What follows belongs to an exercise in optimizing a design on an open flow for small area, a short achievable clock period and few clock cycles; a production flow would make more cautious choices. RTL that was checked went through simulation tests only; none was proved equivalent to the original. The series may have gaps, and a smaller design here may also do less where the tests do not look. The RTL of runs 5 to 7 was laid out without a check of its function. Power is estimated from default activity; no workload was simulated.

run_1/wires.png
Only two layers are drawn.
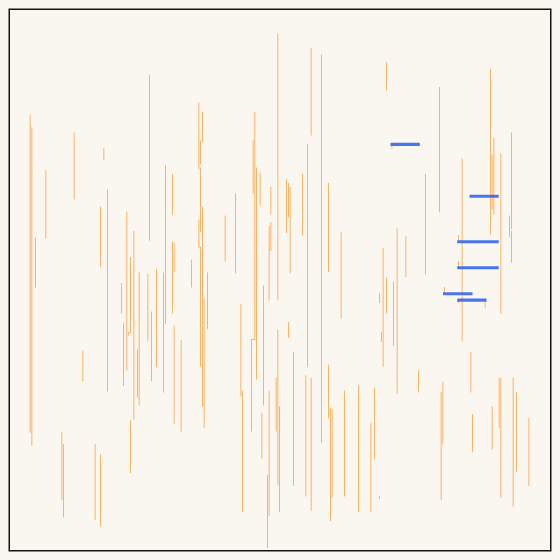
run_1/flops_by_reg.png
Other sequential cells in the stronger grey, the rest of the logic in the fainter grey.
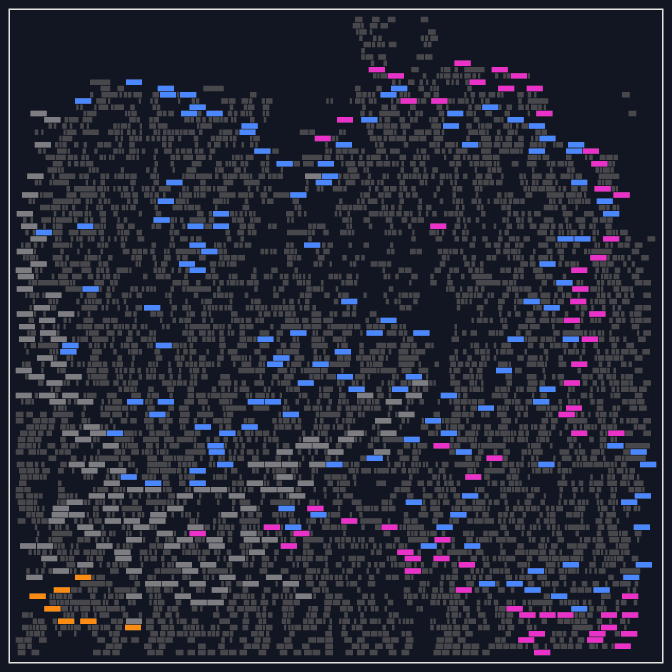
run_1/placement.png
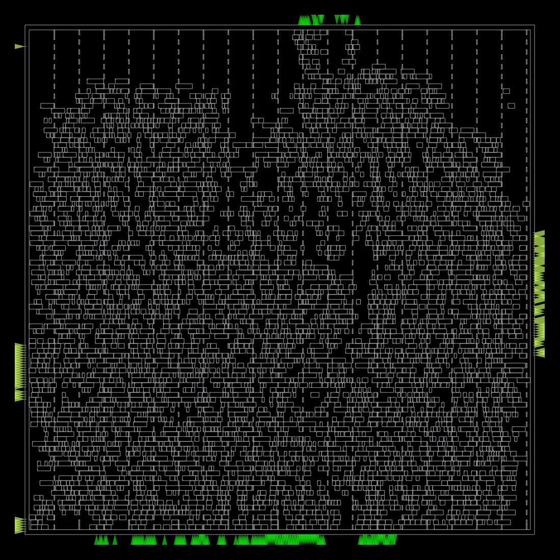
[run.sh]
#!/bin/bash
# synth_recipe.tcl (not shown) runs the flow's synth.tcl, then flattens the netlist and writes it again
# the make line also repeats each setting of config.mk as NAME=value (left out here)
make -C /OpenROAD-flow-scripts/flow DESIGN_CONFIG=/design/flow/config.mk WORK_HOME=/design/flow/orfs CLKGATE_MAP_FILE= SYNTH_SCRIPT=/design/flow/synth_recipe.tcl finish
[config.mk]
export PLATFORM = sky130hd
export DESIGN_NAME = divider
export DESIGN_NICKNAME = divider
export VERILOG_FILES = /design/flow/design.v
export SDC_FILE = /design/flow/constraint.sdc
export NUM_CORES = 4
export LEC_CHECK = 0
export CAP_MARGIN = 20
export CORE_MARGIN = 2
export CORE_UTILIZATION = 40
export SLEW_MARGIN = 20
[constraint.sdc]
create_clock -name core_clock -period 10.0 [get_ports {clk}]
set_input_delay 2.0000 -clock core_clock [delete_from_list [all_inputs] [get_ports {clk}]]
set_output_delay 2.0000 -clock core_clock [all_outputs]
set_load 0.01 [all_outputs]
[design.v]
module divider
(
	input  wire        clk         ,
	input  wire        rst         ,
	input  wire [63:0] divisor     , 
	input  wire [63:0] dividend    , 
	input  wire [9 :0] inst_op_f3  , 
	input  wire        div_ready   , 
	output wire [63:0] div_rem_data, 
	output wire        div_finish  , 
	output reg         busy_o       
);
	parameter DIV   = 10'b0110011_100;
	parameter DIVU  = 10'b0110011_101;
	parameter REM   = 10'b0110011_110;
	parameter REMU  = 10'b0110011_111;
	parameter DIVW  = 10'b0111011_100;
	parameter DIVUW = 10'b0111011_101;
	parameter REMW  = 10'b0111011_110;
	parameter REMUW = 10'b0111011_111;
	reg [6 :0] counter   ;
	reg        sign      ; 
	reg        sign_y    ; 
	reg [63:0] dividend_t; 
	reg [63:0] divider_t ; 
	reg  [127:0] temp_a   ; 
	reg  [127:0] temp_b   ; 
	reg          finish   ; 
	wire         sign_inst; 
	assign sign_inst = (inst_op_f3 == DIV) || (inst_op_f3 == DIVW) || (inst_op_f3 == REM) || (inst_op_f3 == REMW);
	wire         div_by_zero = inst_op_f3[9:3] == 7'b0111011 ? (divisor[31:0] == 32'd0) : (divisor == 64'd0);
	reg [63:0] yushu;
	reg [63:0] shang;
	always @(posedge clk)
		begin
			if(rst == 1'b1) begin
				counter    = 7'b0  ;
				dividend_t = 64'b0 ;
				divider_t  = 64'b0 ;
				temp_a     = 128'b0;
				temp_b     = 128'b0;
				finish     = 1'b0  ;
				sign       = 1'b0  ;
				sign_y     = 1'b0  ;
				busy_o     = 1'b0  ;
			end
			else begin
				case(counter)
					0:begin
						if(div_ready) begin 
							counter = counter + 1;
							finish  = 1'b0       ;
							busy_o  = 1'b1       ;
                            if((inst_op_f3 == DIV) | (inst_op_f3 == DIVU) | (inst_op_f3 == REM) |(inst_op_f3 == REMU)) begin
    							if(sign_inst && dividend[63] && divisor[63]) begin 
    								dividend_t = ~dividend + 1; 
    								divider_t  = ~divisor + 1 ; 
    								sign       = 1'b0         ; 
    								sign_y     = 1'b1         ; 
    							end
    							else if(sign_inst && dividend[63]) begin 
    								dividend_t = ~dividend + 1; 
    								divider_t  = divisor      ; 
    								sign       = 1'b1         ; 
    								sign_y     = 1'b1         ; 
    							end
    							else if(sign_inst && divisor[63]) begin 
    								divider_t  = ~divisor + 1; 
    								dividend_t = dividend    ; 
    								sign       = 1'b1        ; 
    								sign_y     = 1'b0        ; 
    							end
							    else begin 
							    	divider_t  = divisor ; 
							    	dividend_t = dividend; 
							    	sign       = 1'b0    ; 
							    	sign_y     = 1'b0    ; 
							    end
                            end
                            else begin 
    							if(sign_inst && dividend[31] && divisor[31]) begin 
    								dividend_t = {{32{1'b0}},~dividend[31:0] + 1}; 
    								divider_t  = {{32{1'b0}},~divisor[31:0] + 1}; 
    								sign       = 1'b0         ; 
    								sign_y     = 1'b1         ; 
    							end
    							else if(sign_inst && dividend[31]) begin 
    								dividend_t = {{32{1'b0}},~dividend[31:0] + 1}; 
    								divider_t  = {{32{1'b0}},divisor[31:0]}; 
    								sign       = 1'b1         ; 
    								sign_y     = 1'b1         ; 
    							end
    							else if(sign_inst && divisor[31]) begin 
    								divider_t  = {{32{1'b0}},~divisor[31:0] + 1};; 
    								dividend_t = {{32{1'b0}},dividend[31:0]}; 
    								sign       = 1'b1        ; 
    								sign_y     = 1'b0        ; 
    							end
							    else begin 
							    	divider_t  = {{32{1'b0}},divisor[31:0]} ; 
							    	dividend_t = {{32{1'b0}},dividend[31:0]}; 
							    	sign       = 1'b0    ; 
							    	sign_y     = 1'b0    ; 
							    end
                            end
						end
					end
					1:begin
						temp_a  = {64'b0, dividend_t};
						temp_b  = {divider_t, 64'b0 };
						counter = counter + 1        ;
						busy_o  = 1'b1               ;
					end
					66:begin
						finish  = 1'b1       ;
						counter = counter + 1;
						busy_o  = 1'b0       ;
					end
					67:begin
						counter = 7'b0;
						finish  = 1'b0;
						busy_o  = 1'b0;
					end
					default:begin
						counter = counter + 1;
						temp_a  = {temp_a[126:0], 1'b0};
						if(temp_a >= temp_b) begin
							temp_a = temp_a - temp_b + 1'b1; 
						end
						else begin
							temp_a = temp_a;
						end
					end
				endcase
			end
		end
	always @(*)
		begin
			if(rst == 1'b1) begin
				yushu = 64'b0;
				shang = 64'b0;
			end
			else if(div_by_zero) begin 
				shang = 64'hffff_ffff_ffff_ffff;
				yushu = dividend               ;
			end
			else if(finish) begin
				if(sign && (!sign_y)) begin 
					yushu = temp_a[127:64]     ;
					shang = ~temp_a[63 : 0] + 1;
				end
				else if(sign && sign_y) begin
					yushu = ~temp_a[127:64] + 1;
					shang = ~temp_a[63 : 0] + 1;
				end
				else if((!sign) && (sign_y)) begin
					yushu = ~temp_a[127:64] + 1;
					shang = temp_a[63 : 0]     ;
				end
				else begin
					yushu = temp_a[127:64];
					shang = temp_a[63 : 0];
				end
			end
			else begin
				yushu = temp_a[127:64];
				shang = temp_a[63 : 0];
			end
		end
	assign div_finish = finish;
	assign div_rem_data = ((inst_op_f3 == DIV) || (inst_op_f3 == DIVU)) ? shang :
						  ((inst_op_f3 == DIVUW) || (inst_op_f3 == DIVW)) ? {{32{shang[31]}}, shang[31:0]} :
	                      ((inst_op_f3 == REM) || (inst_op_f3 == REMU)) ? yushu : 
						  ((inst_op_f3 == REMUW) || (inst_op_f3 == REMW)) ? {{32{yushu[31]}}, yushu[31:0]} : 64'b0;
	reg [9 :0] current_instr_type; 
	reg [9 :0] next_instr_type;
	always@(*)begin
		case(current_instr_type)
			DIV:next_instr_type = (inst_op_f3 == DIV)   ? DIV 	: 
							 	  (inst_op_f3 == DIVU)  ? DIVU 	:
							 	  (inst_op_f3 == REM)	? REM	:
							 	  (inst_op_f3 == REMU) 	? REMU  :
							 	  (inst_op_f3 == DIVW)  ? DIVW 	: 
								  (inst_op_f3 == DIVUW) ? DIVUW	:
								  (inst_op_f3 == REMW)	? REMW	:
							 	  (inst_op_f3 == REMUW) ? REMUW :1'b0;
		   DIVU:next_instr_type = (inst_op_f3 == DIV)   ? DIV 	: 
							 	  (inst_op_f3 == DIVU)  ? DIVU 	:
							 	  (inst_op_f3 == REM)	? REM	:
							 	  (inst_op_f3 == REMU) 	? REMU  :
							 	  (inst_op_f3 == DIVW)  ? DIVW 	: 
								  (inst_op_f3 == DIVUW) ? DIVUW	:
								  (inst_op_f3 == REMW)	? REMW	:
							 	  (inst_op_f3 == REMUW) ? REMUW :1'b0;
		    REM:next_instr_type = (inst_op_f3 == DIV)   ? DIV 	: 
							 	  (inst_op_f3 == DIVU)  ? DIVU 	:
							 	  (inst_op_f3 == REM)	? REM	:
							 	  (inst_op_f3 == REMU) 	? REMU  :
							 	  (inst_op_f3 == DIVW)  ? DIVW 	: 
								  (inst_op_f3 == DIVUW) ? DIVUW	:
								  (inst_op_f3 == REMW)	? REMW	:
							 	  (inst_op_f3 == REMUW) ? REMUW :1'b0;
		   REMU:next_instr_type = (inst_op_f3 == DIV)   ? DIV 	: 
							 	  (inst_op_f3 == DIVU)  ? DIVU 	:
							 	  (inst_op_f3 == REM)	? REM	:
							 	  (inst_op_f3 == REMU) 	? REMU  :
							 	  (inst_op_f3 == DIVW)  ? DIVW 	: 
								  (inst_op_f3 == DIVUW) ? DIVUW	:
								  (inst_op_f3 == REMW)	? REMW	:
							 	  (inst_op_f3 == REMUW) ? REMUW :1'b0;
		   DIVW:next_instr_type = (inst_op_f3 == DIV)   ? DIV 	: 
							 	  (inst_op_f3 == DIVU)  ? DIVU 	:
							 	  (inst_op_f3 == REM)	? REM	:
							 	  (inst_op_f3 == REMU) 	? REMU  :
							 	  (inst_op_f3 == DIVW)  ? DIVW 	: 
								  (inst_op_f3 == DIVUW) ? DIVUW	:
								  (inst_op_f3 == REMW)	? REMW	:
							 	  (inst_op_f3 == REMUW) ? REMUW :1'b0;
		  DIVUW:next_instr_type = (inst_op_f3 == DIV)   ? DIV 	: 
							 	  (inst_op_f3 == DIVU)  ? DIVU 	:
							 	  (inst_op_f3 == REM)	? REM	:
							 	  (inst_op_f3 == REMU) 	? REMU  :
							 	  (inst_op_f3 == DIVW)  ? DIVW 	: 
								  (inst_op_f3 == DIVUW) ? DIVUW	:
								  (inst_op_f3 == REMW)	? REMW	:
							 	  (inst_op_f3 == REMUW) ? REMUW :1'b0;
		   REMW:next_instr_type = (inst_op_f3 == DIV)   ? DIV 	: 
							 	  (inst_op_f3 == DIVU)  ? DIVU 	:
							 	  (inst_op_f3 == REM)	? REM	:
							 	  (inst_op_f3 == REMU) 	? REMU  :
							 	  (inst_op_f3 == DIVW)  ? DIVW 	: 
								  (inst_op_f3 == DIVUW) ? DIVUW	:
								  (inst_op_f3 == REMW)	? REMW	:
							 	  (inst_op_f3 == REMUW) ? REMUW :1'b0;
		   REMUW:next_instr_type = (inst_op_f3 == DIV)   ? DIV 	: 
							 	  (inst_op_f3 == DIVU)  ? DIVU 	:
							 	  (inst_op_f3 == REM)	? REM	:
							 	  (inst_op_f3 == REMU) 	? REMU  :
							 	  (inst_op_f3 == DIVW)  ? DIVW 	: 
								  (inst_op_f3 == DIVUW) ? DIVUW	:
								  (inst_op_f3 == REMW)	? REMW	:
							 	  (inst_op_f3 == REMUW) ? REMUW :1'b0;								  
		   1'b0:next_instr_type = (inst_op_f3 == DIV)   ? DIV 	: 
							 	  (inst_op_f3 == DIVU)  ? DIVU 	:
							 	  (inst_op_f3 == REM)	? REM	:
							 	  (inst_op_f3 == REMU) 	? REMU  :
							 	  (inst_op_f3 == DIVW)  ? DIVW 	: 
								  (inst_op_f3 == DIVUW) ? DIVUW	:
								  (inst_op_f3 == REMW)	? REMW	:
							 	  (inst_op_f3 == REMUW) ? REMUW :1'b0;
			default:next_instr_type = 1'b0;
		endcase
	end
	always@(posedge clk)begin
		current_instr_type <= next_instr_type;
	end
endmodule
==> impl_metrics.env, run 1 <==
export IMPL_fp_dieH_um=283
export IMPL_timing_final_setup_violations=0
export IMPL_synth_warnings=1
export IMPL_netlist_area_mm2=0.0311
export IMPL_clock_skew_final_ns=0.0305
export IMPL_path_cells="clkdlybuf4s50_1 -> or3_1 -> or4_1 -> or3_1 -> nor3_2 -> nand4_1 -> o32ai_1 -> and3_2 -> nor2_1 -> o21ai_1 -> o2111ai_4 -> o2111ai_1 -> clkdlybuf4s50_1"
export IMPL_cts_hold_repair_buffers=0
export IMPL_cpPeakStageDelay_ns=0.64
export IMPL_design_portCount=207
export IMPL_h_tree_depth=2
export IMPL_grt_first_pass_wirelength_um=198000
export IMPL_critical_path_endpoint="div_rem_data[61]"
export IMPL_cts_root_buffer_cell="sky130_fd_sc_hd__clkbuf_16"
export IMPL_crit_path_launch_type="input pin"
export IMPL_timing_reg2reg_setup_slack_ns=3.91
export IMPL_final_common_cell="sky130_fd_sc_hd__nand2_1"
export IMPL_vias_per_cell=6.03
export IMPL_sequential_element_share_of_the_synthesized_area_pct=21.3
export IMPL_vdd_ir_drop_worst_v=0.000233
export IMPL_max_slew_margin_rel_pct=18.1
export IMPL_power_density_cell_area_mw_per_mm2=318
export IMPL_post_cts_setup_buffer_count=0
export IMPL_crit_path_top_delay_cell="sky130_fd_sc_hd__and3_2"
export IMPL_design_final_nets=4803
export IMPL_synth_xor_area_share_pct=9.82
export IMPL_max_freq_mhz=109
export IMPL_timing_critical_path_fanout_max=32
export IMPL_cts_buffers=44
export IMPL_dieArea_mm2=0.0800
export IMPL_rr_worst_depth=17
export IMPL_critical_path_reg2reg_endpoint="temp_a[27]"
export IMPL_floorplan_core_area_mm2=0.0772
export IMPL_cts_tree="done"
export IMPL_area_growth_pct=13.8
export IMPL_synth_net_count=4760
export IMPL_largest_family_of_logic_cells_by_synthesized_area="compound AO/OA/AOI/OAI gates"
export IMPL_reg2reg_from="temp_a[1]"
export IMPL_required_time_worst_endpoint_ns=8.00
export IMPL_timing_final_crit_share_pct=91.9
export IMPL_async_reset_ff_share_pct=0
export IMPL_synth_simple_gate_area_share_pct=20.4
export IMPL_layout_cells_most_common_list="528 x sky130_fd_sc_hd__nand2_1, 442 x sky130_fd_sc_hd__a21oi_1, 347 x sky130_fd_sc_hd__nor2_1"
export IMPL_final_max_slew_violation_count=0
export IMPL_place_gp_congestion=0.978
export IMPL_grt_setup_unrepaired="false"
export IMPL_leakage_nw=13.3
export IMPL_run_status="finished clean"
export IMPL_remaining_drc_errors=0
export IMPL_post_cts_resized=0
export IMPL_muxShareOfSynthArea_pct=0.623
export IMPL_place_hpwl_um=104000
export IMPL_synth_area_per_cell_um2=7.19
export IMPL_drt_pass1_iterations=6
export IMPL_ys_types=90
export IMPL_initial_util_pct=40.3
export IMPL_crit_type="in -> out"
export IMPL_synth_adder_area_share_pct=12.4
export IMPL_x_dimension_of_the_die_um=283
export IMPL_max_slew_worst_pin_slew_ns=1.22
export IMPL_postSynthRegisterBits=331
export IMPL_synth_edff_count=0
export IMPL_clock_sinks=331
Testbench counts for the RTL of run 1, summed over its fixed seeds: cycles 163,200.
About wires.png:
blue -> metal 5  # wire length 95.7 µm
orange -> metal 4  # wire length 5430 µm
DRT Wirelength: 132000 µm
GRT Resource Usage Total: 31.8%
via total after detailed routing: 32851
per-cell routed wire length: 24.2 µm

About flops_by_reg.png:
magenta -> `dividend_t`  # sequential cells 64
blue -> `temp_a`  # sequential cells 128, where widely spread
orange -> `counter`  # sequential cells 7, where bottom left
not coloured = 132
seq pwr: 1.77 mW
fraction of standard cell area that is sequential: 18.7%
fin util: 45.9%
area taken by flip-flops and latches: 0.00663 mm²

About placement.png:
Well-Tap Cells: 1040
count of standard-cell rows: 102

==> run 1: power breakdown <==
| part | internal, mW | switching (mW) | leakage, nW | total (mW) |
|---|---|---|---|---|
| sequential | 1.54 | 0.233 | 2.70 | 1.77 |
| combinational | 2.70 | 5.17 | 9.88 | 7.87 |
| clock | 0.926 | 0.700 | 0.703 | 1.63 |
==> run 1: final cells by class <==
cell class              count  area, µm²
multi-input cells        3431      22400
clock buffers              59       1230
well taps                1040       1300
flip-flops and latches    331       6630
inverters                 313       1170
repair buffers            250       2420
clock inverters            20        246
fillers                  8059      41800
==> run 1: synth_stat cells, types with 8 or more instances <==
cell type,number,area (µm²)
sky130_fd_sc_hd__and2_1,19,119
sky130_fd_sc_hd__and3_1,31,194
sky130_fd_sc_hd__o21a_1,11,82.6
sky130_fd_sc_hd__o21bai_1,41,308
sky130_fd_sc_hd__buf_2,17,85.1
sky130_fd_sc_hd__or3_1,37,231
sky130_fd_sc_hd__nor2b_1,39,244
sky130_fd_sc_hd__o41ai_1,16,140
sky130_fd_sc_hd__a221o_1,8,80.1
sky130_fd_sc_hd__a22oi_1,38,285
sky130_fd_sc_hd__o2111ai_1,10,87.6
sky130_fd_sc_hd__nor2_1,350,1310
sky130_fd_sc_hd__o21ai_0,301,1510
sky130_fd_sc_hd__nor3_1,74,370
sky130_fd_sc_hd__a21oi_1,442,2210
sky130_fd_sc_hd__clkbuf_1,228,856
sky130_fd_sc_hd__o21ai_1,16,80.1
sky130_fd_sc_hd__a22o_1,8,70.1
sky130_fd_sc_hd__a21boi_0,15,113
sky130_fd_sc_hd__a311oi_1,13,114
sky130_fd_sc_hd__xor2_1,91,797
sky130_fd_sc_hd__o211ai_1,80,601
sky130_fd_sc_hd__xnor2_1,258,2260
sky130_fd_sc_hd__ha_1,260,3250
sky130_fd_sc_hd__fa_1,31,621
sky130_fd_sc_hd__dfxtp_1,331,6630
sky130_fd_sc_hd__nand3_1,102,510
sky130_fd_sc_hd__a221oi_1,61,534
sky130_fd_sc_hd__nor3b_1,9,67.6
sky130_fd_sc_hd__inv_1,313,1170
sky130_fd_sc_hd__o31ai_1,82,616
sky130_fd_sc_hd__a31oi_1,48,300
sky130_fd_sc_hd__or4_1,19,143
sky130_fd_sc_hd__nand4_1,30,188
sky130_fd_sc_hd__nand2b_1,30,188
sky130_fd_sc_hd__a211oi_1,97,728
sky130_fd_sc_hd__nand2_1,530,1990
sky130_fd_sc_hd__mux2i_1,16,160
sky130_fd_sc_hd__a21o_1,31,233
sky130_fd_sc_hd__or2_2,8,50.1
sky130_fd_sc_hd__nor4_1,61,382
==> run 1: routing by layer <==
metal,track usage (%),wire length (µm)
met5,0,95
met4,12.1,5430
met3,5.08,10200
met2,52.6,60400
met1,41.6,55700
==> run 1: state kept, by name (all words and copies together) (netlist names) <==
name        flops
sign_y          1
divider_t      64
dividend_t     64
sign            1
busy_o          1
finish          1
counter         7
temp_a        128
temp_b         64
==> run 1: stage by stage <==
stage	hold WS, ns	cell area [µm²]	std cells	setup WS [ns]
5_1_grt	0.461	35400	5444	0.552
4_1_cts	0.450	35400	5444	0.902
2_1_floorplan	0.425	31100	4328	3.09
3_5_place_dp	0.443	33900	5365	0.896
3_3_place_gp	0.438	33900	5365	1.00
6_report	0.451	35400	5444	0.806
==> run 1: worst min-delay path by stage <==
| stage | start | slack [ns] | to | cells after the start |
|---|---|---|---|---|
| after floorplan | dividend_t[60] | 0.42 | dividend_t[60] | 2 |
| after global placement | dividend_t[46] | 0.44 | dividend_t[46] | 2 |
| after detailed placement | divider_t[61] | 0.44 | divider_t[61] | 2 |
| after CTS | divider_t[41] | 0.45 | temp_b[105] | 2 |
| after global routing | divider_t[35] | 0.46 | temp_b[99] | 2 |
| final | divider_t[54] | 0.45 | temp_b[118] | 2 |
==> run 1: worst max-delay path, delay by kind of cell <==
kind / cells / cell delay (ns)
AO/OA/AOI/OAI: 4 / 1.75
buffers and inverters: 2 / 1.04
AND/OR/NAND/NOR: 7 / 2.39
==> run 1: kinds of logic after synthesis <==
logic type,Yosys count
flops,331
simple gates,1376
mux,19
buf+inv,566
compound gates,1396
xor+xnor,349
fa+ha+maj,291
run_1/layer_met1.png
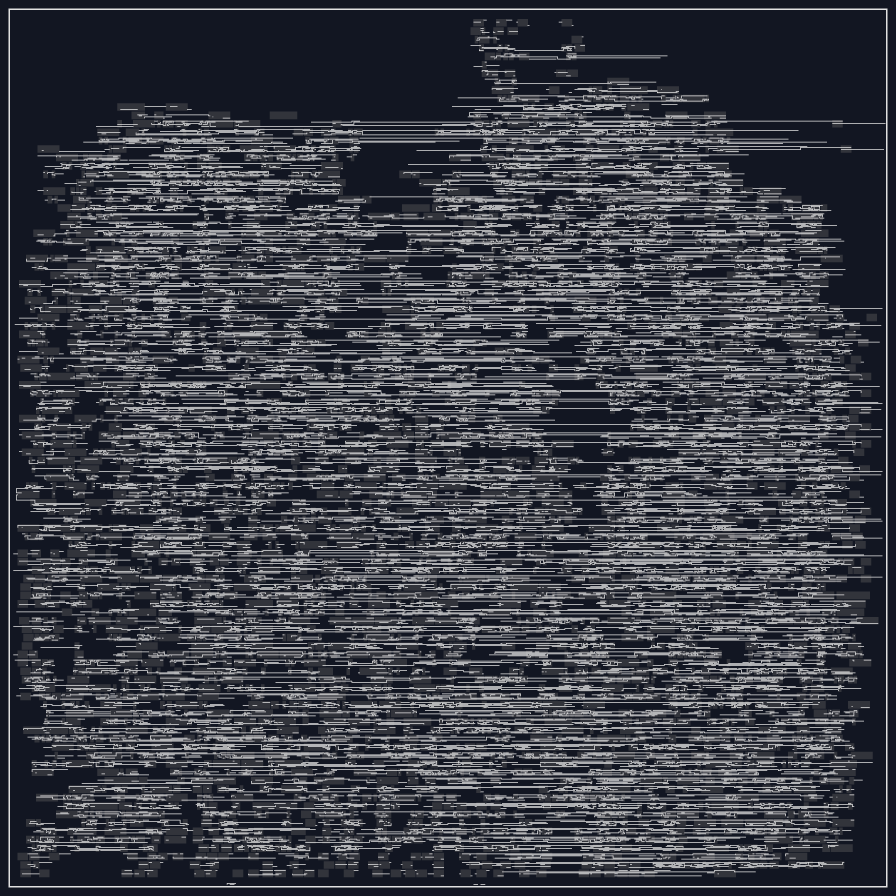

==> inputs of run 2 (changes only) <==
==> design.v (replaced) <==
module divider
(
	input  wire        clk         ,
	input  wire        rst         ,
	input  wire [63:0] divisor     ,
	input  wire [63:0] dividend    ,
	input  wire [9 :0] inst_op_f3  ,
	input  wire        div_ready   ,
	output wire [63:0] div_rem_data,
	output wire        div_finish  ,
	output wire        busy_o
);
	localparam S_IDLE = 2'd0, S_NORM = 2'd1, S_ITER = 2'd2, S_DONE = 2'd3;
	reg [1:0]  state;
	reg [63:0] rem_r;    
	reg [64:0] dsr_r;    
	reg [63:0] quo_r;    
	reg [4:0]  cnt_r;    
	reg        w_r;      
	reg        rem_op_r; 
	reg        neg_q_r;  
	reg        neg_r_r;  
	reg        dz_r;     
	wire op_w      = inst_op_f3[6];
	wire op_signed = ~inst_op_f3[0];
	wire [63:0] xa = op_w ? {{32{op_signed & dividend[31]}}, dividend[31:0]} : dividend;
	wire [63:0] xb = op_w ? {{32{op_signed & divisor[31]}},  divisor[31:0]}  : divisor;
	wire a_neg = op_signed & xa[63];
	wire b_neg = op_signed & xb[63];
	wire [63:0] abs_a = a_neg ? (~xa + 64'd1) : xa;
	wire [63:0] abs_b = b_neg ? (~xb + 64'd1) : xb;
	wire b_zero = op_w ? (divisor[31:0] == 32'd0) : (divisor == 64'd0);
	function [5:0] lzc64;
		input [63:0] x;
		integer i;
		reg [31:0] v1; reg [31:0] c1;
		reg [15:0] v2; reg [31:0] c2;
		reg [7:0]  v3; reg [23:0] c3;
		reg [3:0]  v4; reg [15:0] c4;
		reg [1:0]  v5; reg [9:0]  c5;
		begin
			for (i = 0; i < 32; i = i + 1) begin
				v1[i] = x[2*i+1] | x[2*i];
				c1[i] = ~x[2*i+1];
			end
			for (i = 0; i < 16; i = i + 1) begin
				v2[i] = v1[2*i+1] | v1[2*i];
				c2[2*i+:2] = v1[2*i+1] ? {1'b0, c1[2*i+1]} : {1'b1, c1[2*i]};
			end
			for (i = 0; i < 8; i = i + 1) begin
				v3[i] = v2[2*i+1] | v2[2*i];
				c3[3*i+:3] = v2[2*i+1] ? {1'b0, c2[2*(2*i+1)+:2]} : {1'b1, c2[2*(2*i)+:2]};
			end
			for (i = 0; i < 4; i = i + 1) begin
				v4[i] = v3[2*i+1] | v3[2*i];
				c4[4*i+:4] = v3[2*i+1] ? {1'b0, c3[3*(2*i+1)+:3]} : {1'b1, c3[3*(2*i)+:3]};
			end
			for (i = 0; i < 2; i = i + 1) begin
				v5[i] = v4[2*i+1] | v4[2*i];
				c5[5*i+:5] = v4[2*i+1] ? {1'b0, c4[4*(2*i+1)+:4]} : {1'b1, c4[4*(2*i)+:4]};
			end
			lzc64 = v5[1] ? {1'b0, c5[9:5]} : {1'b1, c5[4:0]};
		end
	endfunction
	wire [5:0] lz_a = lzc64(rem_r);
	wire [5:0] lz_b = lzc64(dsr_r[63:0]);
	wire [5:0] sh   = lz_b[5:0] - lz_a[5:0];
	wire [64:0] dsr_aligned = {dsr_r[63:0], 1'b0} << {sh[5:1], 1'b0};
	wire zero_quo = dz_r | (rem_r < dsr_r[63:0]);
	wire [65:0] t1 = {2'b0, rem_r} - {1'b0, dsr_r};
	wire        q1 = ~t1[65];
	wire [63:0] r1 = q1 ? t1[63:0] : rem_r;
	wire [64:0] d1 = {1'b0, dsr_r[64:1]};
	wire [65:0] t2 = {2'b0, r1} - {1'b0, d1};
	wire        q2 = ~t2[65];
	wire [63:0] r2 = q2 ? t2[63:0] : r1;
	always @(posedge clk) begin
		if (rst) begin
			state <= S_IDLE;
		end else begin
			case (state)
				S_IDLE: if (div_ready) begin
					state    <= S_NORM;
					rem_r    <= abs_a;
					dsr_r    <= {1'b0, abs_b};
					quo_r    <= {64{b_zero}};
					w_r      <= op_w;
					rem_op_r <= inst_op_f3[1];
					neg_q_r  <= (a_neg ^ b_neg) & ~b_zero;
					neg_r_r  <= a_neg;
					dz_r     <= b_zero;
				end
				S_NORM: begin
					if (zero_quo) begin
						state <= S_IDLE;
					end else begin
						state <= S_ITER;
						dsr_r <= dsr_aligned;
						cnt_r <= sh[5:1];
					end
				end
				S_ITER: begin
					rem_r <= r2;
					dsr_r <= {2'b0, dsr_r[64:2]};
					quo_r <= {quo_r[61:0], q1, q2};
					cnt_r <= cnt_r - 5'd1;
					if (cnt_r == 5'd0)
						state <= S_DONE;
				end
				S_DONE: state <= S_IDLE;
			endcase
		end
	end
	wire [63:0] res_mag = rem_op_r ? rem_r : quo_r;
	wire        res_neg = rem_op_r ? neg_r_r : neg_q_r;
	wire [63:0] res     = res_neg ? (~res_mag + 64'd1) : res_mag;
	assign div_rem_data = w_r ? {{32{res[31]}}, res[31:0]} : res;
	assign div_finish   = (state == S_DONE) | ((state == S_NORM) & zero_quo);
	assign busy_o       = (state == S_ITER);
endmodule
run_2/layer_met1.png
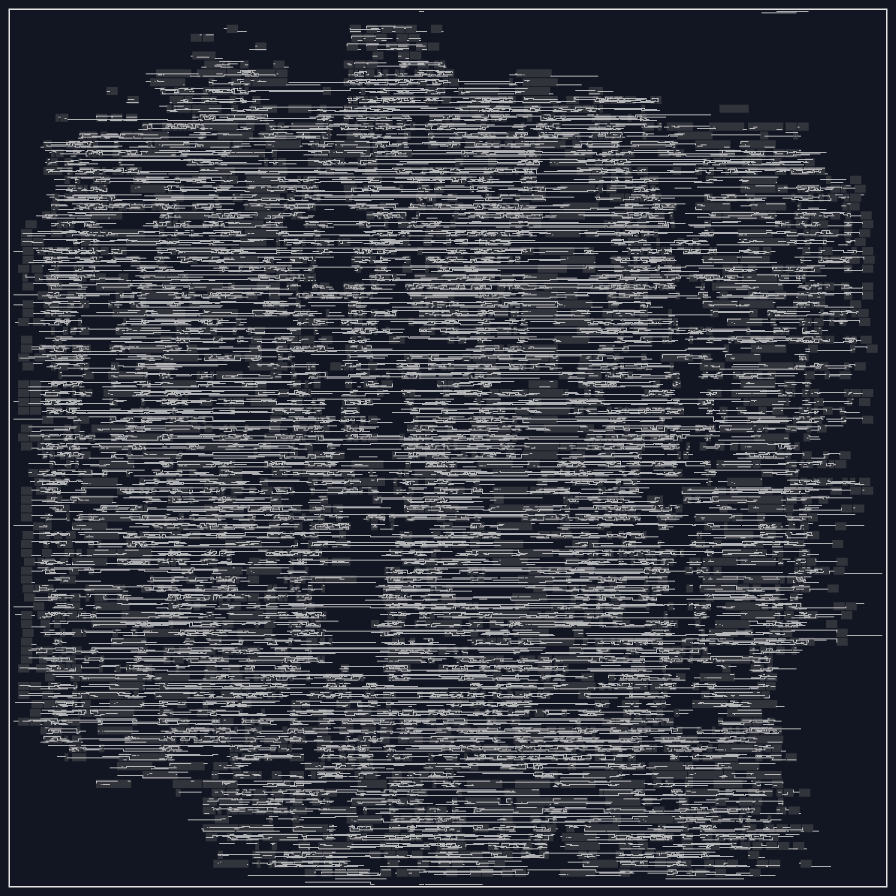
wire length on this layer = 48.3 mm
longest straight run = 101 µm
main direction = horizontal
met1 global-route usage: 40.8%
via total after detailed routing: 28492
DRT Wirelength: 105000 µm

run_2/wires.png
Only two layers are drawn.
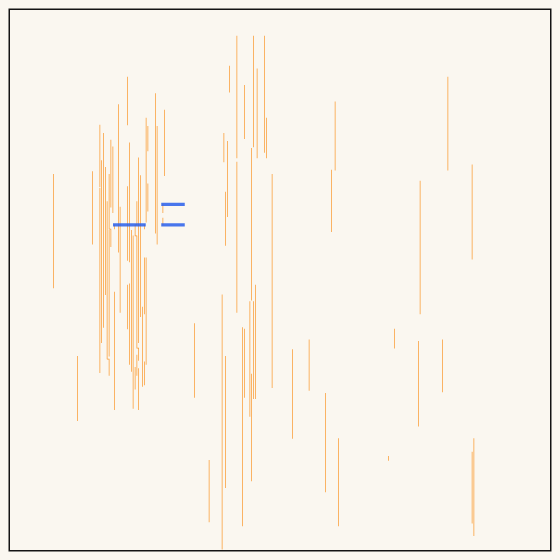
orange -> metal 4  # wire length 3700 µm
blue -> metal 5  # wire length 35.0 µm
per-cell routed wire length: 22.8 µm
GRT Resource Usage Total: 28.4%

==> impl_metrics.env, run 2 <==
export IMPL_crit_type="reg -> reg"
export IMPL_vdd_ir_drop_worst_v=0.000132
export IMPL_grt_setup_unrepaired="false"
export IMPL_required_time_worst_endpoint_ns=10.32
export IMPL_gr_overflow_total=0
export IMPL_ys_types=95
export IMPL_critical_path_buf_inv_count=3
export IMPL_cts_hold_repair_buffers=0
export IMPL_post_cts_resized=0
export IMPL_sequential_element_share_of_the_synthesized_area_pct=22.0
export IMPL_timing_hold_worst_class="reg -> reg"
export IMPL_pwr_share_comb_pct=64.0
export IMPL_top_cell_types_by_occurrence_after_synthesis="439 x sky130_fd_sc_hd__a21oi_1, 368 x sky130_fd_sc_hd__nor2_1, 294 x sky130_fd_sc_hd__nand2_1, 225 x sky130_fd_sc_hd__o21ai_0, 203 x sky130_fd_sc_hd__edfxtp_1"
export IMPL_design_final_nets=3960
export IMPL_biggestRegsByFlops="dsr_r x65, quo_r x64, rem_r x64"
export IMPL_cpPeakStageDelay_ns=0.65
export IMPL_floorplan_rows=96
export IMPL_reg2reg_from="dsr_r[2]"
export IMPL_minimum_clock_period_ns=8.40
export IMPL_post_cts_setup_buffer_count=0
export IMPL_nFillCells=7020
export IMPL_drt_pass1_iterations=6
export IMPL_power_share_clock_pct=15.7
export IMPL_switching_power_as_a_share_of_total_power_pct=48.7
export IMPL_placedInstanceArea_mm2=0.0306
export IMPL_remaining_drc_errors=0
export IMPL_drt_iter0_drc=3014
export IMPL_leakage_nw=12.2
export IMPL_x_dimension_of_the_die_um=268
export IMPL_area_growth_pct=12.8
export IMPL_max_slew_worst_pin_slew_ns=1.05
export IMPL_most_instantiated_flip_flop_cell_in_the_synthesis_netlist="sky130_fd_sc_hd__edfxtp_1"
export IMPL_finish_instance_area_mm2=0.0315
export IMPL_internal_power_mw=3.08
export IMPL_clk_transition_reported_paths_ns=0.06
export IMPL_cts_root_buffer_cell="sky130_fd_sc_hd__clkbuf_16"
export IMPL_end_kind="flop"
export IMPL_postSynthRegisterBits=205
export IMPL_place_gp_congestion=0.947
export IMPL_netlist_area_leader_share_pct=21.8
export IMPL_fin_setup_tns_ns=0
export IMPL_worst_setup_startpoint="dsr_r[2]"
export IMPL_layout_cells_most_common_list="437 x sky130_fd_sc_hd__a21oi_1, 367 x sky130_fd_sc_hd__nor2_1, 294 x sky130_fd_sc_hd__nand2_1"
export IMPL_synth_warnings=1
export IMPL_max_cap_violations=0
export IMPL_async_reset_ff_share_pct=0
export IMPL_largest_register_ffs=65
export IMPL_clk_insertion_delay_late_ns=0.58
export IMPL_grt_pass1_vias=26578
export IMPL_clock_skew_final_ns=0.0199
export IMPL_crit_path_launch_type="flop"
export IMPL_detail_route_antenna_nets=0
export IMPL_pwr_share_seq_pct=20.3
export IMPL_final_max_slew_violation_count=0
export IMPL_max_slew_margin_rel_pct=29.5
export IMPL_grt_first_pass_wirelength_um=159000
export IMPL_run_status="finished clean"
export IMPL_timing_final_crit_share_pct=84.0
export IMPL_clock_sinks=205
export IMPL_netlist_area_mm2=0.0279
export IMPL_timing_final_setup_violations=0
export IMPL_grt_max_degree=74
export IMPL_power_density_cell_area_mw_per_mm2=191
export IMPL_dieArea_mm2=0.0720
export IMPL_layout_drive_gt1_share_pct=5.77
export IMPL_worst_case_clock_buffer_depth=3
export IMPL_synth_edff_count=203
export IMPL_place_hpwl_um=83900
export IMPL_n_antenna_cell=0
export IMPL_synth_area_per_cell_um2=7.69
export IMPL_max_freq_mhz=119
export IMPL_vias_per_cell=6.16
export IMPL_synth_net_count=3916
export IMPL_crit_path_top_delay_cell="sky130_fd_sc_hd__nor2_1"
export IMPL_cts_buffers=26
export IMPL_netSwitchingPower_mw=2.93
export IMPL_cell_accounting_for_the_most_synthesized_area="sky130_fd_sc_hd__edfxtp_1"
export IMPL_final_common_cell="sky130_fd_sc_hd__a21oi_1"
export IMPL_cp_arrival_ns=8.72
export IMPL_timing_final_hold_violations=0
export IMPL_h_tree_depth=1
export IMPL_synth_most_common_cell="sky130_fd_sc_hd__a21oi_1"
export IMPL_initial_util_pct=40.6
export IMPL_timing_critical_path_fanout_max=7
export IMPL_synth_top_cells_by_area="sky130_fd_sc_hd__edfxtp_1 22%, sky130_fd_sc_hd__a21oi_1 7.9%, sky130_fd_sc_hd__ha_1 6.3%, sky130_fd_sc_hd__mux2i_1 6.1%, sky130_fd_sc_hd__xnor2_1 5.1%"
export IMPL_cells_after_synth=3631
export IMPL_critPathTopFamily="compound AO/OA/AOI/OAI gates"
export IMPL_cts_tree="done"
export IMPL_design_portCount=207
export IMPL_antenna_found_initial=3
Testbench counts for the RTL of run 2, summed over its fixed seeds: cycles 14,195.
run_2/io_placement.png
Pins as bars across the die edge, other pins in grey.
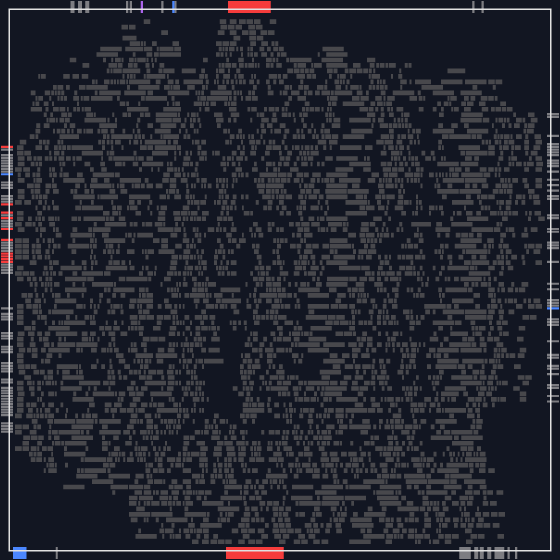
red -> `dividend`  # pins 64, direction input, edge 31 bottom, 23 top, 10 left
purple -> `div_ready`  # pins 1, direction input, edge top
blue -> `inst_op_f3`  # pins 10, direction input, edge 7 bottom, 1 top, 1 right, 1 left
DIE HEIGHT: 268 µm
total of buffers placed on input and output ports: 199

run_2/placement.png
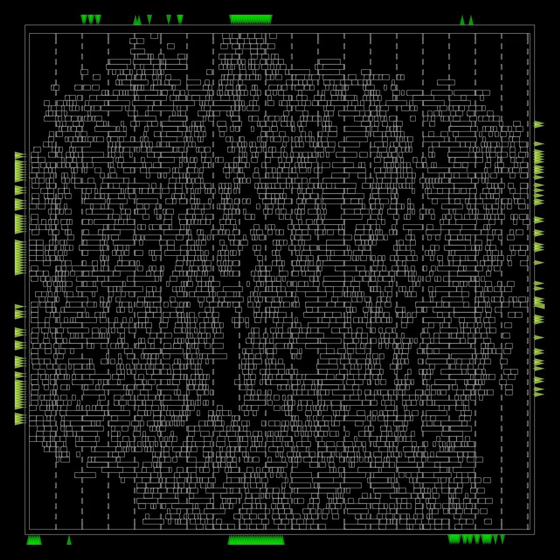
final standard cell count with taps included and fillers excluded: 4625
Core Footprint: 0.0688 mm²

run 2: power by group through the flow:
stage                     clock (mW)  sequential [mW]  combinational (mW)
after floorplan                    0             1.19                2.66
after global placement             0             1.23                3.75
after detailed placement           0             1.23                3.74
after CTS                      0.959             1.21                3.76
after global routing           0.982             1.23                4.13
final                          0.946             1.22                3.85
run 2: final cells by class:
class | count | area, µm² | area share (%)
Tap cell | 931 | 1160 | 3.70
Multi-Input combinational cell | 3066 | 20500 | 65.2
Clock inverter | 16 | 136 | 0.433
Clock buffer | 31 | 691 | 2.19
Inverter | 138 | 518 | 1.64
Timing Repair Buffer | 238 | 2320 | 7.38
Sequential cell | 205 | 6140 | 19.5
run 2: final timing paths:
| path | slack [ns] | endpoint | depth (start not counted) |
|---|---|---|---|
| setup / recovery | 1.60 | rem_r[63] | 25 |
| hold / removal | 0.53 | flop | 2 |
| setup reg to reg | 1.60 | rem_r[63] | 25 |
| hold reg to reg | 0.53 | flop | 2 |
run 2: logic make-up (layout without fill, tap and decap cells):
logic type / Yosys count / after routing / share of synthesized area [%]
compound gates: 1297 / 1297 / 29.5
xor+xnor: 276 / 276 / 8.65
fa+ha+maj: 144 / 144 / 6.53
buf+inv: 360 / 423 / 5.05
flops: 205 / 205 / 22.0
mux: 247 / 247 / 9.55
simple gates: 1102 / 1102 / 18.7
run 2: routing by layer:
metal | share of wire, % | global-route usage, % | vias up
li1 | - | - | 13728
met5 | 0.032 | 0 | -
met1 | 46 | 40.8 | 13394
met4 | 3.5 | 9.36 | 6
met3 | 7.7 | 3.62 | 173
met2 | 43 | 43.8 | 1191
run 2: tightest hold or removal path: cells and delay by family (launching register included):
| kind | cells | cell delay, ns |
|---|---|---|
| AOI/OAI and AO/OA | 1 | 0.06 |
| and+or+nand+nor | 1 | 0.07 |
| DFF | 1 | 0.35 |
run 2: per-stage QoR:
stage	total power, mW	util [%]	hold slack (ns)	setup slack [ns]	cells
after global placement	4.98	44.5	0.519	1.81	4577
after global routing	6.34	45.8	0.562	1.18	4625
after CTS	5.93	45.7	0.541	1.70	4624
after floorplan	3.85	-	0.463	1.10	3631
final	6.01	45.8	0.531	1.60	4625
after detailed placement	4.97	44.5	0.534	1.75	4577
run_2/flops_by_reg.png
Other sequential cells in the stronger grey, the rest of the logic in the fainter grey.
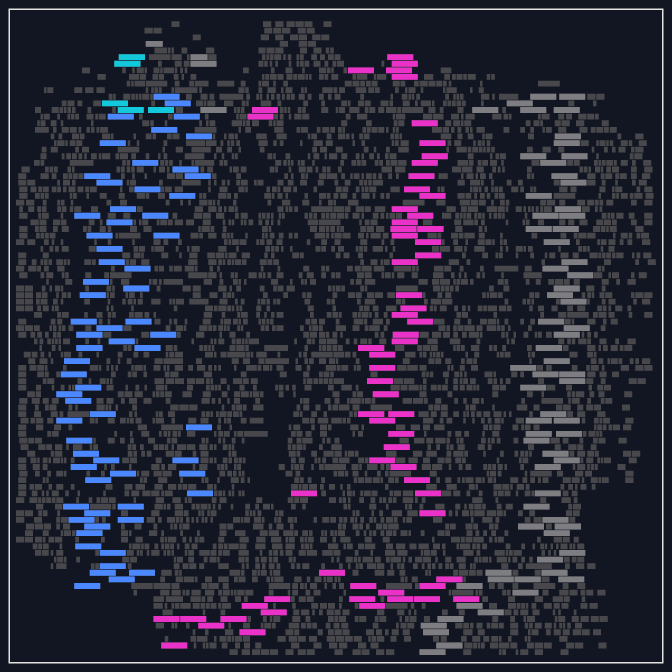

==> inputs of run 3 (changes only) <==
--- a/config.mk
+++ b/config.mk
@@ -9,3 +9,4 @@
 export CORE_MARGIN = 2
 export CORE_UTILIZATION = 40
+export SETUP_SLACK_MARGIN = 4
 export SLEW_MARGIN = 20
run_3/flops_by_reg.png
Other sequential cells in the stronger grey, the rest of the logic in the fainter grey.
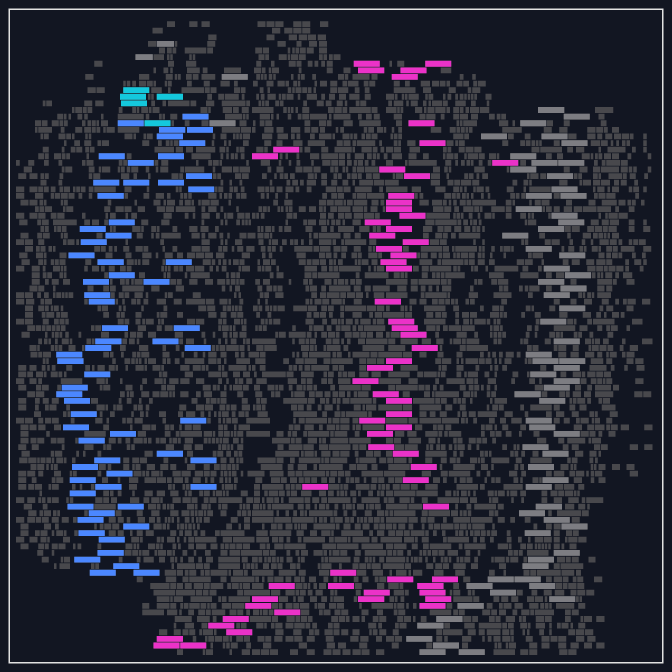
cyan -> `cnt_r`  # sequential cells 5, where top left
magenta -> `rem_r`  # sequential cells 64
blue -> `dsr_r`  # sequential cells 65
not coloured = 71
area taken by flip-flops and latches: 0.00614 mm²
fin util: 53.7%
seq pwr: 1.21 mW

run_3/layer_met1.png
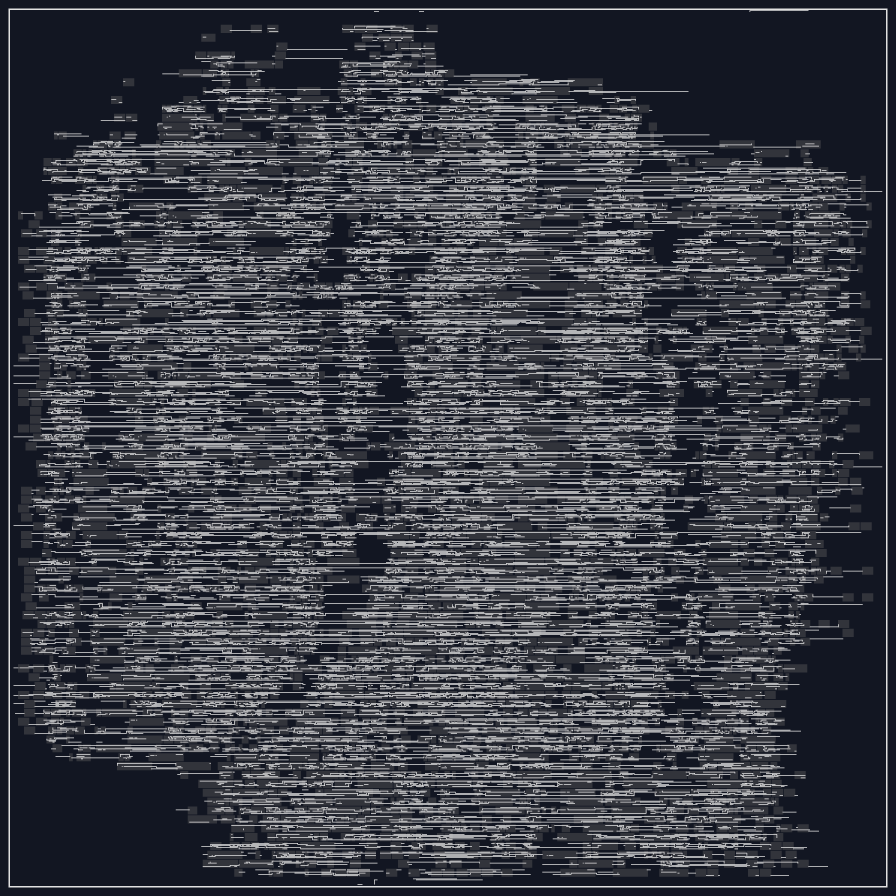
share of all routed wire = 42%
wire length on this layer = 49.2 mm
met1 global-route usage: 42.5%
DRT Wirelength: 117000 µm
via total after detailed routing: 30824

run_3/io_placement.png
Pins as bars across the die edge, other pins in grey.
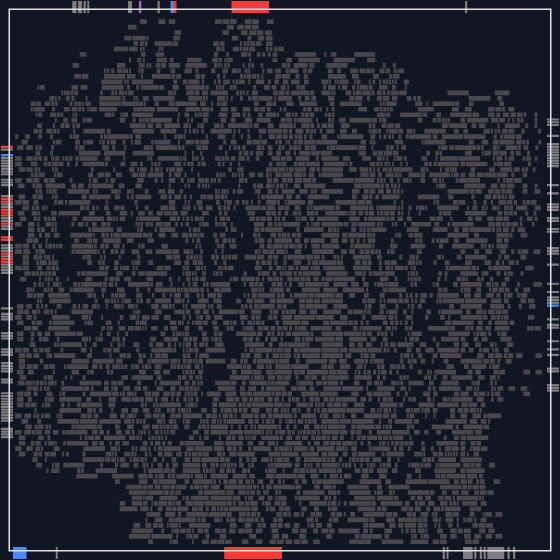
blue -> `inst_op_f3`  # pins 10, direction input, edge 7 bottom, 1 top, 1 right, 1 left
red -> `dividend`  # pins 64, direction input, edge 31 bottom, 21 top, 12 left
purple -> `div_ready`  # pins 1, direction input, edge top
x dimension of the die: 268 µm

run_3/wires.png
Only two layers are drawn.
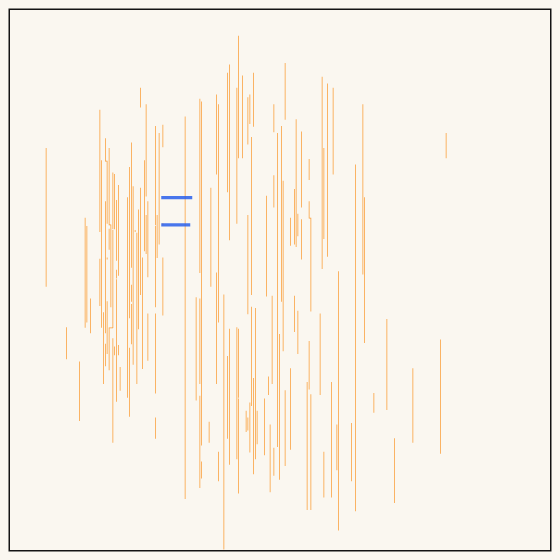
orange -> metal 4  # wire length 6280 µm
blue -> metal 5  # wire length 26.7 µm
per-cell routed wire length: 24.0 µm
GRT Resource Usage Total: 30.2%

==> impl_metrics.env, run 3 <==
export IMPL_run_status="finished clean"
export IMPL_vias_per_cell=6.30
export IMPL_critPathTopFamily="compound AO/OA/AOI/OAI gates"
export IMPL_floorplan_rows=96
export IMPL_netSwitchingPower_mw=3.49
export IMPL_initial_util_pct=40.6
export IMPL_end_kind="flop"
export IMPL_layout_drive_gt1_share_pct=21.9
export IMPL_critical_path_reg2reg_endpoint="rem_r[41]"
export IMPL_crit_path_top_delay_cell="sky130_fd_sc_hd__edfxtp_1"
export IMPL_cts_buffers=27
export IMPL_grt_first_pass_wirelength_um=169000
export IMPL_timing_final_crit_share_pct=64.6
export IMPL_dieArea_mm2=0.0720
export IMPL_power_share_clock_pct=13.5
export IMPL_ys_types=95
export IMPL_synth_compound_area_share_pct=29.5
export IMPL_timing_final_setup_violations=0
export IMPL_hold_worst_slack_ns=0.544
export IMPL_drt_iter0_drc=3257
export IMPL_detail_route_antenna_nets=0
export IMPL_clock_sinks=205
export IMPL_max_slew_margin_rel_pct=14.5
export IMPL_layout_cells_most_common_list="389 x sky130_fd_sc_hd__a21oi_1, 341 x sky130_fd_sc_hd__nor2_1, 271 x sky130_fd_sc_hd__nand2_1"
export IMPL_final_max_slew_violation_count=0
export IMPL_synth_net_count=3916
export IMPL_remaining_drc_errors=0
export IMPL_netlist_area_mm2=0.0279
export IMPL_place_gp_congestion=0.967
export IMPL_leakage_nw=14.2
export IMPL_place_hpwl_um=82800
export IMPL_fin_setup_tns_ns=0
export IMPL_final_common_cell="sky130_fd_sc_hd__a21oi_1"
export IMPL_cells_after_synth=3631
export IMPL_cts_tree="done"
export IMPL_cell_accounting_for_the_most_synthesized_area="sky130_fd_sc_hd__edfxtp_1"
export IMPL_synth_xor_area_share_pct=8.65
export IMPL_postSynthRegisterBits=205
export IMPL_minimum_clock_period_ns=6.46
export IMPL_area_growth_pct=32.4
export IMPL_max_cap_violations=0
export IMPL_crit_path_launch_type="flop"
export IMPL_synth_adder_area_share_pct=6.53
export IMPL_cp_arrival_ns=6.74
export IMPL_design_final_nets=4223
export IMPL_largest_family_of_logic_cells_by_synthesized_area="compound AO/OA/AOI/OAI gates"
export IMPL_synth_simple_gate_area_share_pct=18.7
export IMPL_rr_worst_depth=30
export IMPL_worst_case_clock_buffer_depth=3
export IMPL_timing_reg2reg_setup_slack_ns=3.54
export IMPL_largest_register_ffs=65
export IMPL_clk_transition_reported_paths_ns=0.07
export IMPL_floorplan_core_area_mm2=0.0688
export IMPL_vdd_ir_drop_worst_v=0.000169
export IMPL_reg2reg_from="rem_r[5]"
export IMPL_cpPeakStageDelay_ns=0.43
export IMPL_max_freq_mhz=155
export IMPL_synth_top_cells_by_area="sky130_fd_sc_hd__edfxtp_1 22%, sky130_fd_sc_hd__a21oi_1 7.9%, sky130_fd_sc_hd__ha_1 6.3%, sky130_fd_sc_hd__mux2i_1 6.1%, sky130_fd_sc_hd__xnor2_1 5.1%"
export IMPL_drt_pass1_iterations=6
export IMPL_power_density_cell_area_mw_per_mm2=196
export IMPL_grt_max_degree=73
export IMPL_synth_edff_count=203
export IMPL_synth_area_per_cell_um2=7.69
export IMPL_crit_type="reg -> reg"
export IMPL_cpMostUsedCell="sky130_fd_sc_hd__buf_4"
export IMPL_muxShareOfSynthArea_pct=9.55
export IMPL_antenna_found_initial=5
export IMPL_grt_pass1_vias=27973
export IMPL_h_tree_depth=1
export IMPL_pwr_share_seq_pct=16.6
export IMPL_design_portCount=207
export IMPL_total_of_buffers_placed_on_input_and_output_ports=199
export IMPL_cts_root_buffer_cell="sky130_fd_sc_hd__clkbuf_16"
export IMPL_biggestRegsByFlops="dsr_r x65, quo_r x64, rem_r x64"
export IMPL_async_reset_ff_share_pct=0
export IMPL_clk_insertion_delay_late_ns=0.59
export IMPL_clock_skew_final_ns=0.0156
export IMPL_most_instantiated_flip_flop_cell_in_the_synthesis_netlist="sky130_fd_sc_hd__edfxtp_1"
export IMPL_timing_hold_worst_path_depth=2
export IMPL_pwr_share_comb_pct=69.8
export IMPL_internal_power_mw=3.77
export IMPL_timing_critical_path_fanout_max=7
export IMPL_synth_warnings=1
export IMPL_grt_setup_unrepaired="true"
export IMPL_netlist_area_leader_share_pct=21.8
export IMPL_critical_path_buf_inv_count=11
export IMPL_timing_final_hold_violations=0
export IMPL_timing_hold_worst_class="reg -> reg"
export IMPL_sequential_element_share_of_the_synthesized_area_pct=22.0
export IMPL_gr_overflow_total=0
export IMPL_max_slew_worst_pin_slew_ns=1.28
export IMPL_synth_most_common_cell="sky130_fd_sc_hd__a21oi_1"
export IMPL_top_cell_types_by_occurrence_after_synthesis="439 x sky130_fd_sc_hd__a21oi_1, 368 x sky130_fd_sc_hd__nor2_1, 294 x sky130_fd_sc_hd__nand2_1, 225 x sky130_fd_sc_hd__o21ai_0, 203 x sky130_fd_sc_hd__edfxtp_1"
export IMPL_switching_power_as_a_share_of_total_power_pct=48.0
export IMPL_required_time_worst_endpoint_ns=10.28
## run 3: cell types whose count changed in the layout (fill, tap and decap cells not counted), sizes merged, moves of 5 or more
| cell | change |
|---|---|
| dlygate4sd2 | +5 |
| clkinv | -6 |
| clkbuf | +14 |
| buf | +265 |
| clkdlybuf4s50 | -26 |
| clkinvlp | +9 |
## run 3: how the worst max path moves through the flow
stage	startpoint	to	cells past startpoint
floorplan	rem_op_r	div_rem_data[60]	20
global placement	dsr_r[2]	rem_r[59]	25
detailed placement	dsr_r[2]	rem_r[59]	25
CTS	rem_op_r	div_rem_data[60]	13
global route	rem_op_r	div_rem_data[61]	15
finish	rem_r[5]	rem_r[41]	30
## run 3: layout make-up
| class | instances | area [µm²] |
|---|---|---|
| fillers | 6414 | 31900 |
| multi-input cells | 3067 | 23300 |
| flip-flops and latches | 205 | 6140 |
| repair buffers | 499 | 4920 |
| well taps | 931 | 1160 |
| clock buffers | 32 | 694 |
| inverters | 138 | 546 |
| clock inverters | 18 | 170 |
| diodes | 2 | 5.00 |
## run 3: power groups by stage
stage	clock network, mW	registers [mW]	logic [mW]
finish	0.983	1.21	5.07
global route	1.02	1.21	5.34
CTS	0.994	1.20	4.30
detailed placement	0	1.23	3.73
global placement	0	1.23	3.74
floorplan	0	1.17	2.69
## run 3: stage by stage
stage,power [mW],util [%],std cells,setup slack (ns),area [µm²]
floorplan,3.86,-,3631,3.87,28200
global placement,4.97,44.6,4574,1.72,30700
detailed placement,4.96,44.6,4574,1.65,30700
CTS,6.50,49.7,4736,3.66,34200
global route,7.58,53.7,4890,3.41,37000
finish,7.26,53.7,4892,3.54,37000
## run 3: worst reg2reg max path, delay by kind of cell (launching register included)
kind	cells	cell delay, ns
compound gates	10	1.86
fa+ha+maj	2	0.57
buf+inv	11	1.80
flops	1	0.43
mux	1	0.35
simple gates	6	1.14
## run 3: per-layer routing
| layer | wire (µm) | up-vias | GRT usage [%] |
|---|---|---|---|
| li1 | - | 14278 | - |
| met5 | 26 | - | 0 |
| met4 | 6280 | 4 | 12.8 |
| met1 | 49200 | 14637 | 42.5 |
| met3 | 11300 | 309 | 4.28 |
| met2 | 50500 | 1596 | 46.2 |
## run 3: what timing repair did
| item | 4_1_cts | 5_1_grt |
|---|---|---|
| hold buffers | 0 | 0 |
| endpoints found under the setup margin | 154 | 144 |
| cloned | 11 | 11 |
| resized for setup | 357 | 370 |
| pin swaps | 59 | 145 |
| setup buffers | 101 | 142 |
## run 3: kinds of logic after synthesis
logic type	Yosys count
AO/OA/AOI/OAI	1297
XOR/XNOR	276
buffers and inverters	360
multiplexers	247
flip-flops	205
AND/OR/NAND/NOR	1102
adder cells (fa/ha/maj)	144
run_3/placement.png
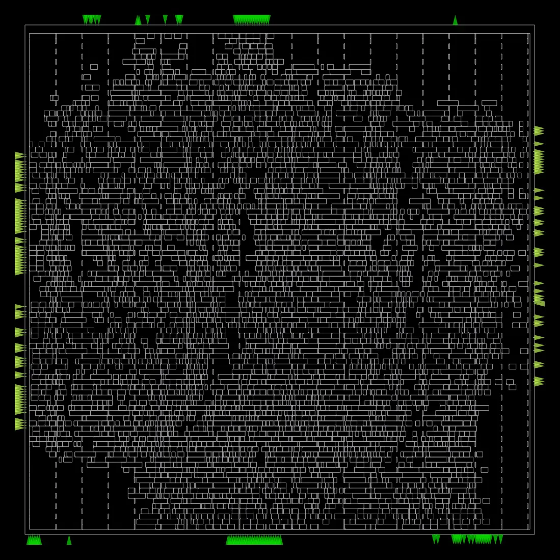

==> inputs of run 4 (changes only) <==
--- a/design.v
+++ b/design.v
@@ -14,7 +14,7 @@
 	reg [1:0]  state;
 	reg [63:0] rem_r;    
-	reg [64:0] dsr_r;    
+	reg [63:0] dsr_r;    
 	reg [63:0] quo_r;    
-	reg [4:0]  cnt_r;    
+	reg [5:0]  cnt_r;    
 	reg        w_r;      
 	reg        rem_op_r; 
@@ -64,15 +64,10 @@
 	endfunction
 	wire [5:0] lz_a = lzc64(rem_r);
-	wire [5:0] lz_b = lzc64(dsr_r[63:0]);
-	wire [5:0] sh   = lz_b[5:0] - lz_a[5:0];
-	wire [64:0] dsr_aligned = {dsr_r[63:0], 1'b0} << {sh[5:1], 1'b0};
-	wire zero_quo = dz_r | (rem_r < dsr_r[63:0]);
-	wire [65:0] t1 = {2'b0, rem_r} - {1'b0, dsr_r};
-	wire        q1 = ~t1[65];
+	wire [5:0] lz_b = lzc64(dsr_r);
+	wire [5:0] sh   = lz_b - lz_a;
+	wire [64:0] t1 = {1'b0, rem_r} - {1'b0, dsr_r};
+	wire        q1 = ~t1[64];
 	wire [63:0] r1 = q1 ? t1[63:0] : rem_r;
-	wire [64:0] d1 = {1'b0, dsr_r[64:1]};
-	wire [65:0] t2 = {2'b0, r1} - {1'b0, d1};
-	wire        q2 = ~t2[65];
-	wire [63:0] r2 = q2 ? t2[63:0] : r1;
+	wire zero_quo = dz_r | ~q1;
 	always @(posedge clk) begin
 		if (rst) begin
@@ -83,5 +78,5 @@
 					state    <= S_NORM;
 					rem_r    <= abs_a;
-					dsr_r    <= {1'b0, abs_b};
+					dsr_r    <= abs_b;
 					quo_r    <= {64{b_zero}};
 					w_r      <= op_w;
@@ -96,14 +91,14 @@
 					end else begin
 						state <= S_ITER;
-						dsr_r <= dsr_aligned;
-						cnt_r <= sh[5:1];
+						dsr_r <= dsr_r << sh;
+						cnt_r <= sh;
 					end
 				end
 				S_ITER: begin
-					rem_r <= r2;
-					dsr_r <= {2'b0, dsr_r[64:2]};
-					quo_r <= {quo_r[61:0], q1, q2};
-					cnt_r <= cnt_r - 5'd1;
-					if (cnt_r == 5'd0)
+					rem_r <= r1;
+					dsr_r <= {1'b0, dsr_r[63:1]};
+					quo_r <= {quo_r[62:0], q1};
+					cnt_r <= cnt_r - 6'd1;
+					if (cnt_r == 6'd0)
 						state <= S_DONE;
 				end
--- a/config.mk
+++ b/config.mk
@@ -9,4 +9,3 @@
 export CORE_MARGIN = 2
 export CORE_UTILIZATION = 40
-export SETUP_SLACK_MARGIN = 4
 export SLEW_MARGIN = 20
run_4/placement.png
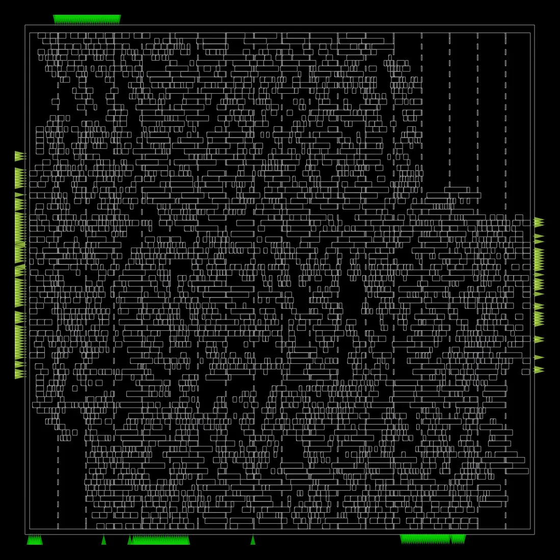
flip-flop and latch count: 205
count of standard-cell rows: 90
final standard cell count with taps included and fillers excluded: 4013

run_4/layer_met1.png
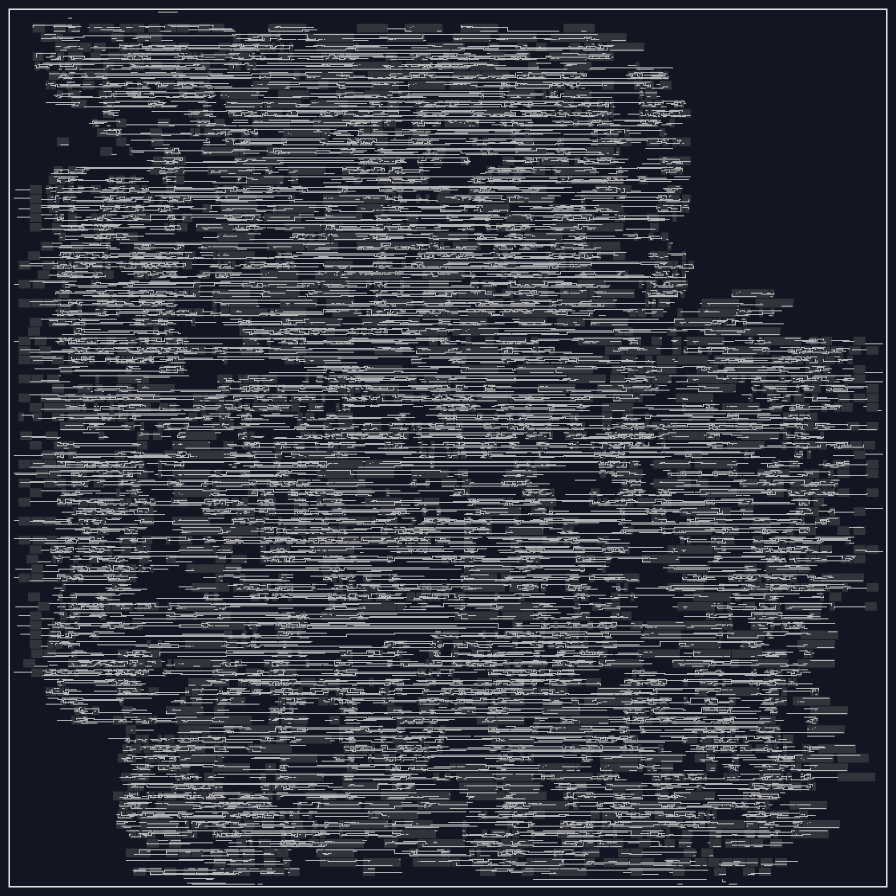
nets with wire on the layer = 3240
longest straight run = 80.0 µm
via total after detailed routing: 25618
DRT Wirelength: 100000 µm
met1 global-route usage: 45.3%

==> impl_metrics.env, run 4 <==
export IMPL_place_hpwl_um=77500
export IMPL_finish_instance_area_mm2=0.0279
export IMPL_crit_path_launch_type="flop"
export IMPL_fin_setup_tns_ns=0
export IMPL_sequential_element_share_of_the_synthesized_area_pct=25.1
export IMPL_grt_setup_unrepaired="false"
export IMPL_timing_hold_worst_start="quo_r[42]"
export IMPL_cts_tree="done"
export IMPL_timing_hold_worst_class="reg -> reg"
export IMPL_most_instantiated_flip_flop_cell_in_the_synthesis_netlist="sky130_fd_sc_hd__edfxtp_1"
export IMPL_place_gp_congestion=1.00
export IMPL_cts_buffers=28
export IMPL_post_cts_resized=0
export IMPL_reg2reg_from="dsr_r[50]"
export IMPL_max_freq_mhz=125
export IMPL_cells_after_synth=3157
export IMPL_synth_area_per_cell_um2=7.75
export IMPL_clock_sinks=205
export IMPL_cts_hold_repair_buffers=0
export IMPL_gr_overflow_total=0
export IMPL_post_cts_setup_buffer_count=0
export IMPL_power_density_cell_area_mw_per_mm2=157
export IMPL_max_slew_margin_rel_pct=26.8
export IMPL_grt_max_degree=93
export IMPL_layout_cells_most_common_list="436 x sky130_fd_sc_hd__nand2_1, 319 x sky130_fd_sc_hd__nor2_1, 306 x sky130_fd_sc_hd__a21oi_1"
export IMPL_synth_most_common_cell="sky130_fd_sc_hd__nand2_1"
export IMPL_timing_final_crit_share_pct=79.9
export IMPL_netlist_area_leader_share_pct=24.9
export IMPL_antenna_found_initial=0
export IMPL_vias_per_cell=6.38
export IMPL_remaining_drc_errors=0
export IMPL_netlist_area_mm2=0.0245
export IMPL_leakage_nw=10.6
export IMPL_n_antenna_cell=0
export IMPL_clk_insertion_delay_late_ns=0.61
export IMPL_synth_top_cells_by_area="sky130_fd_sc_hd__edfxtp_1 25%, sky130_fd_sc_hd__mux2i_1 6.7%, sky130_fd_sc_hd__nand2_1 6.7%, sky130_fd_sc_hd__a21oi_1 6.3%, sky130_fd_sc_hd__nor2_1 4.9%"
export IMPL_cts_root_buffer_cell="sky130_fd_sc_hd__clkbuf_16"
export IMPL_timing_critical_path_fanout_max=78
export IMPL_area_growth_pct=14.1
export IMPL_run_status="finished clean"
export IMPL_clock_skew_final_ns=0.0381
export IMPL_clk_transition_reported_paths_ns=0.07
export IMPL_timing_reg2reg_setup_slack_ns=2.88
export IMPL_synth_edff_count=203
export IMPL_cp_arrival_ns=5.99
export IMPL_vdd_ir_drop_worst_v=0.000142
export IMPL_hold_worst_slack_ns=0.540
export IMPL_max_cap_violations=0
export IMPL_design_portCount=207
export IMPL_crit_path_top_delay_cell="sky130_fd_sc_hd__edfxtp_1"
export IMPL_grt_total_usage_pct=30.8
export IMPL_nFillCells=5926
export IMPL_hold_end="quo_r[43]"
export IMPL_fin_ws_ns=2.01
export IMPL_biggestRegsByFlops="dsr_r x64, quo_r x64, rem_r x64"
export IMPL_top_cell_types_by_occurrence_after_synthesis="436 x sky130_fd_sc_hd__nand2_1, 320 x sky130_fd_sc_hd__nor2_1, 308 x sky130_fd_sc_hd__a21oi_1, 208 x sky130_fd_sc_hd__o21ai_0, 203 x sky130_fd_sc_hd__edfxtp_1"
export IMPL_dpl_worst_slack_ns=2.77
export IMPL_timing_hold_worst_path_depth=2
export IMPL_detail_route_antenna_nets=0
export IMPL_ys_types=86
export IMPL_grt_first_pass_wirelength_um=150000
export IMPL_per_cell_routed_wire_length_um=25.0
export IMPL_postSynthRegisterBits=205
export IMPL_design_final_nets=3431
export IMPL_drt_iter0_drc=3172
export IMPL_timing_final_hold_violations=0
export IMPL_total_of_buffers_placed_on_input_and_output_ports=199
export IMPL_max_slew_worst_pin_slew_ns=1.10
export IMPL_drt_pass1_iterations=6
export IMPL_floorplan_core_area_mm2=0.0605
export IMPL_h_tree_depth=1
export IMPL_required_time_worst_endpoint_ns=8.00
export IMPL_end_kind="primary output"
export IMPL_minimum_clock_period_ns=7.99
export IMPL_async_reset_ff_share_pct=0
export IMPL_synth_warnings=1
export IMPL_critical_path_reg2reg_endpoint="dsr_r[57]"
export IMPL_placedInstanceArea_mm2=0.0270
export IMPL_cpPeakStageDelay_ns=0.97
export IMPL_cell_accounting_for_the_most_synthesized_area="sky130_fd_sc_hd__edfxtp_1"
export IMPL_final_max_slew_violation_count=0
export IMPL_rr_worst_depth=15
export IMPL_path_cells="buf_4 -> buf_4 -> mux2i_1 -> o21ai_0 -> or2_2 -> nor2_1 -> nand2_1 -> nor2_1 -> a31oi_1 -> xor2_1 -> o21ai_0 -> clkdlybuf4s50_1"
export IMPL_final_common_cell="sky130_fd_sc_hd__nand2_1"
export IMPL_dieArea_mm2=0.0632
export IMPL_initial_util_pct=40.5
export IMPL_grt_pass1_vias=23497
export IMPL_layout_drive_gt1_share_pct=6.69
export IMPL_synth_net_count=3378
export IMPL_crit_type="reg -> out"
export IMPL_pwr_total_mw=4.38
export IMPL_place_inst=3962
export IMPL_timing_final_setup_violations=0
export IMPL_worst_case_clock_buffer_depth=3
Testbench counts for the RTL of run 4, summed over its fixed seeds: cycles 22,072.
run_4/io_placement.png
Pins as bars across the die edge, other pins in grey.
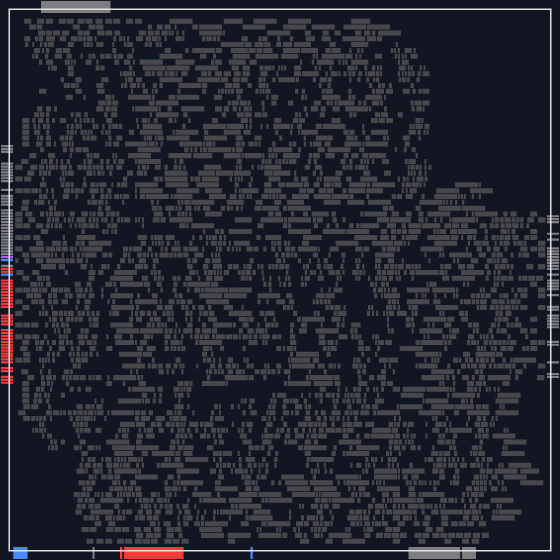
purple -> `div_ready`  # pins 1, direction input, edge left
blue -> `inst_op_f3`  # pins 10, direction input, edge 8 bottom, 2 left
red -> `dividend`  # pins 64, direction input, edge 33 left, 31 bottom
all pins by edge = 73 bottom, 68 left, 35 top, 31 right
x dimension of the die: 251 µm
DIE HEIGHT: 251 µm

run_4/flops_by_reg.png
Other sequential cells in the stronger grey, the rest of the logic in the fainter grey.
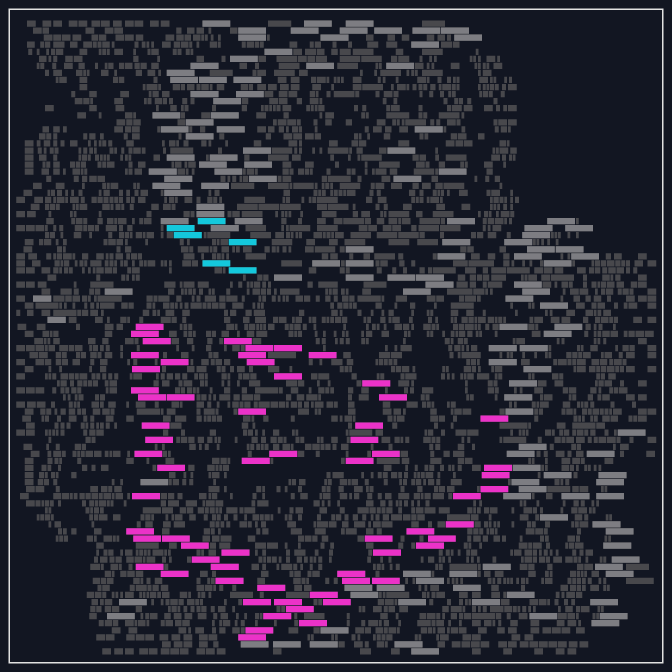
cyan -> `cnt_r`  # sequential cells 6
magenta -> `rem_r`  # sequential cells 64
fraction of standard cell area that is sequential: 22.0%
fin util: 46.2%
seq pwr: 1.19 mW

run 4: changes by cell type in the layout (fill, tap and decap cells not counted), moves of 29 or more:
| cell | delta |
|---|---|
| sky130_fd_sc_hd__buf_4 | -195 |
| sky130_fd_sc_hd__mux2_2 | -40 |
| sky130_fd_sc_hd__xnor2_1 | -37 |
| sky130_fd_sc_hd__a21o_1 | -88 |
| sky130_fd_sc_hd__o21ai_1 | -48 |
| sky130_fd_sc_hd__a21oi_1 | -83 |
| sky130_fd_sc_hd__nor3_1 | +58 |
| sky130_fd_sc_hd__buf_6 | -29 |
| sky130_fd_sc_hd__nand2_1 | +165 |
| sky130_fd_sc_hd__ha_4 | -74 |
| sky130_fd_sc_hd__mux4_2 | +44 |
run 4: logic make-up (layout without fill, tap and decap cells):
logic type      after synthesis  count (layout)  synth area share [%]
compound gates              900             900                  22.8
xor+xnor                    230             230                  8.23
fa+ha+maj                    80              80                  4.15
mux                         226             226                  12.0
simple gates               1186            1186                  22.4
buf+inv                     330             404                  5.37
flops                       205             205                  25.1
run 4: layout make-up:
class | instances | area, µm² | area share (%)
multi-input cells | 2622 | 17200 | 61.5
flip-flops and latches | 205 | 6140 | 22.0
repair buffers | 232 | 2230 | 8.00
well taps | 782 | 978 | 3.50
clock buffers | 30 | 708 | 2.54
inverters | 121 | 454 | 1.63
clock inverters | 21 | 236 | 0.847
run 4: report_power, final:
part / total [mW] / internal [mW] / switching, mW
Clock: 1.05 / 0.617 / 0.436
Combinational: 2.14 / 0.808 / 1.33
Sequential: 1.19 / 1.04 / 0.151
Total: 4.38 / 2.47 / 1.92
run 4: per-layer routing:
| metal | track usage (%) | up-vias | part of all wire (%) |
|---|---|---|---|
| met5 | 0 | - | 0 |
| met4 | 9.42 | 0 | 3.1 |
| met3 | 7.24 | 140 | 11 |
| met2 | 44.2 | 1468 | 41 |
| met1 | 45.3 | 12275 | 44 |
| li1 | - | 11735 | - |
run 4: how the worst max path moves through the flow:
stage | startpoint | end | slack (ns) | cells past startpoint
2_1_floorplan | dsr_r[0] | dsr_r[0] | 2.03 | 11
3_3_place_gp | rem_op_r | div_rem_data[59] | 2.91 | 12
3_5_place_dp | rem_op_r | div_rem_data[63] | 2.77 | 12
4_1_cts | rem_op_r | div_rem_data[63] | 2.09 | 12
5_1_grt | rem_op_r | div_rem_data[51] | 1.58 | 12
6_report | rem_op_r | div_rem_data[63] | 2.01 | 12
run 4: worst max-delay path: cells and delay by family (launching register included):
| kind | cells | cell delay (ns) |
|---|---|---|
| compound gates | 3 | 0.64 |
| xor+xnor | 1 | 0.17 |
| buf+inv | 3 | 2.03 |
| flops | 1 | 0.97 |
| mux | 1 | 0.47 |
| simple gates | 4 | 1.02 |
run_4/wires.png
Only two layers are drawn.
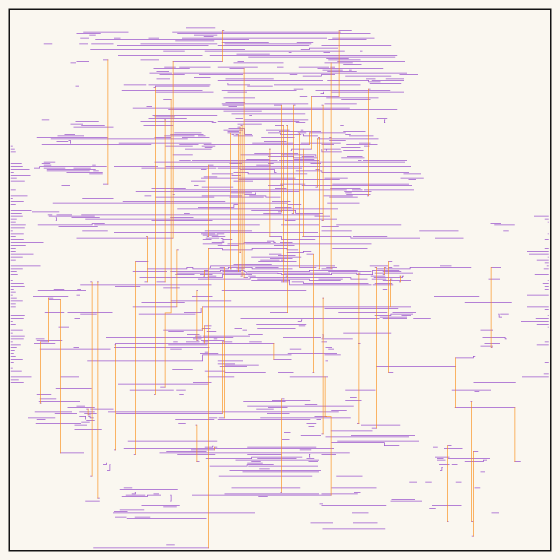

## Run 5: files that changed since run 4, shown whole
==> design.v <==
module divider
(
	input  wire        clk         ,
	input  wire        rst         ,
	input  wire [63:0] divisor     ,
	input  wire [63:0] dividend    ,
	input  wire [9 :0] inst_op_f3  ,
	input  wire        div_ready   ,
	output wire [63:0] div_rem_data,
	output wire        div_finish  ,
	output wire        busy_o
);
	localparam S_IDLE = 3'd0, S_NORM = 3'd1, S_ITER = 3'd2, S_NEG = 3'd3, S_DONE = 3'd4;
	reg [2:0]  state;
	reg [63:0] rem_r;    
	reg [63:0] dsr_r;    
	reg [63:0] res_r;    
	reg [5:0]  cnt_r;    
	reg [6:0]  lza_r;    
	reg [6:0]  lzb_r;    
	reg        w_r;      
	reg        rem_op_r; 
	reg        a_neg_r;  
	reg        b_neg_r;  
	reg        neg_r;    
	reg        dz_r;     
	reg        one_r;    
	reg        fneg_r;   
	function [5:0] lzc64;
		input [63:0] x;
		integer i;
		reg [31:0] v1; reg [31:0] c1;
		reg [15:0] v2; reg [31:0] c2;
		reg [7:0]  v3; reg [23:0] c3;
		reg [3:0]  v4; reg [15:0] c4;
		reg [1:0]  v5; reg [9:0]  c5;
		begin
			for (i = 0; i < 32; i = i + 1) begin
				v1[i] = x[2*i+1] | x[2*i];
				c1[i] = ~x[2*i+1];
			end
			for (i = 0; i < 16; i = i + 1) begin
				v2[i] = v1[2*i+1] | v1[2*i];
				c2[2*i+:2] = v1[2*i+1] ? {1'b0, c1[2*i+1]} : {1'b1, c1[2*i]};
			end
			for (i = 0; i < 8; i = i + 1) begin
				v3[i] = v2[2*i+1] | v2[2*i];
				c3[3*i+:3] = v2[2*i+1] ? {1'b0, c2[2*(2*i+1)+:2]} : {1'b1, c2[2*(2*i)+:2]};
			end
			for (i = 0; i < 4; i = i + 1) begin
				v4[i] = v3[2*i+1] | v3[2*i];
				c4[4*i+:4] = v3[2*i+1] ? {1'b0, c3[3*(2*i+1)+:3]} : {1'b1, c3[3*(2*i)+:3]};
			end
			for (i = 0; i < 2; i = i + 1) begin
				v5[i] = v4[2*i+1] | v4[2*i];
				c5[5*i+:5] = v4[2*i+1] ? {1'b0, c4[4*(2*i+1)+:4]} : {1'b1, c4[4*(2*i)+:4]};
			end
			lzc64 = v5[1] ? {1'b0, c5[9:5]} : {1'b1, c5[4:0]};
		end
	endfunction
	function [6:0] lz_mag;
		input [63:0] x;
		input        sgn;    
		input        w;      
		reg [5:0] c64, c32;
		reg       p64, p32;
		reg [6:0] v64;
		reg [5:0] v32;
		begin
			c64 = lzc64({x[63:1] ^ x[62:0], 1'b1});
			c32 = lzc64({x[31:1] ^ x[30:0], 1'b1, 32'd0});
			p64 = (x[62:0] & ~x[63:1]) == 63'd0;
			p32 = (x[30:0] & ~x[31:1]) == 31'd0;
			v64 = (x[63] & ~sgn) ? 7'd0 : ({1'b0, c64} + {6'd0, ~(x[63] & p64)});
			v32 = (x[31] & ~sgn) ? 6'd0 : ({1'b0, c32[4:0]} + {5'd0, ~(x[31] & p32)});
			lz_mag = w ? {1'b0, v32} + 7'd32 : v64;
		end
	endfunction
	function [63:0] inc64;
		input [63:0] x;
		input cin;
		integer i, l;
		reg [63:0] pp;
		begin
			pp = x;
			for (l = 0; l < 6; l = l + 1)
				for (i = 63; i >= 0; i = i - 1)
					if ((i >> l) & 1)
						pp[i] = pp[i] & pp[((i >> l) << l) - 1];
			inc64[0] = x[0] ^ cin;
			for (i = 1; i < 64; i = i + 1) inc64[i] = x[i] ^ (pp[i-1] & cin);
		end
	endfunction
	function [64:0] add64;
		input [63:0] x, y;
		input cin;
		integer i, l;
		reg [63:0] g, p, gg, pp;
		begin
			g = x & y; p = x ^ y;
			gg = g; pp = p;
			gg[0] = g[0] | (p[0] & cin);
			for (l = 0; l < 6; l = l + 1)
				for (i = 0; i < 64; i = i + 1)
					if ((i >> l) & 1) begin
						gg[i] = gg[i] | (pp[i] & gg[((i >> l) << l) - 1]);
						pp[i] = pp[i] & pp[((i >> l) << l) - 1];
					end
			add64[0] = p[0] ^ cin;
			for (i = 1; i < 64; i = i + 1) add64[i] = p[i] ^ gg[i-1];
			add64[64] = gg[63];
		end
	endfunction
	wire op_w      = inst_op_f3[6];
	wire op_signed = ~inst_op_f3[0];
	wire op_rem    = inst_op_f3[1];
	wire [63:0] xa = op_w ? {{32{op_signed & dividend[31]}}, dividend[31:0]} : dividend;
	wire [63:0] xb = op_w ? {{32{op_signed & divisor[31]}},  divisor[31:0]}  : divisor;
	wire a_neg  = op_signed & (op_w ? dividend[31] : dividend[63]);
	wire b_neg  = op_signed & (op_w ? divisor[31]  : divisor[63]);
	wire b_zero = (divisor[31:0] == 32'd0) & (op_w | (divisor[63:32] == 32'd0));
	wire b_one  = (xb == 64'd1) | (op_signed & (xb == {64{1'b1}}));
	wire [6:0]  sh      = lzb_r - lza_r;
	wire        early   = dz_r | one_r | (lza_r > lzb_r);
	wire [63:0] neg_in  = (state == S_NEG) ? res_r : rem_r;
	wire [63:0] neg_out = inc64(~neg_in, 1'b1);
	wire [63:0] abs_b   = b_neg_r ? inc64(~dsr_r, 1'b1) : dsr_r;
	wire [64:0] t1 = add64(rem_r, ~dsr_r, 1'b1);
	wire        q1 = t1[64];    
	wire [63:0] r1 = q1 ? t1[63:0] : rem_r;
	wire        last = (cnt_r == 6'd0);
	always @(posedge clk) begin
		if (rst) begin
			state <= S_IDLE;
		end else begin
			case (state)
				S_IDLE: if (div_ready) begin
					state    <= S_NORM;
					rem_r    <= xa;
					dsr_r    <= xb;
					res_r    <= op_rem ? (b_one ? 64'd0 : xa) : (b_one ? xa : {64{b_zero}});
					lza_r    <= lz_mag(dividend, op_signed, op_w);
					lzb_r    <= lz_mag(divisor, op_signed, op_w);
					w_r      <= op_w;
					rem_op_r <= op_rem;
					a_neg_r  <= a_neg;
					b_neg_r  <= b_neg;
					neg_r    <= op_rem ? a_neg : (a_neg ^ b_neg);
					dz_r     <= b_zero;
					one_r    <= b_one;
					fneg_r   <= ~op_rem & b_one & b_neg;
				end
				S_NORM: begin
					if (early) begin
						state <= fneg_r ? S_NEG : S_IDLE;
					end else begin
						state <= S_ITER;
						if (a_neg_r)
							rem_r <= neg_out;
						dsr_r <= abs_b << sh[5:0];
						cnt_r <= sh[5:0];
						if (!rem_op_r)
							res_r <= 64'd0;
					end
				end
				S_ITER: begin
					rem_r <= r1;
					dsr_r <= {1'b0, dsr_r[63:1]};
					res_r <= (last & rem_op_r) ? r1 : {res_r[62:0], q1};
					cnt_r <= cnt_r - 6'd1;
					if (last)
						state <= neg_r ? S_NEG : S_DONE;
				end
				S_NEG: begin
					res_r <= neg_out;
					state <= S_DONE;
				end
				default: state <= S_IDLE;
			endcase
		end
	end
	assign div_rem_data = w_r ? {{32{res_r[31]}}, res_r[31:0]} : res_r;
	assign div_finish   = (state == S_DONE) | ((state == S_NORM) & early & ~fneg_r);
	assign busy_o       = (state == S_ITER) | (state == S_NEG);
endmodule
==> config.mk <==
export PLATFORM = sky130hd
export DESIGN_NAME = divider
export DESIGN_NICKNAME = divider
export VERILOG_FILES = /design/flow/design.v
export SDC_FILE = /design/flow/constraint.sdc
export NUM_CORES = 4
export LEC_CHECK = 0
export CAP_MARGIN = 20
export CORE_MARGIN = 2
export CORE_UTILIZATION = 40
export SETUP_SLACK_MARGIN = 4
export SLEW_MARGIN = 20
run_5/wires.png
Only two layers are drawn.
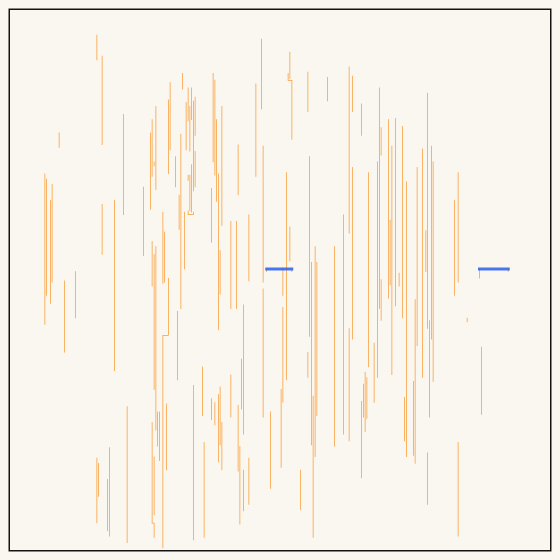
blue -> metal 5  # wire length 27.6 µm
orange -> metal 4  # wire length 6490 µm
via total after detailed routing: 34148
GRT Resource Usage Total: 34.4%
per-cell routed wire length: 28.0 µm

run_5/layer_met1.png
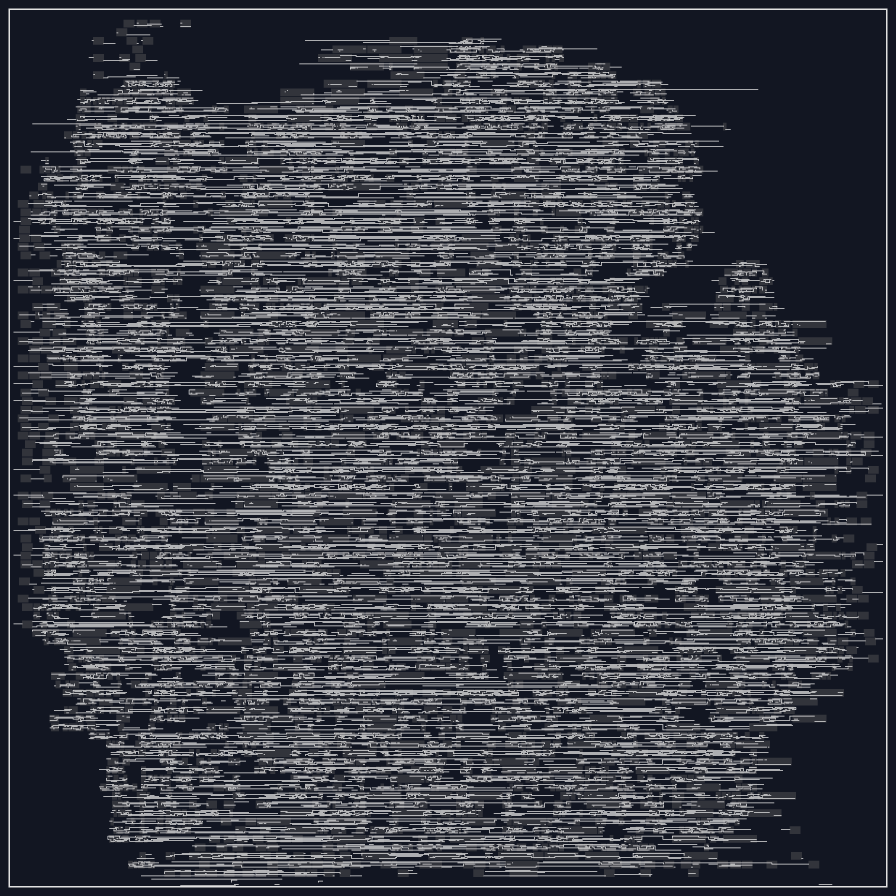
met1 global-route usage: 48.9%
DRT Wirelength: 139000 µm

==> impl_metrics.env, run 5 <==
export IMPL_place_hpwl_um=102000
export IMPL_clk_transition_reported_paths_ns=0.06
export IMPL_drt_pass1_iterations=7
export IMPL_clock_sinks=223
export IMPL_synth_edff_count=220
export IMPL_cp_arrival_ns=3.81
export IMPL_grt_pass1_vias=30759
export IMPL_netlist_area_mm2=0.0300
export IMPL_dieArea_mm2=0.0771
export IMPL_design_portCount=207
export IMPL_cts_buffers=30
export IMPL_place_gp_congestion=0.976
export IMPL_cells_after_synth=3982
export IMPL_fin_setup_tns_ns=0
export IMPL_switching_power_as_a_share_of_total_power_pct=48.2
export IMPL_pwr_share_comb_pct=54.0
export IMPL_hold_worst_slack_ns=0.557
export IMPL_final_common_cell="sky130_fd_sc_hd__o21ai_0"
export IMPL_timing_hold_worst_path_depth=2
export IMPL_worst_case_clock_buffer_depth=3
export IMPL_synth_top_cells_by_area="sky130_fd_sc_hd__edfxtp_1 22%, sky130_fd_sc_hd__o21ai_0 6.4%, sky130_fd_sc_hd__ha_1 6.2%, sky130_fd_sc_hd__a21oi_1 6.1%, sky130_fd_sc_hd__xnor2_1 3.9%"
export IMPL_cts_root_buffer_cell="sky130_fd_sc_hd__clkbuf_16"
export IMPL_timing_hold_worst_class="reg -> reg"
export IMPL_initial_util_pct=40.3
export IMPL_timing_final_setup_violations=0
export IMPL_power_share_clock_pct=20.0
export IMPL_ys_types=106
export IMPL_leakage_nw=12.3
export IMPL_cell_accounting_for_the_most_synthesized_area="sky130_fd_sc_hd__edfxtp_1"
export IMPL_drt_iter0_drc=5489
export IMPL_top_cell_types_by_occurrence_after_synthesis="382 x sky130_fd_sc_hd__o21ai_0, 368 x sky130_fd_sc_hd__a21oi_1, 280 x sky130_fd_sc_hd__nand2_1, 278 x sky130_fd_sc_hd__nor2_1, 266 x sky130_fd_sc_hd__inv_1"
export IMPL_max_slew_margin_rel_pct=23.3
export IMPL_post_cts_setup_buffer_count=0
export IMPL_netlist_area_leader_share_pct=22.0
export IMPL_clk_insertion_delay_late_ns=0.66
export IMPL_netSwitchingPower_mw=2.65
export IMPL_timing_final_hold_violations=0
export IMPL_power_density_cell_area_mw_per_mm2=164
export IMPL_detail_route_antenna_nets=0
export IMPL_met2_usage_pct=50.0
export IMPL_h_tree_depth=1
export IMPL_final_max_slew_violation_count=0
export IMPL_max_slew_worst_pin_slew_ns=1.15
export IMPL_clock_skew_final_ns=0.0824
export IMPL_biggestRegsByFlops="dsr_r x64, rem_r x64, res_r x64"
export IMPL_area_growth_pct=11.9
export IMPL_pwr_share_seq_pct=26.1
export IMPL_post_cts_resized=0
export IMPL_antenna_found_initial=5
export IMPL_synth_area_per_cell_um2=7.52
export IMPL_grt_first_pass_wirelength_um=203000
export IMPL_vias_per_cell=6.88
export IMPL_timing_final_crit_share_pct=58.1
export IMPL_run_status="finished clean"
export IMPL_rr_worst_depth=14
export IMPL_place_inst=4902
export IMPL_gr_overflow_total=0
export IMPL_internal_power_mw=2.85
export IMPL_timing_critical_path_fanout_max=6
export IMPL_floorplan_core_area_mm2=0.0743
export IMPL_cts_tree="done"
export IMPL_layout_cells_most_common_list="378 x sky130_fd_sc_hd__o21ai_0, 366 x sky130_fd_sc_hd__a21oi_1, 279 x sky130_fd_sc_hd__nand2_1"
export IMPL_grt_max_degree=99
export IMPL_cts_hold_repair_buffers=0
export IMPL_postSynthRegisterBits=223
export IMPL_layout_drive_gt1_share_pct=6.14
export IMPL_synth_warnings=1
export IMPL_globalRouteMet3Util_pct=7.46
export IMPL_design_final_nets=4263
export IMPL_grt_setup_unrepaired="false"
export IMPL_grt_most_used_layer="met2"
export IMPL_pwr_total_mw=5.50
export IMPL_sequential_element_share_of_the_synthesized_area_pct=22.2
export IMPL_max_cap_violations=0
export IMPL_minimum_clock_period_ns=5.81
export IMPL_max_freq_mhz=172
export IMPL_most_instantiated_flip_flop_cell_in_the_synthesis_netlist="sky130_fd_sc_hd__edfxtp_1"
export IMPL_end_kind="primary output"
export IMPL_crit_type="reg -> out"
export IMPL_synth_net_count=4279
export IMPL_remaining_drc_errors=0
export IMPL_async_reset_ff_share_pct=0
export IMPL_synth_most_common_cell="sky130_fd_sc_hd__o21ai_0"
export IMPL_vdd_ir_drop_worst_v=0.000154
export IMPL_required_time_worst_endpoint_ns=8.00
export IMPL_total_of_buffers_placed_on_input_and_output_ports=199
export IMPL_crit_path_launch_type="flop"
run_5/io_placement.png
Pins as bars across the die edge, other pins in grey.
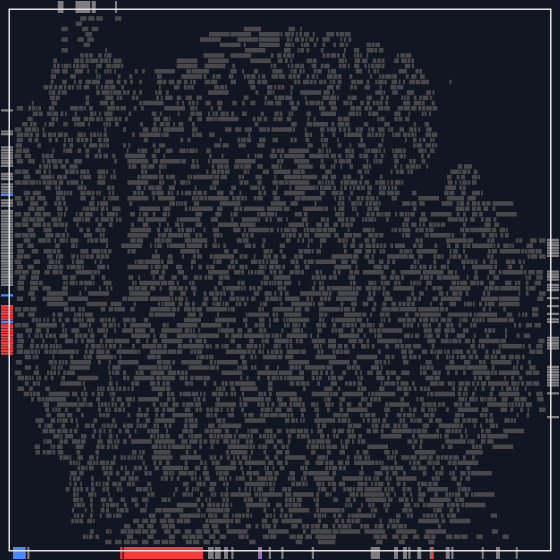
red -> `dividend`  # pins 64, direction input, edge 46 bottom, 18 left
blue -> `inst_op_f3`  # pins 10, direction input, edge 7 bottom, 3 left
purple -> `div_ready`  # pins 1, direction input, edge bottom
all pins by edge = 88 bottom, 71 left, 34 right, 14 top
x dimension of the die: 278 µm
DIE HEIGHT: 278 µm

run_5/placement.png
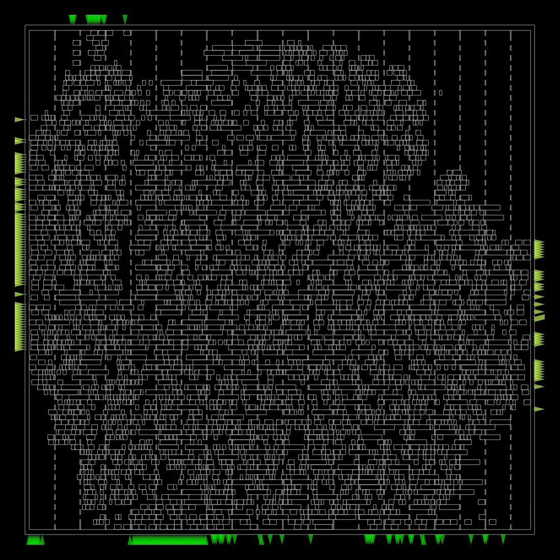
layout filler cell count: 7612
fraction of standard cell area that is sequential: 19.9%
count of standard-cell rows: 100
final standard cell count with taps included and fillers excluded: 4961
Well-Tap Cells: 969

## run 5: changes by cell type after synthesis, sizes merged, moves of 44 or more
cell    change
nand2     -156
a211oi     +44
ha         +71
mux2i      -94
inv       +148
o21ai     +177
a22oi      +48
a21oi      +50
nand3      +44
clkbuf     +79
o22ai      +68
## run 5: logic make-up after synthesis
family	share of synthesized area, %
multiplexers	4.48
adder cells (fa/ha/maj)	6.69
AO/OA/AOI/OAI	33.2
flip-flops	22.2
AND/OR/NAND/NOR	19.6
XOR/XNOR	5.88
buffers and inverters	7.94
## run 5: routing by layer
layer / vias to the layer above / share of wire [%]
met2: 2386 / 41
met1: 16347 / 41
li1: 15103 / -
met5: - / 0.019
met4: 4 / 4.7
met3: 308 / 13
## run 5: critical path, cell delays in order (launching register included)
cell,delay [ns]
sky130_fd_sc_hd__edfxtp_1,0.40
sky130_fd_sc_hd__ha_1,0.52
sky130_fd_sc_hd__o21a_1,0.18
sky130_fd_sc_hd__o21a_1,0.10
sky130_fd_sc_hd__o21a_1,0.09
sky130_fd_sc_hd__o21ai_0,0.06
sky130_fd_sc_hd__nand2b_1,0.07
sky130_fd_sc_hd__a21oi_1,0.09
sky130_fd_sc_hd__o21ai_0,0.20
sky130_fd_sc_hd__buf_4,0.19
sky130_fd_sc_hd__nand3b_1,0.09
sky130_fd_sc_hd__a21oi_1,0.49
sky130_fd_sc_hd__clkdlybuf4s50_1,0.65
## run 5: per-stage QoR
step	cell area, µm²	util (%)	worst slack (ns)
2_1_floorplan	30000	-	4.38
3_3_place_gp	32600	43.8	3.52
3_5_place_dp	32600	43.8	3.49
4_1_cts	33500	45.1	4.12
5_1_grt	33500	45.1	4.05
6_report	33500	45.1	4.19
## run 5: power by group through the flow
stage / logic, mW / registers [mW] / clock network, mW
after floorplan: 1.92 / 1.34 / 0
after global placement: 2.83 / 1.44 / 0
after detailed placement: 2.85 / 1.44 / 0
after CTS: 2.86 / 1.42 / 1.10
after global routing: 3.14 / 1.44 / 1.12
final: 2.97 / 1.43 / 1.10
## run 5: layout make-up
type / count / area, µm²
multi-input combinational: 3166 / 21100
fill: 7612 / 40800
sequential: 223 / 6670
tap: 969 / 1210
inverter: 271 / 1020
clock buffer: 37 / 777
antenna: 2 / 5.00
clock inverter: 19 / 163
timing repair buffer: 274 / 2550
## run 5: final timing paths
check	start	endpoint	slack, ns
worst max-delay path	lzb_r[2]	div_finish	4.19
worst min-delay path	fneg_r	state[0]	0.56
worst max register to register	dsr_r[0]	rem_r[55]	4.43
worst min register to register	fneg_r	state[0]	0.56
run_5/flops_by_reg.png
Other sequential cells in the stronger grey, the rest of the logic in the fainter grey.
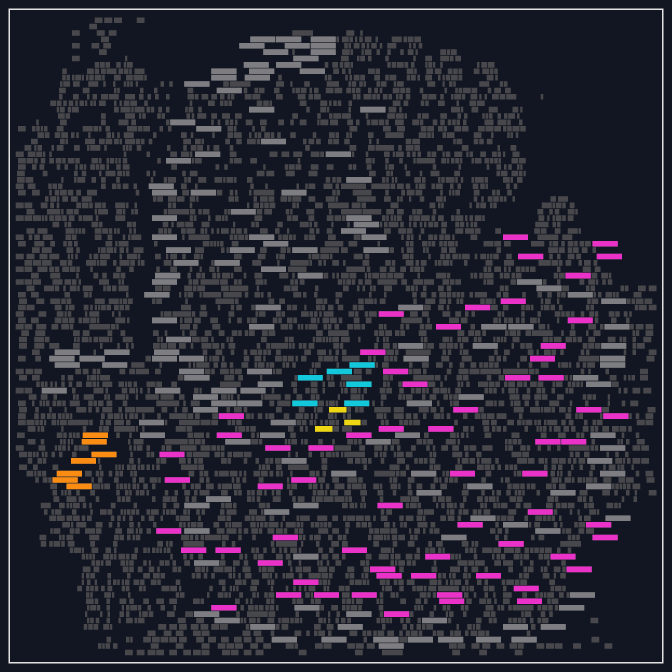

==> inputs of run 6 (changes only) <==
--- a/config.mk
+++ b/config.mk
@@ -9,4 +9,3 @@
 export CORE_MARGIN = 2
 export CORE_UTILIZATION = 40
-export SETUP_SLACK_MARGIN = 4
 export SLEW_MARGIN = 20
run_6/flops_by_reg.png
Other sequential cells in the stronger grey, the rest of the logic in the fainter grey.
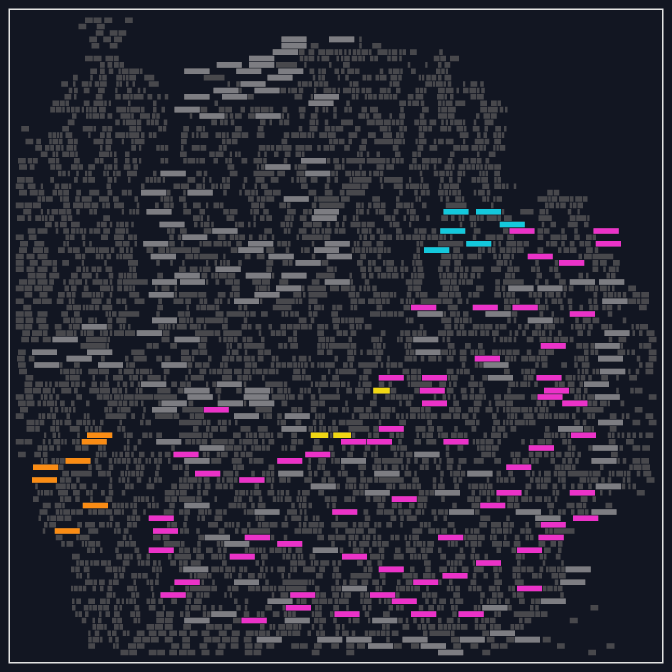
fin util: 45.2%
fraction of standard cell area that is sequential: 19.8%
area taken by flip-flops and latches: 0.00667 mm²
seq pwr: 1.44 mW

run_6/layer_met1.png
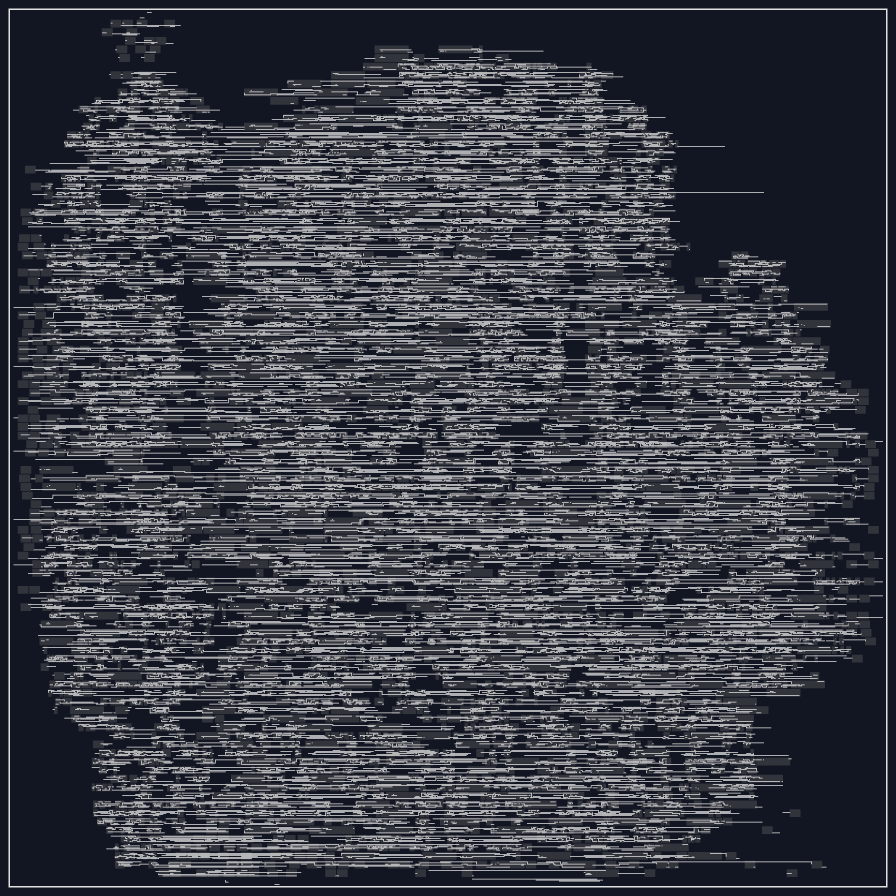
via total after detailed routing: 33956
met1 global-route usage: 47.4%
DRT Wirelength: 138000 µm

==> impl_metrics.env, run 6 <==
export IMPL_run_status="finished clean"
export IMPL_fin_ws_ns=4.09
export IMPL_max_freq_mhz=169
export IMPL_final_max_slew_violation_count=0
export IMPL_synth_simple_gate_area_share_pct=19.6
export IMPL_grt_pass1_vias=30711
export IMPL_synth_most_common_cell="sky130_fd_sc_hd__o21ai_0"
export IMPL_nFillCells=7511
export IMPL_globalRouteMet3Util_pct=9.13
export IMPL_place_gp_congestion=0.983
export IMPL_clock_sinks=223
export IMPL_dpl_worst_slack_ns=3.54
export IMPL_netlist_area_mm2=0.0300
export IMPL_total_of_buffers_placed_on_input_and_output_ports=199
export IMPL_finish_instance_area_mm2=0.0336
export IMPL_end_kind="flop"
export IMPL_timing_final_hold_violations=0
export IMPL_post_cts_resized=0
export IMPL_placedInstanceArea_mm2=0.0325
export IMPL_multi_input_area_mm2=0.0211
export IMPL_synth_adder_area_share_pct=6.69
export IMPL_timing_final_setup_violations=0
export IMPL_clk_transition_reported_paths_ns=0.06
export IMPL_synth_area_per_cell_um2=7.52
export IMPL_required_time_worst_endpoint_ns=10.45
export IMPL_detail_route_antenna_nets=0
export IMPL_cts_tree="done"
export IMPL_cts_root_buffer_cell="sky130_fd_sc_hd__clkbuf_16"
export IMPL_postSynthRegisterBits=223
export IMPL_initial_util_pct=40.3
export IMPL_antenna_found_initial=0
export IMPL_fin_setup_tns_ns=0
export IMPL_cell_accounting_for_the_most_synthesized_area="sky130_fd_sc_hd__edfxtp_1"
export IMPL_layout_drive_gt1_share_pct=6.25
export IMPL_synth_edff_count=220
export IMPL_max_slew_margin_rel_pct=15.5
export IMPL_grt_most_used_layer="met2"
export IMPL_top_cell_types_by_occurrence_after_synthesis="382 x sky130_fd_sc_hd__o21ai_0, 368 x sky130_fd_sc_hd__a21oi_1, 280 x sky130_fd_sc_hd__nand2_1, 278 x sky130_fd_sc_hd__nor2_1, 266 x sky130_fd_sc_hd__inv_1"
export IMPL_floorplan_core_area_mm2=0.0743
export IMPL_grt_max_degree=87
export IMPL_muxShareOfSynthArea_pct=4.48
export IMPL_h_tree_depth=1
export IMPL_biggestRegsByFlops="dsr_r x64, rem_r x64, res_r x64"
export IMPL_gr_overflow_total=0
export IMPL_design_final_nets=4260
export IMPL_ys_types=106
export IMPL_cp_arrival_ns=6.36
export IMPL_timing_hold_worst_class="reg -> reg"
export IMPL_minimum_clock_period_ns=5.91
export IMPL_vias_per_cell=6.85
export IMPL_netlist_area_leader_share_pct=22.0
export IMPL_grt_first_pass_wirelength_um=202000
export IMPL_design_portCount=207
export IMPL_synth_warnings=1
export IMPL_drt_iter0_drc=5252
export IMPL_n_antenna_cell=0
export IMPL_cells_after_synth=3982
export IMPL_layout_cells_most_common_list="378 x sky130_fd_sc_hd__o21ai_0, 366 x sky130_fd_sc_hd__a21oi_1, 279 x sky130_fd_sc_hd__nand2_1"
export IMPL_timing_final_crit_share_pct=59.1
export IMPL_cts_buffers=30
export IMPL_x_dimension_of_the_die_um=278
export IMPL_synth_xor_area_share_pct=5.88
export IMPL_dieArea_mm2=0.0771
export IMPL_post_cts_setup_buffer_count=0
export IMPL_fp_dieH_um=278
export IMPL_crit_path_launch_type="input pin"
export IMPL_vdd_ir_drop_worst_v=0.000169
export IMPL_sequential_element_share_of_the_synthesized_area_pct=22.2
export IMPL_synth_compound_area_share_pct=33.2
export IMPL_grt_setup_unrepaired="false"
export IMPL_crit_type="in -> reg"
export IMPL_power_density_cell_area_mw_per_mm2=166
export IMPL_remaining_drc_errors=0
export IMPL_cts_hold_repair_buffers=0
export IMPL_clk_insertion_delay_late_ns=0.64
export IMPL_drt_pass1_iterations=8
export IMPL_synth_net_count=4279
export IMPL_met2_usage_pct=49.4
export IMPL_max_cap_violations=0
export IMPL_timing_critical_path_fanout_max=64
export IMPL_synth_top_cells_by_area="sky130_fd_sc_hd__edfxtp_1 22%, sky130_fd_sc_hd__o21ai_0 6.4%, sky130_fd_sc_hd__ha_1 6.2%, sky130_fd_sc_hd__a21oi_1 6.1%, sky130_fd_sc_hd__xnor2_1 3.9%"
export IMPL_clock_skew_final_ns=0.0380
export IMPL_async_reset_ff_share_pct=0
export IMPL_place_hpwl_um=101000
export IMPL_floorplan_rows=100
export IMPL_leakage_nw=12.3
export IMPL_worst_case_clock_buffer_depth=3
export IMPL_largest_family_of_logic_cells_by_synthesized_area="compound AO/OA/AOI/OAI gates"
export IMPL_final_common_cell="sky130_fd_sc_hd__o21ai_0"
export IMPL_area_growth_pct=12.1
export IMPL_max_slew_worst_pin_slew_ns=1.25
export IMPL_most_instantiated_flip_flop_cell_in_the_synthesis_netlist="sky130_fd_sc_hd__edfxtp_1"
run_6/wires.png
Only two layers are drawn.
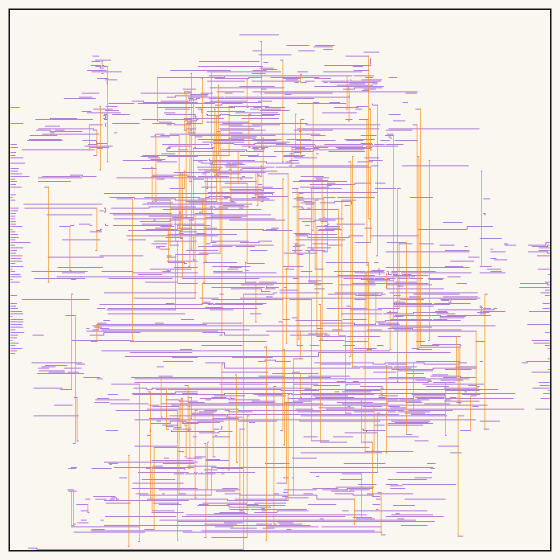
GRT Resource Usage Total: 34.0%
per-cell routed wire length: 27.8 µm

run_6/io_placement.png
Pins as bars across the die edge, other pins in grey.
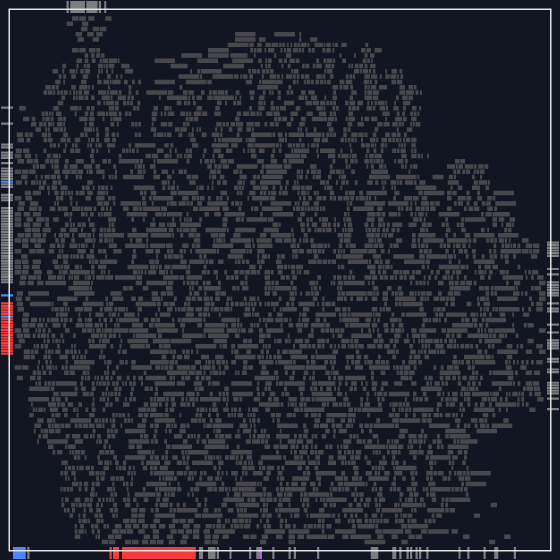
red -> `dividend`  # pins 64, direction input, edge 45 bottom, 19 left
purple -> `div_ready`  # pins 1, direction input, edge bottom
blue -> `inst_op_f3`  # pins 10, direction input, edge 7 bottom, 3 left
all pins by edge = 87 bottom, 69 left, 34 right, 17 top

run 6: cell counts after synthesis:
Identical to the previous run, type by type.
run 6: kinds of logic (layout without fill, tap and decap cells):
| family | Yosys count | count (layout) |
|---|---|---|
| AND/OR/NAND/NOR | 1172 | 1172 |
| buffers and inverters | 593 | 596 |
| XOR/XNOR | 201 | 201 |
| multiplexers | 109 | 109 |
| adder cells (fa/ha/maj) | 156 | 156 |
| flip-flops | 223 | 223 |
| AO/OA/AOI/OAI | 1528 | 1528 |
run 6: area by class of cell:
cell class	count	area share, %
Clock inverter	21	0.801
Multi-Input combinational cell	3166	62.9
Tap cell	969	3.61
Sequential cell	223	19.8
Inverter	271	3.03
Clock buffer	33	2.27
Timing Repair Buffer	271	7.58
run 6: layer usage:
layer | vias to the layer above | routed length, µm
met1 | 16082 | 55500
met4 | 0 | 6500
met2 | 2404 | 56900
li1 | 15103 | -
met3 | 367 | 18700
met5 | - | 0
run 6: worst paths after layout:
| check | startpoint | endpoint | slack, ns | cells past startpoint |
|---|---|---|---|---|
| hold / removal | fneg_r | state[0] | 0.53 | 2 |
| setup / recovery | divisor[49] | res_r[44] | 4.09 | 11 |
| setup reg to reg | state[0] | res_r[49] | 4.34 | 14 |
| hold reg to reg | fneg_r | state[0] | 0.53 | 2 |
run 6: report_power, final:
part / total, mW / internal, mW / leakage, nW / switching (mW)
logic: 2.95 / 1.02 / 9.69 / 1.93
registers: 1.44 / 1.22 / 2.11 / 0.216
clock network: 1.19 / 0.680 / 0.491 / 0.513
run 6: worst max-delay path, stage by stage:
cell                              delay, ns
sky130_fd_sc_hd__clkdlybuf4s50_1       0.63
sky130_fd_sc_hd__inv_1                 0.12
sky130_fd_sc_hd__or3_1                 0.42
sky130_fd_sc_hd__nor4_1                0.58
sky130_fd_sc_hd__a21boi_0              0.23
sky130_fd_sc_hd__o21ai_1               0.75
sky130_fd_sc_hd__xor2_4                0.16
sky130_fd_sc_hd__buf_4                 0.70
sky130_fd_sc_hd__a21oi_1               0.17
sky130_fd_sc_hd__or2_0                 0.24
sky130_fd_sc_hd__a211oi_1              0.24
run 6: metrics by stage:
step | cells | power [mW] | hold WS (ns) | utilization [%]
6_report | 4954 | 5.59 | 0.530 | 45.2
5_1_grt | 4954 | 5.80 | 0.577 | 45.2
4_1_cts | 4953 | 5.46 | 0.528 | 45.2
3_5_place_dp | 4899 | 4.27 | 0.514 | 43.8
3_3_place_gp | 4898 | 4.26 | 0.523 | 43.8
2_1_floorplan | 3982 | 3.26 | 0.492 | -
run_6/placement.png
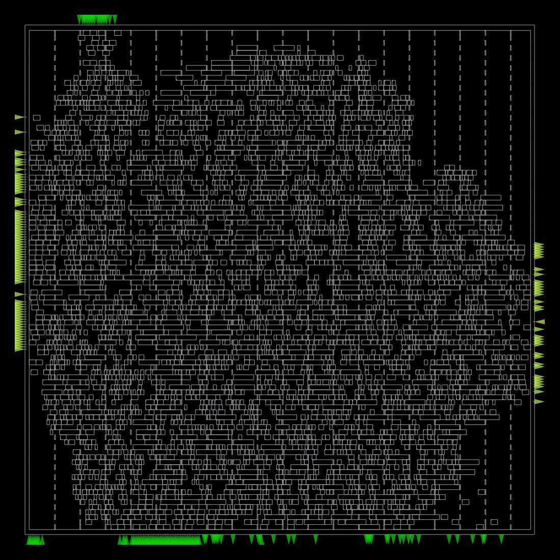

--- run 7: outline of the changes from run 6 ---
design.v: 185 -> 190 lines; modules unchanged: 0
  divider: edited, 185 -> 190 lines
--- a/config.mk
+++ b/config.mk
@@ -9,3 +9,4 @@
 export CORE_MARGIN = 2
 export CORE_UTILIZATION = 40
+export SETUP_SLACK_MARGIN = 5
 export SLEW_MARGIN = 20
run_7/placement.png
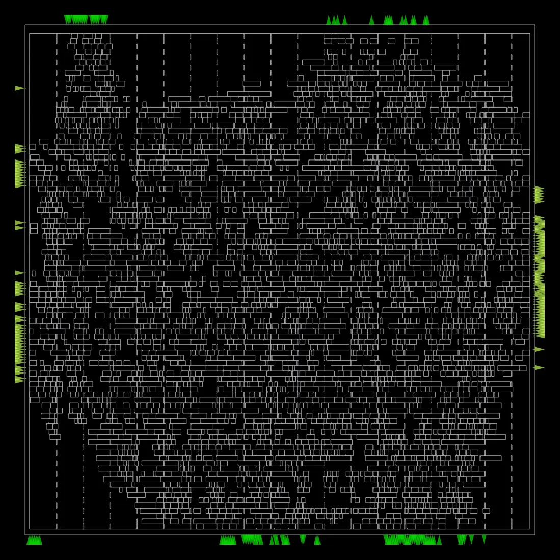
fin util: 47.7%
layout filler cell count: 6264
final standard cell count with taps included and fillers excluded: 4127
Well-Tap Cells: 864
Core Footprint: 0.0660 mm²

run_7/layer_met1.png
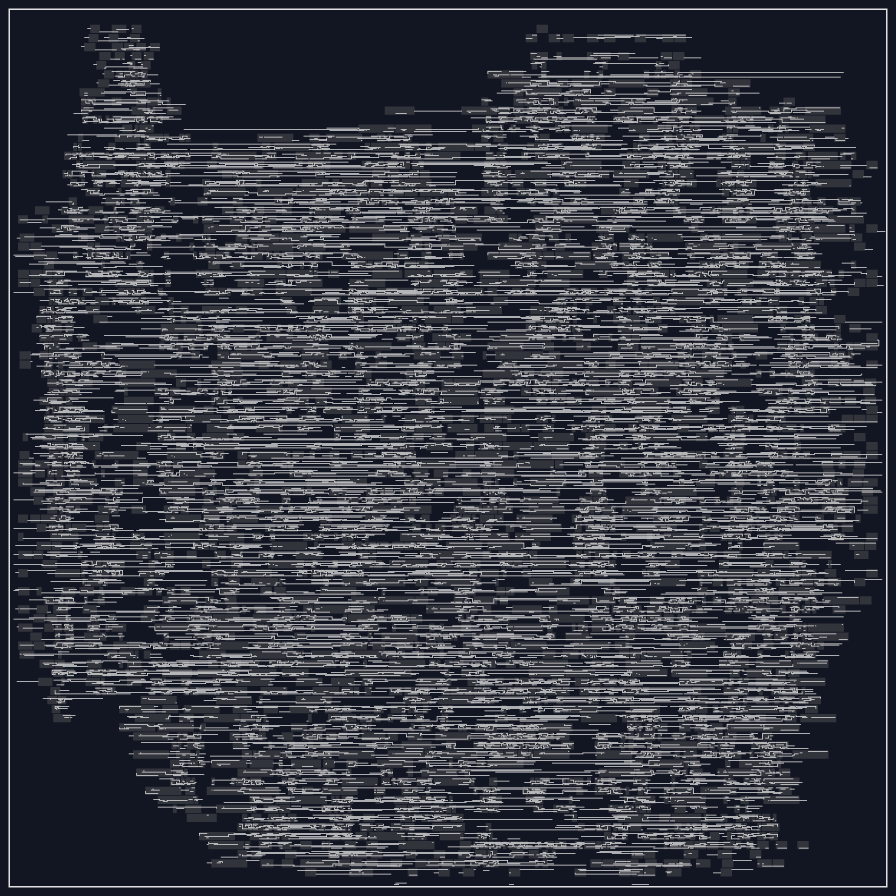
nets with wire on the layer = 3309
longest straight run = 63.5 µm
share of all routed wire = 41%
wire length on this layer = 46.7 mm
via total after detailed routing: 27501
DRT Wirelength: 114000 µm
met1 global-route usage: 41.9%

==> impl_metrics.env, run 7 <==
export IMPL_end_kind="flop"
export IMPL_max_slew_margin_rel_pct=23.8
export IMPL_cts_buffers=30
export IMPL_vdd_ir_drop_worst_v=0.000147
export IMPL_required_time_worst_endpoint_ns=10.34
export IMPL_design_portCount=207
export IMPL_minimum_clock_period_ns=5.08
export IMPL_finish_instance_area_mm2=0.0315
export IMPL_power_density_cell_area_mw_per_mm2=218
export IMPL_crit_type="in -> reg"
export IMPL_final_common_cell="sky130_fd_sc_hd__nand2_1"
export IMPL_grt_max_degree=74
export IMPL_async_reset_ff_share_pct=0
export IMPL_place_hpwl_um=80600
export IMPL_timing_final_crit_share_pct=50.8
export IMPL_placedInstanceArea_mm2=0.0295
export IMPL_crit_path_top_delay_cell="sky130_fd_sc_hd__clkdlybuf4s50_1"
export IMPL_run_status="finished clean"
export IMPL_timing_hold_worst_class="reg -> reg"
export IMPL_synth_top_cells_by_area="sky130_fd_sc_hd__edfxtp_1 25%, sky130_fd_sc_hd__mux2i_1 8.9%, sky130_fd_sc_hd__ha_1 6.7%, sky130_fd_sc_hd__mux4_2 5.2%, sky130_fd_sc_hd__o21ai_0 4.5%"
export IMPL_dieArea_mm2=0.0690
export IMPL_critical_path_buf_inv_count=2
export IMPL_leakage_nw=12.3
export IMPL_netlist_area_leader_share_pct=24.8
export IMPL_timing_final_setup_violations=0
export IMPL_initial_util_pct=40.6
export IMPL_cell_accounting_for_the_most_synthesized_area="sky130_fd_sc_hd__edfxtp_1"
export IMPL_biggestRegsByFlops="dsr_r x65, rem_r x64, res_r x64"
export IMPL_top_cell_types_by_occurrence_after_synthesis="278 x sky130_fd_sc_hd__nand2_1, 243 x sky130_fd_sc_hd__o21ai_0, 239 x sky130_fd_sc_hd__mux2i_1, 221 x sky130_fd_sc_hd__edfxtp_1, 215 x sky130_fd_sc_hd__nor2_1"
export IMPL_timing_critical_path_fanout_max=30
export IMPL_path_cells="clkdlybuf4s50_1 -> nand4_1 -> nor4_2 -> a31oi_2 -> o41ai_1 -> buf_4 -> or3_4 -> o211ai_1 -> a21oi_1 -> nand3_1"
export IMPL_cts_hold_repair_buffers=0
export IMPL_cts_tree="done"
export IMPL_place_inst=4039
export IMPL_grt_pass1_vias=26537
export IMPL_layout_cells_most_common_list="273 x sky130_fd_sc_hd__nand2_1, 242 x sky130_fd_sc_hd__o21ai_0, 239 x sky130_fd_sc_hd__mux2i_1"
export IMPL_synth_warnings=1
export IMPL_clock_sinks=224
export IMPL_vias_per_cell=6.66
export IMPL_cts_root_buffer_cell="sky130_fd_sc_hd__clkbuf_16"
export IMPL_antenna_found_initial=0
export IMPL_clk_transition_reported_paths_ns=0.06
export IMPL_layout_drive_gt1_share_pct=10.5
export IMPL_design_final_nets=3532
export IMPL_fin_setup_tns_ns=0
export IMPL_drt_pass1_iterations=6
export IMPL_sequential_element_share_of_the_synthesized_area_pct=25.0
export IMPL_clk_insertion_delay_late_ns=0.62
export IMPL_synth_net_count=3426
export IMPL_netlist_area_mm2=0.0268
export IMPL_synth_area_per_cell_um2=8.54
export IMPL_place_gp_congestion=0.958
export IMPL_most_instantiated_flip_flop_cell_in_the_synthesis_netlist="sky130_fd_sc_hd__edfxtp_1"
export IMPL_synth_most_common_cell="sky130_fd_sc_hd__nand2_1"
export IMPL_final_max_slew_violation_count=0
export IMPL_max_slew_worst_pin_slew_ns=1.14
export IMPL_drt_iter0_drc=3121
export IMPL_remaining_drc_errors=0
export IMPL_hold_worst_slack_ns=0.544
export IMPL_largest_register_ffs=65
export IMPL_synth_edff_count=221
export IMPL_max_cap_violations=0
export IMPL_clock_skew_final_ns=0.0298
run_7/flops_by_reg.png
Other sequential cells in the stronger grey, the rest of the logic in the fainter grey.
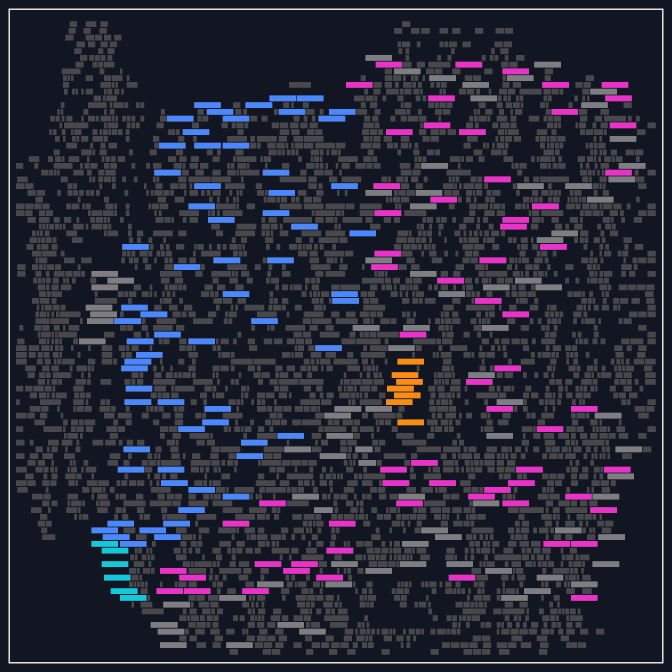
blue -> `dsr_r`  # sequential cells 65
orange -> `lza_r`  # sequential cells 7, where middle
cyan -> `cnt_r`  # sequential cells 6, where bottom left
magenta -> `rem_r`  # sequential cells 64
not coloured = 82
fraction of standard cell area that is sequential: 21.3%
area taken by flip-flops and latches: 0.00670 mm²
seq pwr: 1.70 mW

run_7/wires.png
Only two layers are drawn.
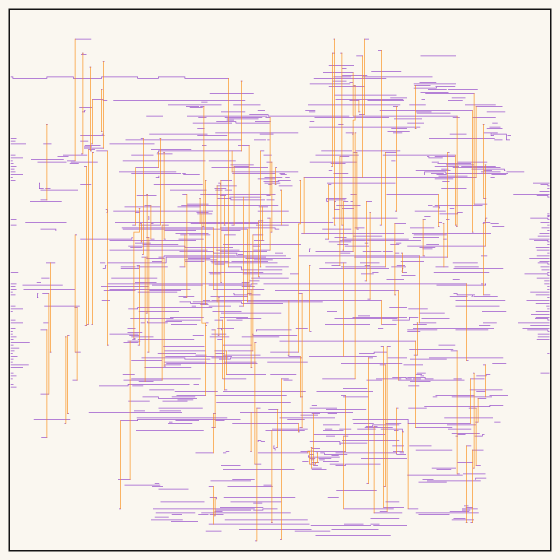
purple -> metal 3  # wire length 10500 µm
orange -> metal 4  # wire length 5960 µm
GRT Resource Usage Total: 31.1%
per-cell routed wire length: 27.5 µm

-- run 7: changes by cell type after synthesis, moves of 34 or more --
cell / delta
sky130_fd_sc_hd__a211oi_1: -48
sky130_fd_sc_hd__a21oi_1: -159
sky130_fd_sc_hd__a31oi_1: -41
sky130_fd_sc_hd__and3_1: -39
sky130_fd_sc_hd__clkbuf_1: -85
sky130_fd_sc_hd__inv_1: -111
sky130_fd_sc_hd__mux2i_1: +168
sky130_fd_sc_hd__mux4_2: +44
sky130_fd_sc_hd__nor2_1: -63
sky130_fd_sc_hd__nor3_1: -34
sky130_fd_sc_hd__o21ai_0: -139
sky130_fd_sc_hd__o22ai_1: -49
sky130_fd_sc_hd__xnor2_1: -35
sky130_fd_sc_hd__xor2_1: +52
-- run 7: cell families after synthesis --
| logic type | after synthesis | share of synthesized area, % |
|---|---|---|
| simple gates | 923 | 17.0 |
| flops | 224 | 25.0 |
| xor+xnor | 218 | 7.13 |
| compound gates | 907 | 22.1 |
| buf+inv | 360 | 5.23 |
| mux | 351 | 16.3 |
| fa+ha+maj | 151 | 7.28 |
-- run 7: path summary, 6_finish.rpt --
| path | start | end | slack (ns) | cells after the start |
|---|---|---|---|---|
| max | divisor[33] | res_r[0] | 4.92 | 10 |
| min | neg_r | state[2] | 0.54 | 1 |
| max reg2reg | out_rem_r | res_r[61] | 5.12 | 11 |
| min reg2reg | neg_r | state[2] | 0.54 | 1 |
-- run 7: routing by layer --
metal,global-route usage [%],part of all wire [%]
met1,41.9,41
met2,48.6,44
met3,4.72,9.3
met4,15.5,5.2
met5,0,0
-- run 7: timing repair --
item,CTS,global route
gates cloned,3,4
setup endpoints to repair,225,139
gates resized for setup,100,66
pin swaps,8,12
setup buffers,16,10
endpoints found under the hold margin,0,0
-- run 7: area by class of cell --
| cell class | count | area (µm²) |
|---|---|---|
| Multi-Input combinational cell | 2550 | 19200 |
| Fill cell | 6264 | 34500 |
| Sequential cell | 224 | 6700 |
| Clock buffer | 41 | 852 |
| Clock inverter | 14 | 159 |
| Inverter | 158 | 594 |
| Timing Repair Buffer | 276 | 2830 |
| Tap cell | 864 | 1080 |
-- run 7: metrics by stage --
| step | power [mW] | worst slack (ns) |
|---|---|---|
| after CTS | 6.74 | 5.00 |
| after floorplan | 4.20 | 5.00 |
| after global routing | 7.19 | 4.88 |
| after detailed placement | 5.53 | 3.29 |
| final | 6.86 | 4.92 |
| after global placement | 5.47 | 3.41 |
-- run 7: worst reg2reg max path, delay by kind of cell, from the launching register on --
family	cells	cell delay, ns
AOI/OAI and AO/OA	3	1.31
DFF	1	0.44
and+or+nand+nor	4	1.72
buffers and inverters	3	0.96
xor gates and xnor gates	1	0.15
-- run 7: power breakdown --
part / switching (mW) / total (mW) / internal (mW)
logic: 2.42 / 4.02 / 1.60
registers: 0.344 / 1.70 / 1.36
clock network: 0.473 / 1.14 / 0.669

[re-timing with driven ports]
The flow's constraints put no driver on any port. The routed layouts listed below were extracted and timed again, unchanged, in two steps.
Step 1 (the two cells are an assumption about what drives the block):
set clk [get_ports {clk}]
set_driving_cell -lib_cell sky130_fd_sc_hd__clkbuf_16 $clk
set_driving_cell -lib_cell sky130_fd_sc_hd__buf_2 [delete_from_list [all_inputs] $clk]
Step 2 times the ports against the registers' clock, not the clock port: input delays grow and output delays shrink by t, the midpoint of the rising clock arrivals with the driver on.
Three values: ideal ports, drivers, drivers and shift; two values: the first two.
| run | t (ns) | setup WS [ns] | hold slack, ns | cell pins on the clock port's net |
|---|---|---|---|---|
| run 1 | 0.672 | 0.806 / 0.786 / 0.786 | 0.451 / 0.451 / 0.451 | 1 |
| run 2 | 0.622 | 1.596 / 1.596 / 1.596 | 0.531 / 0.531 / 0.531 | 1 |
| run 3 | 0.641 | 3.542 / 3.542 / 3.209 | 0.544 / 0.544 / 0.544 | 1 |
| run 4 | 0.653 | 2.009 / 1.945 / 2.598 | 0.540 / 0.540 / 0.540 | 1 |
| run 5 | 0.685 | 4.186 / 4.118 / 3.647 | 0.557 / 0.557 / 0.557 | 1 |
| run 6 | 0.678 | 4.087 / 4.123 / 3.445 | 0.530 / 0.530 / 0.530 | 1 |
| run 7 | 0.664 | 4.923 / 4.962 / 4.298 | 0.544 / 0.544 / 0.544 | 1 |
After both steps setup and hold are still met in every run listed. For run 6, which loses most, drivers alone change the setup slack by +0.036 ns; drivers and shift together by -0.642 ns.
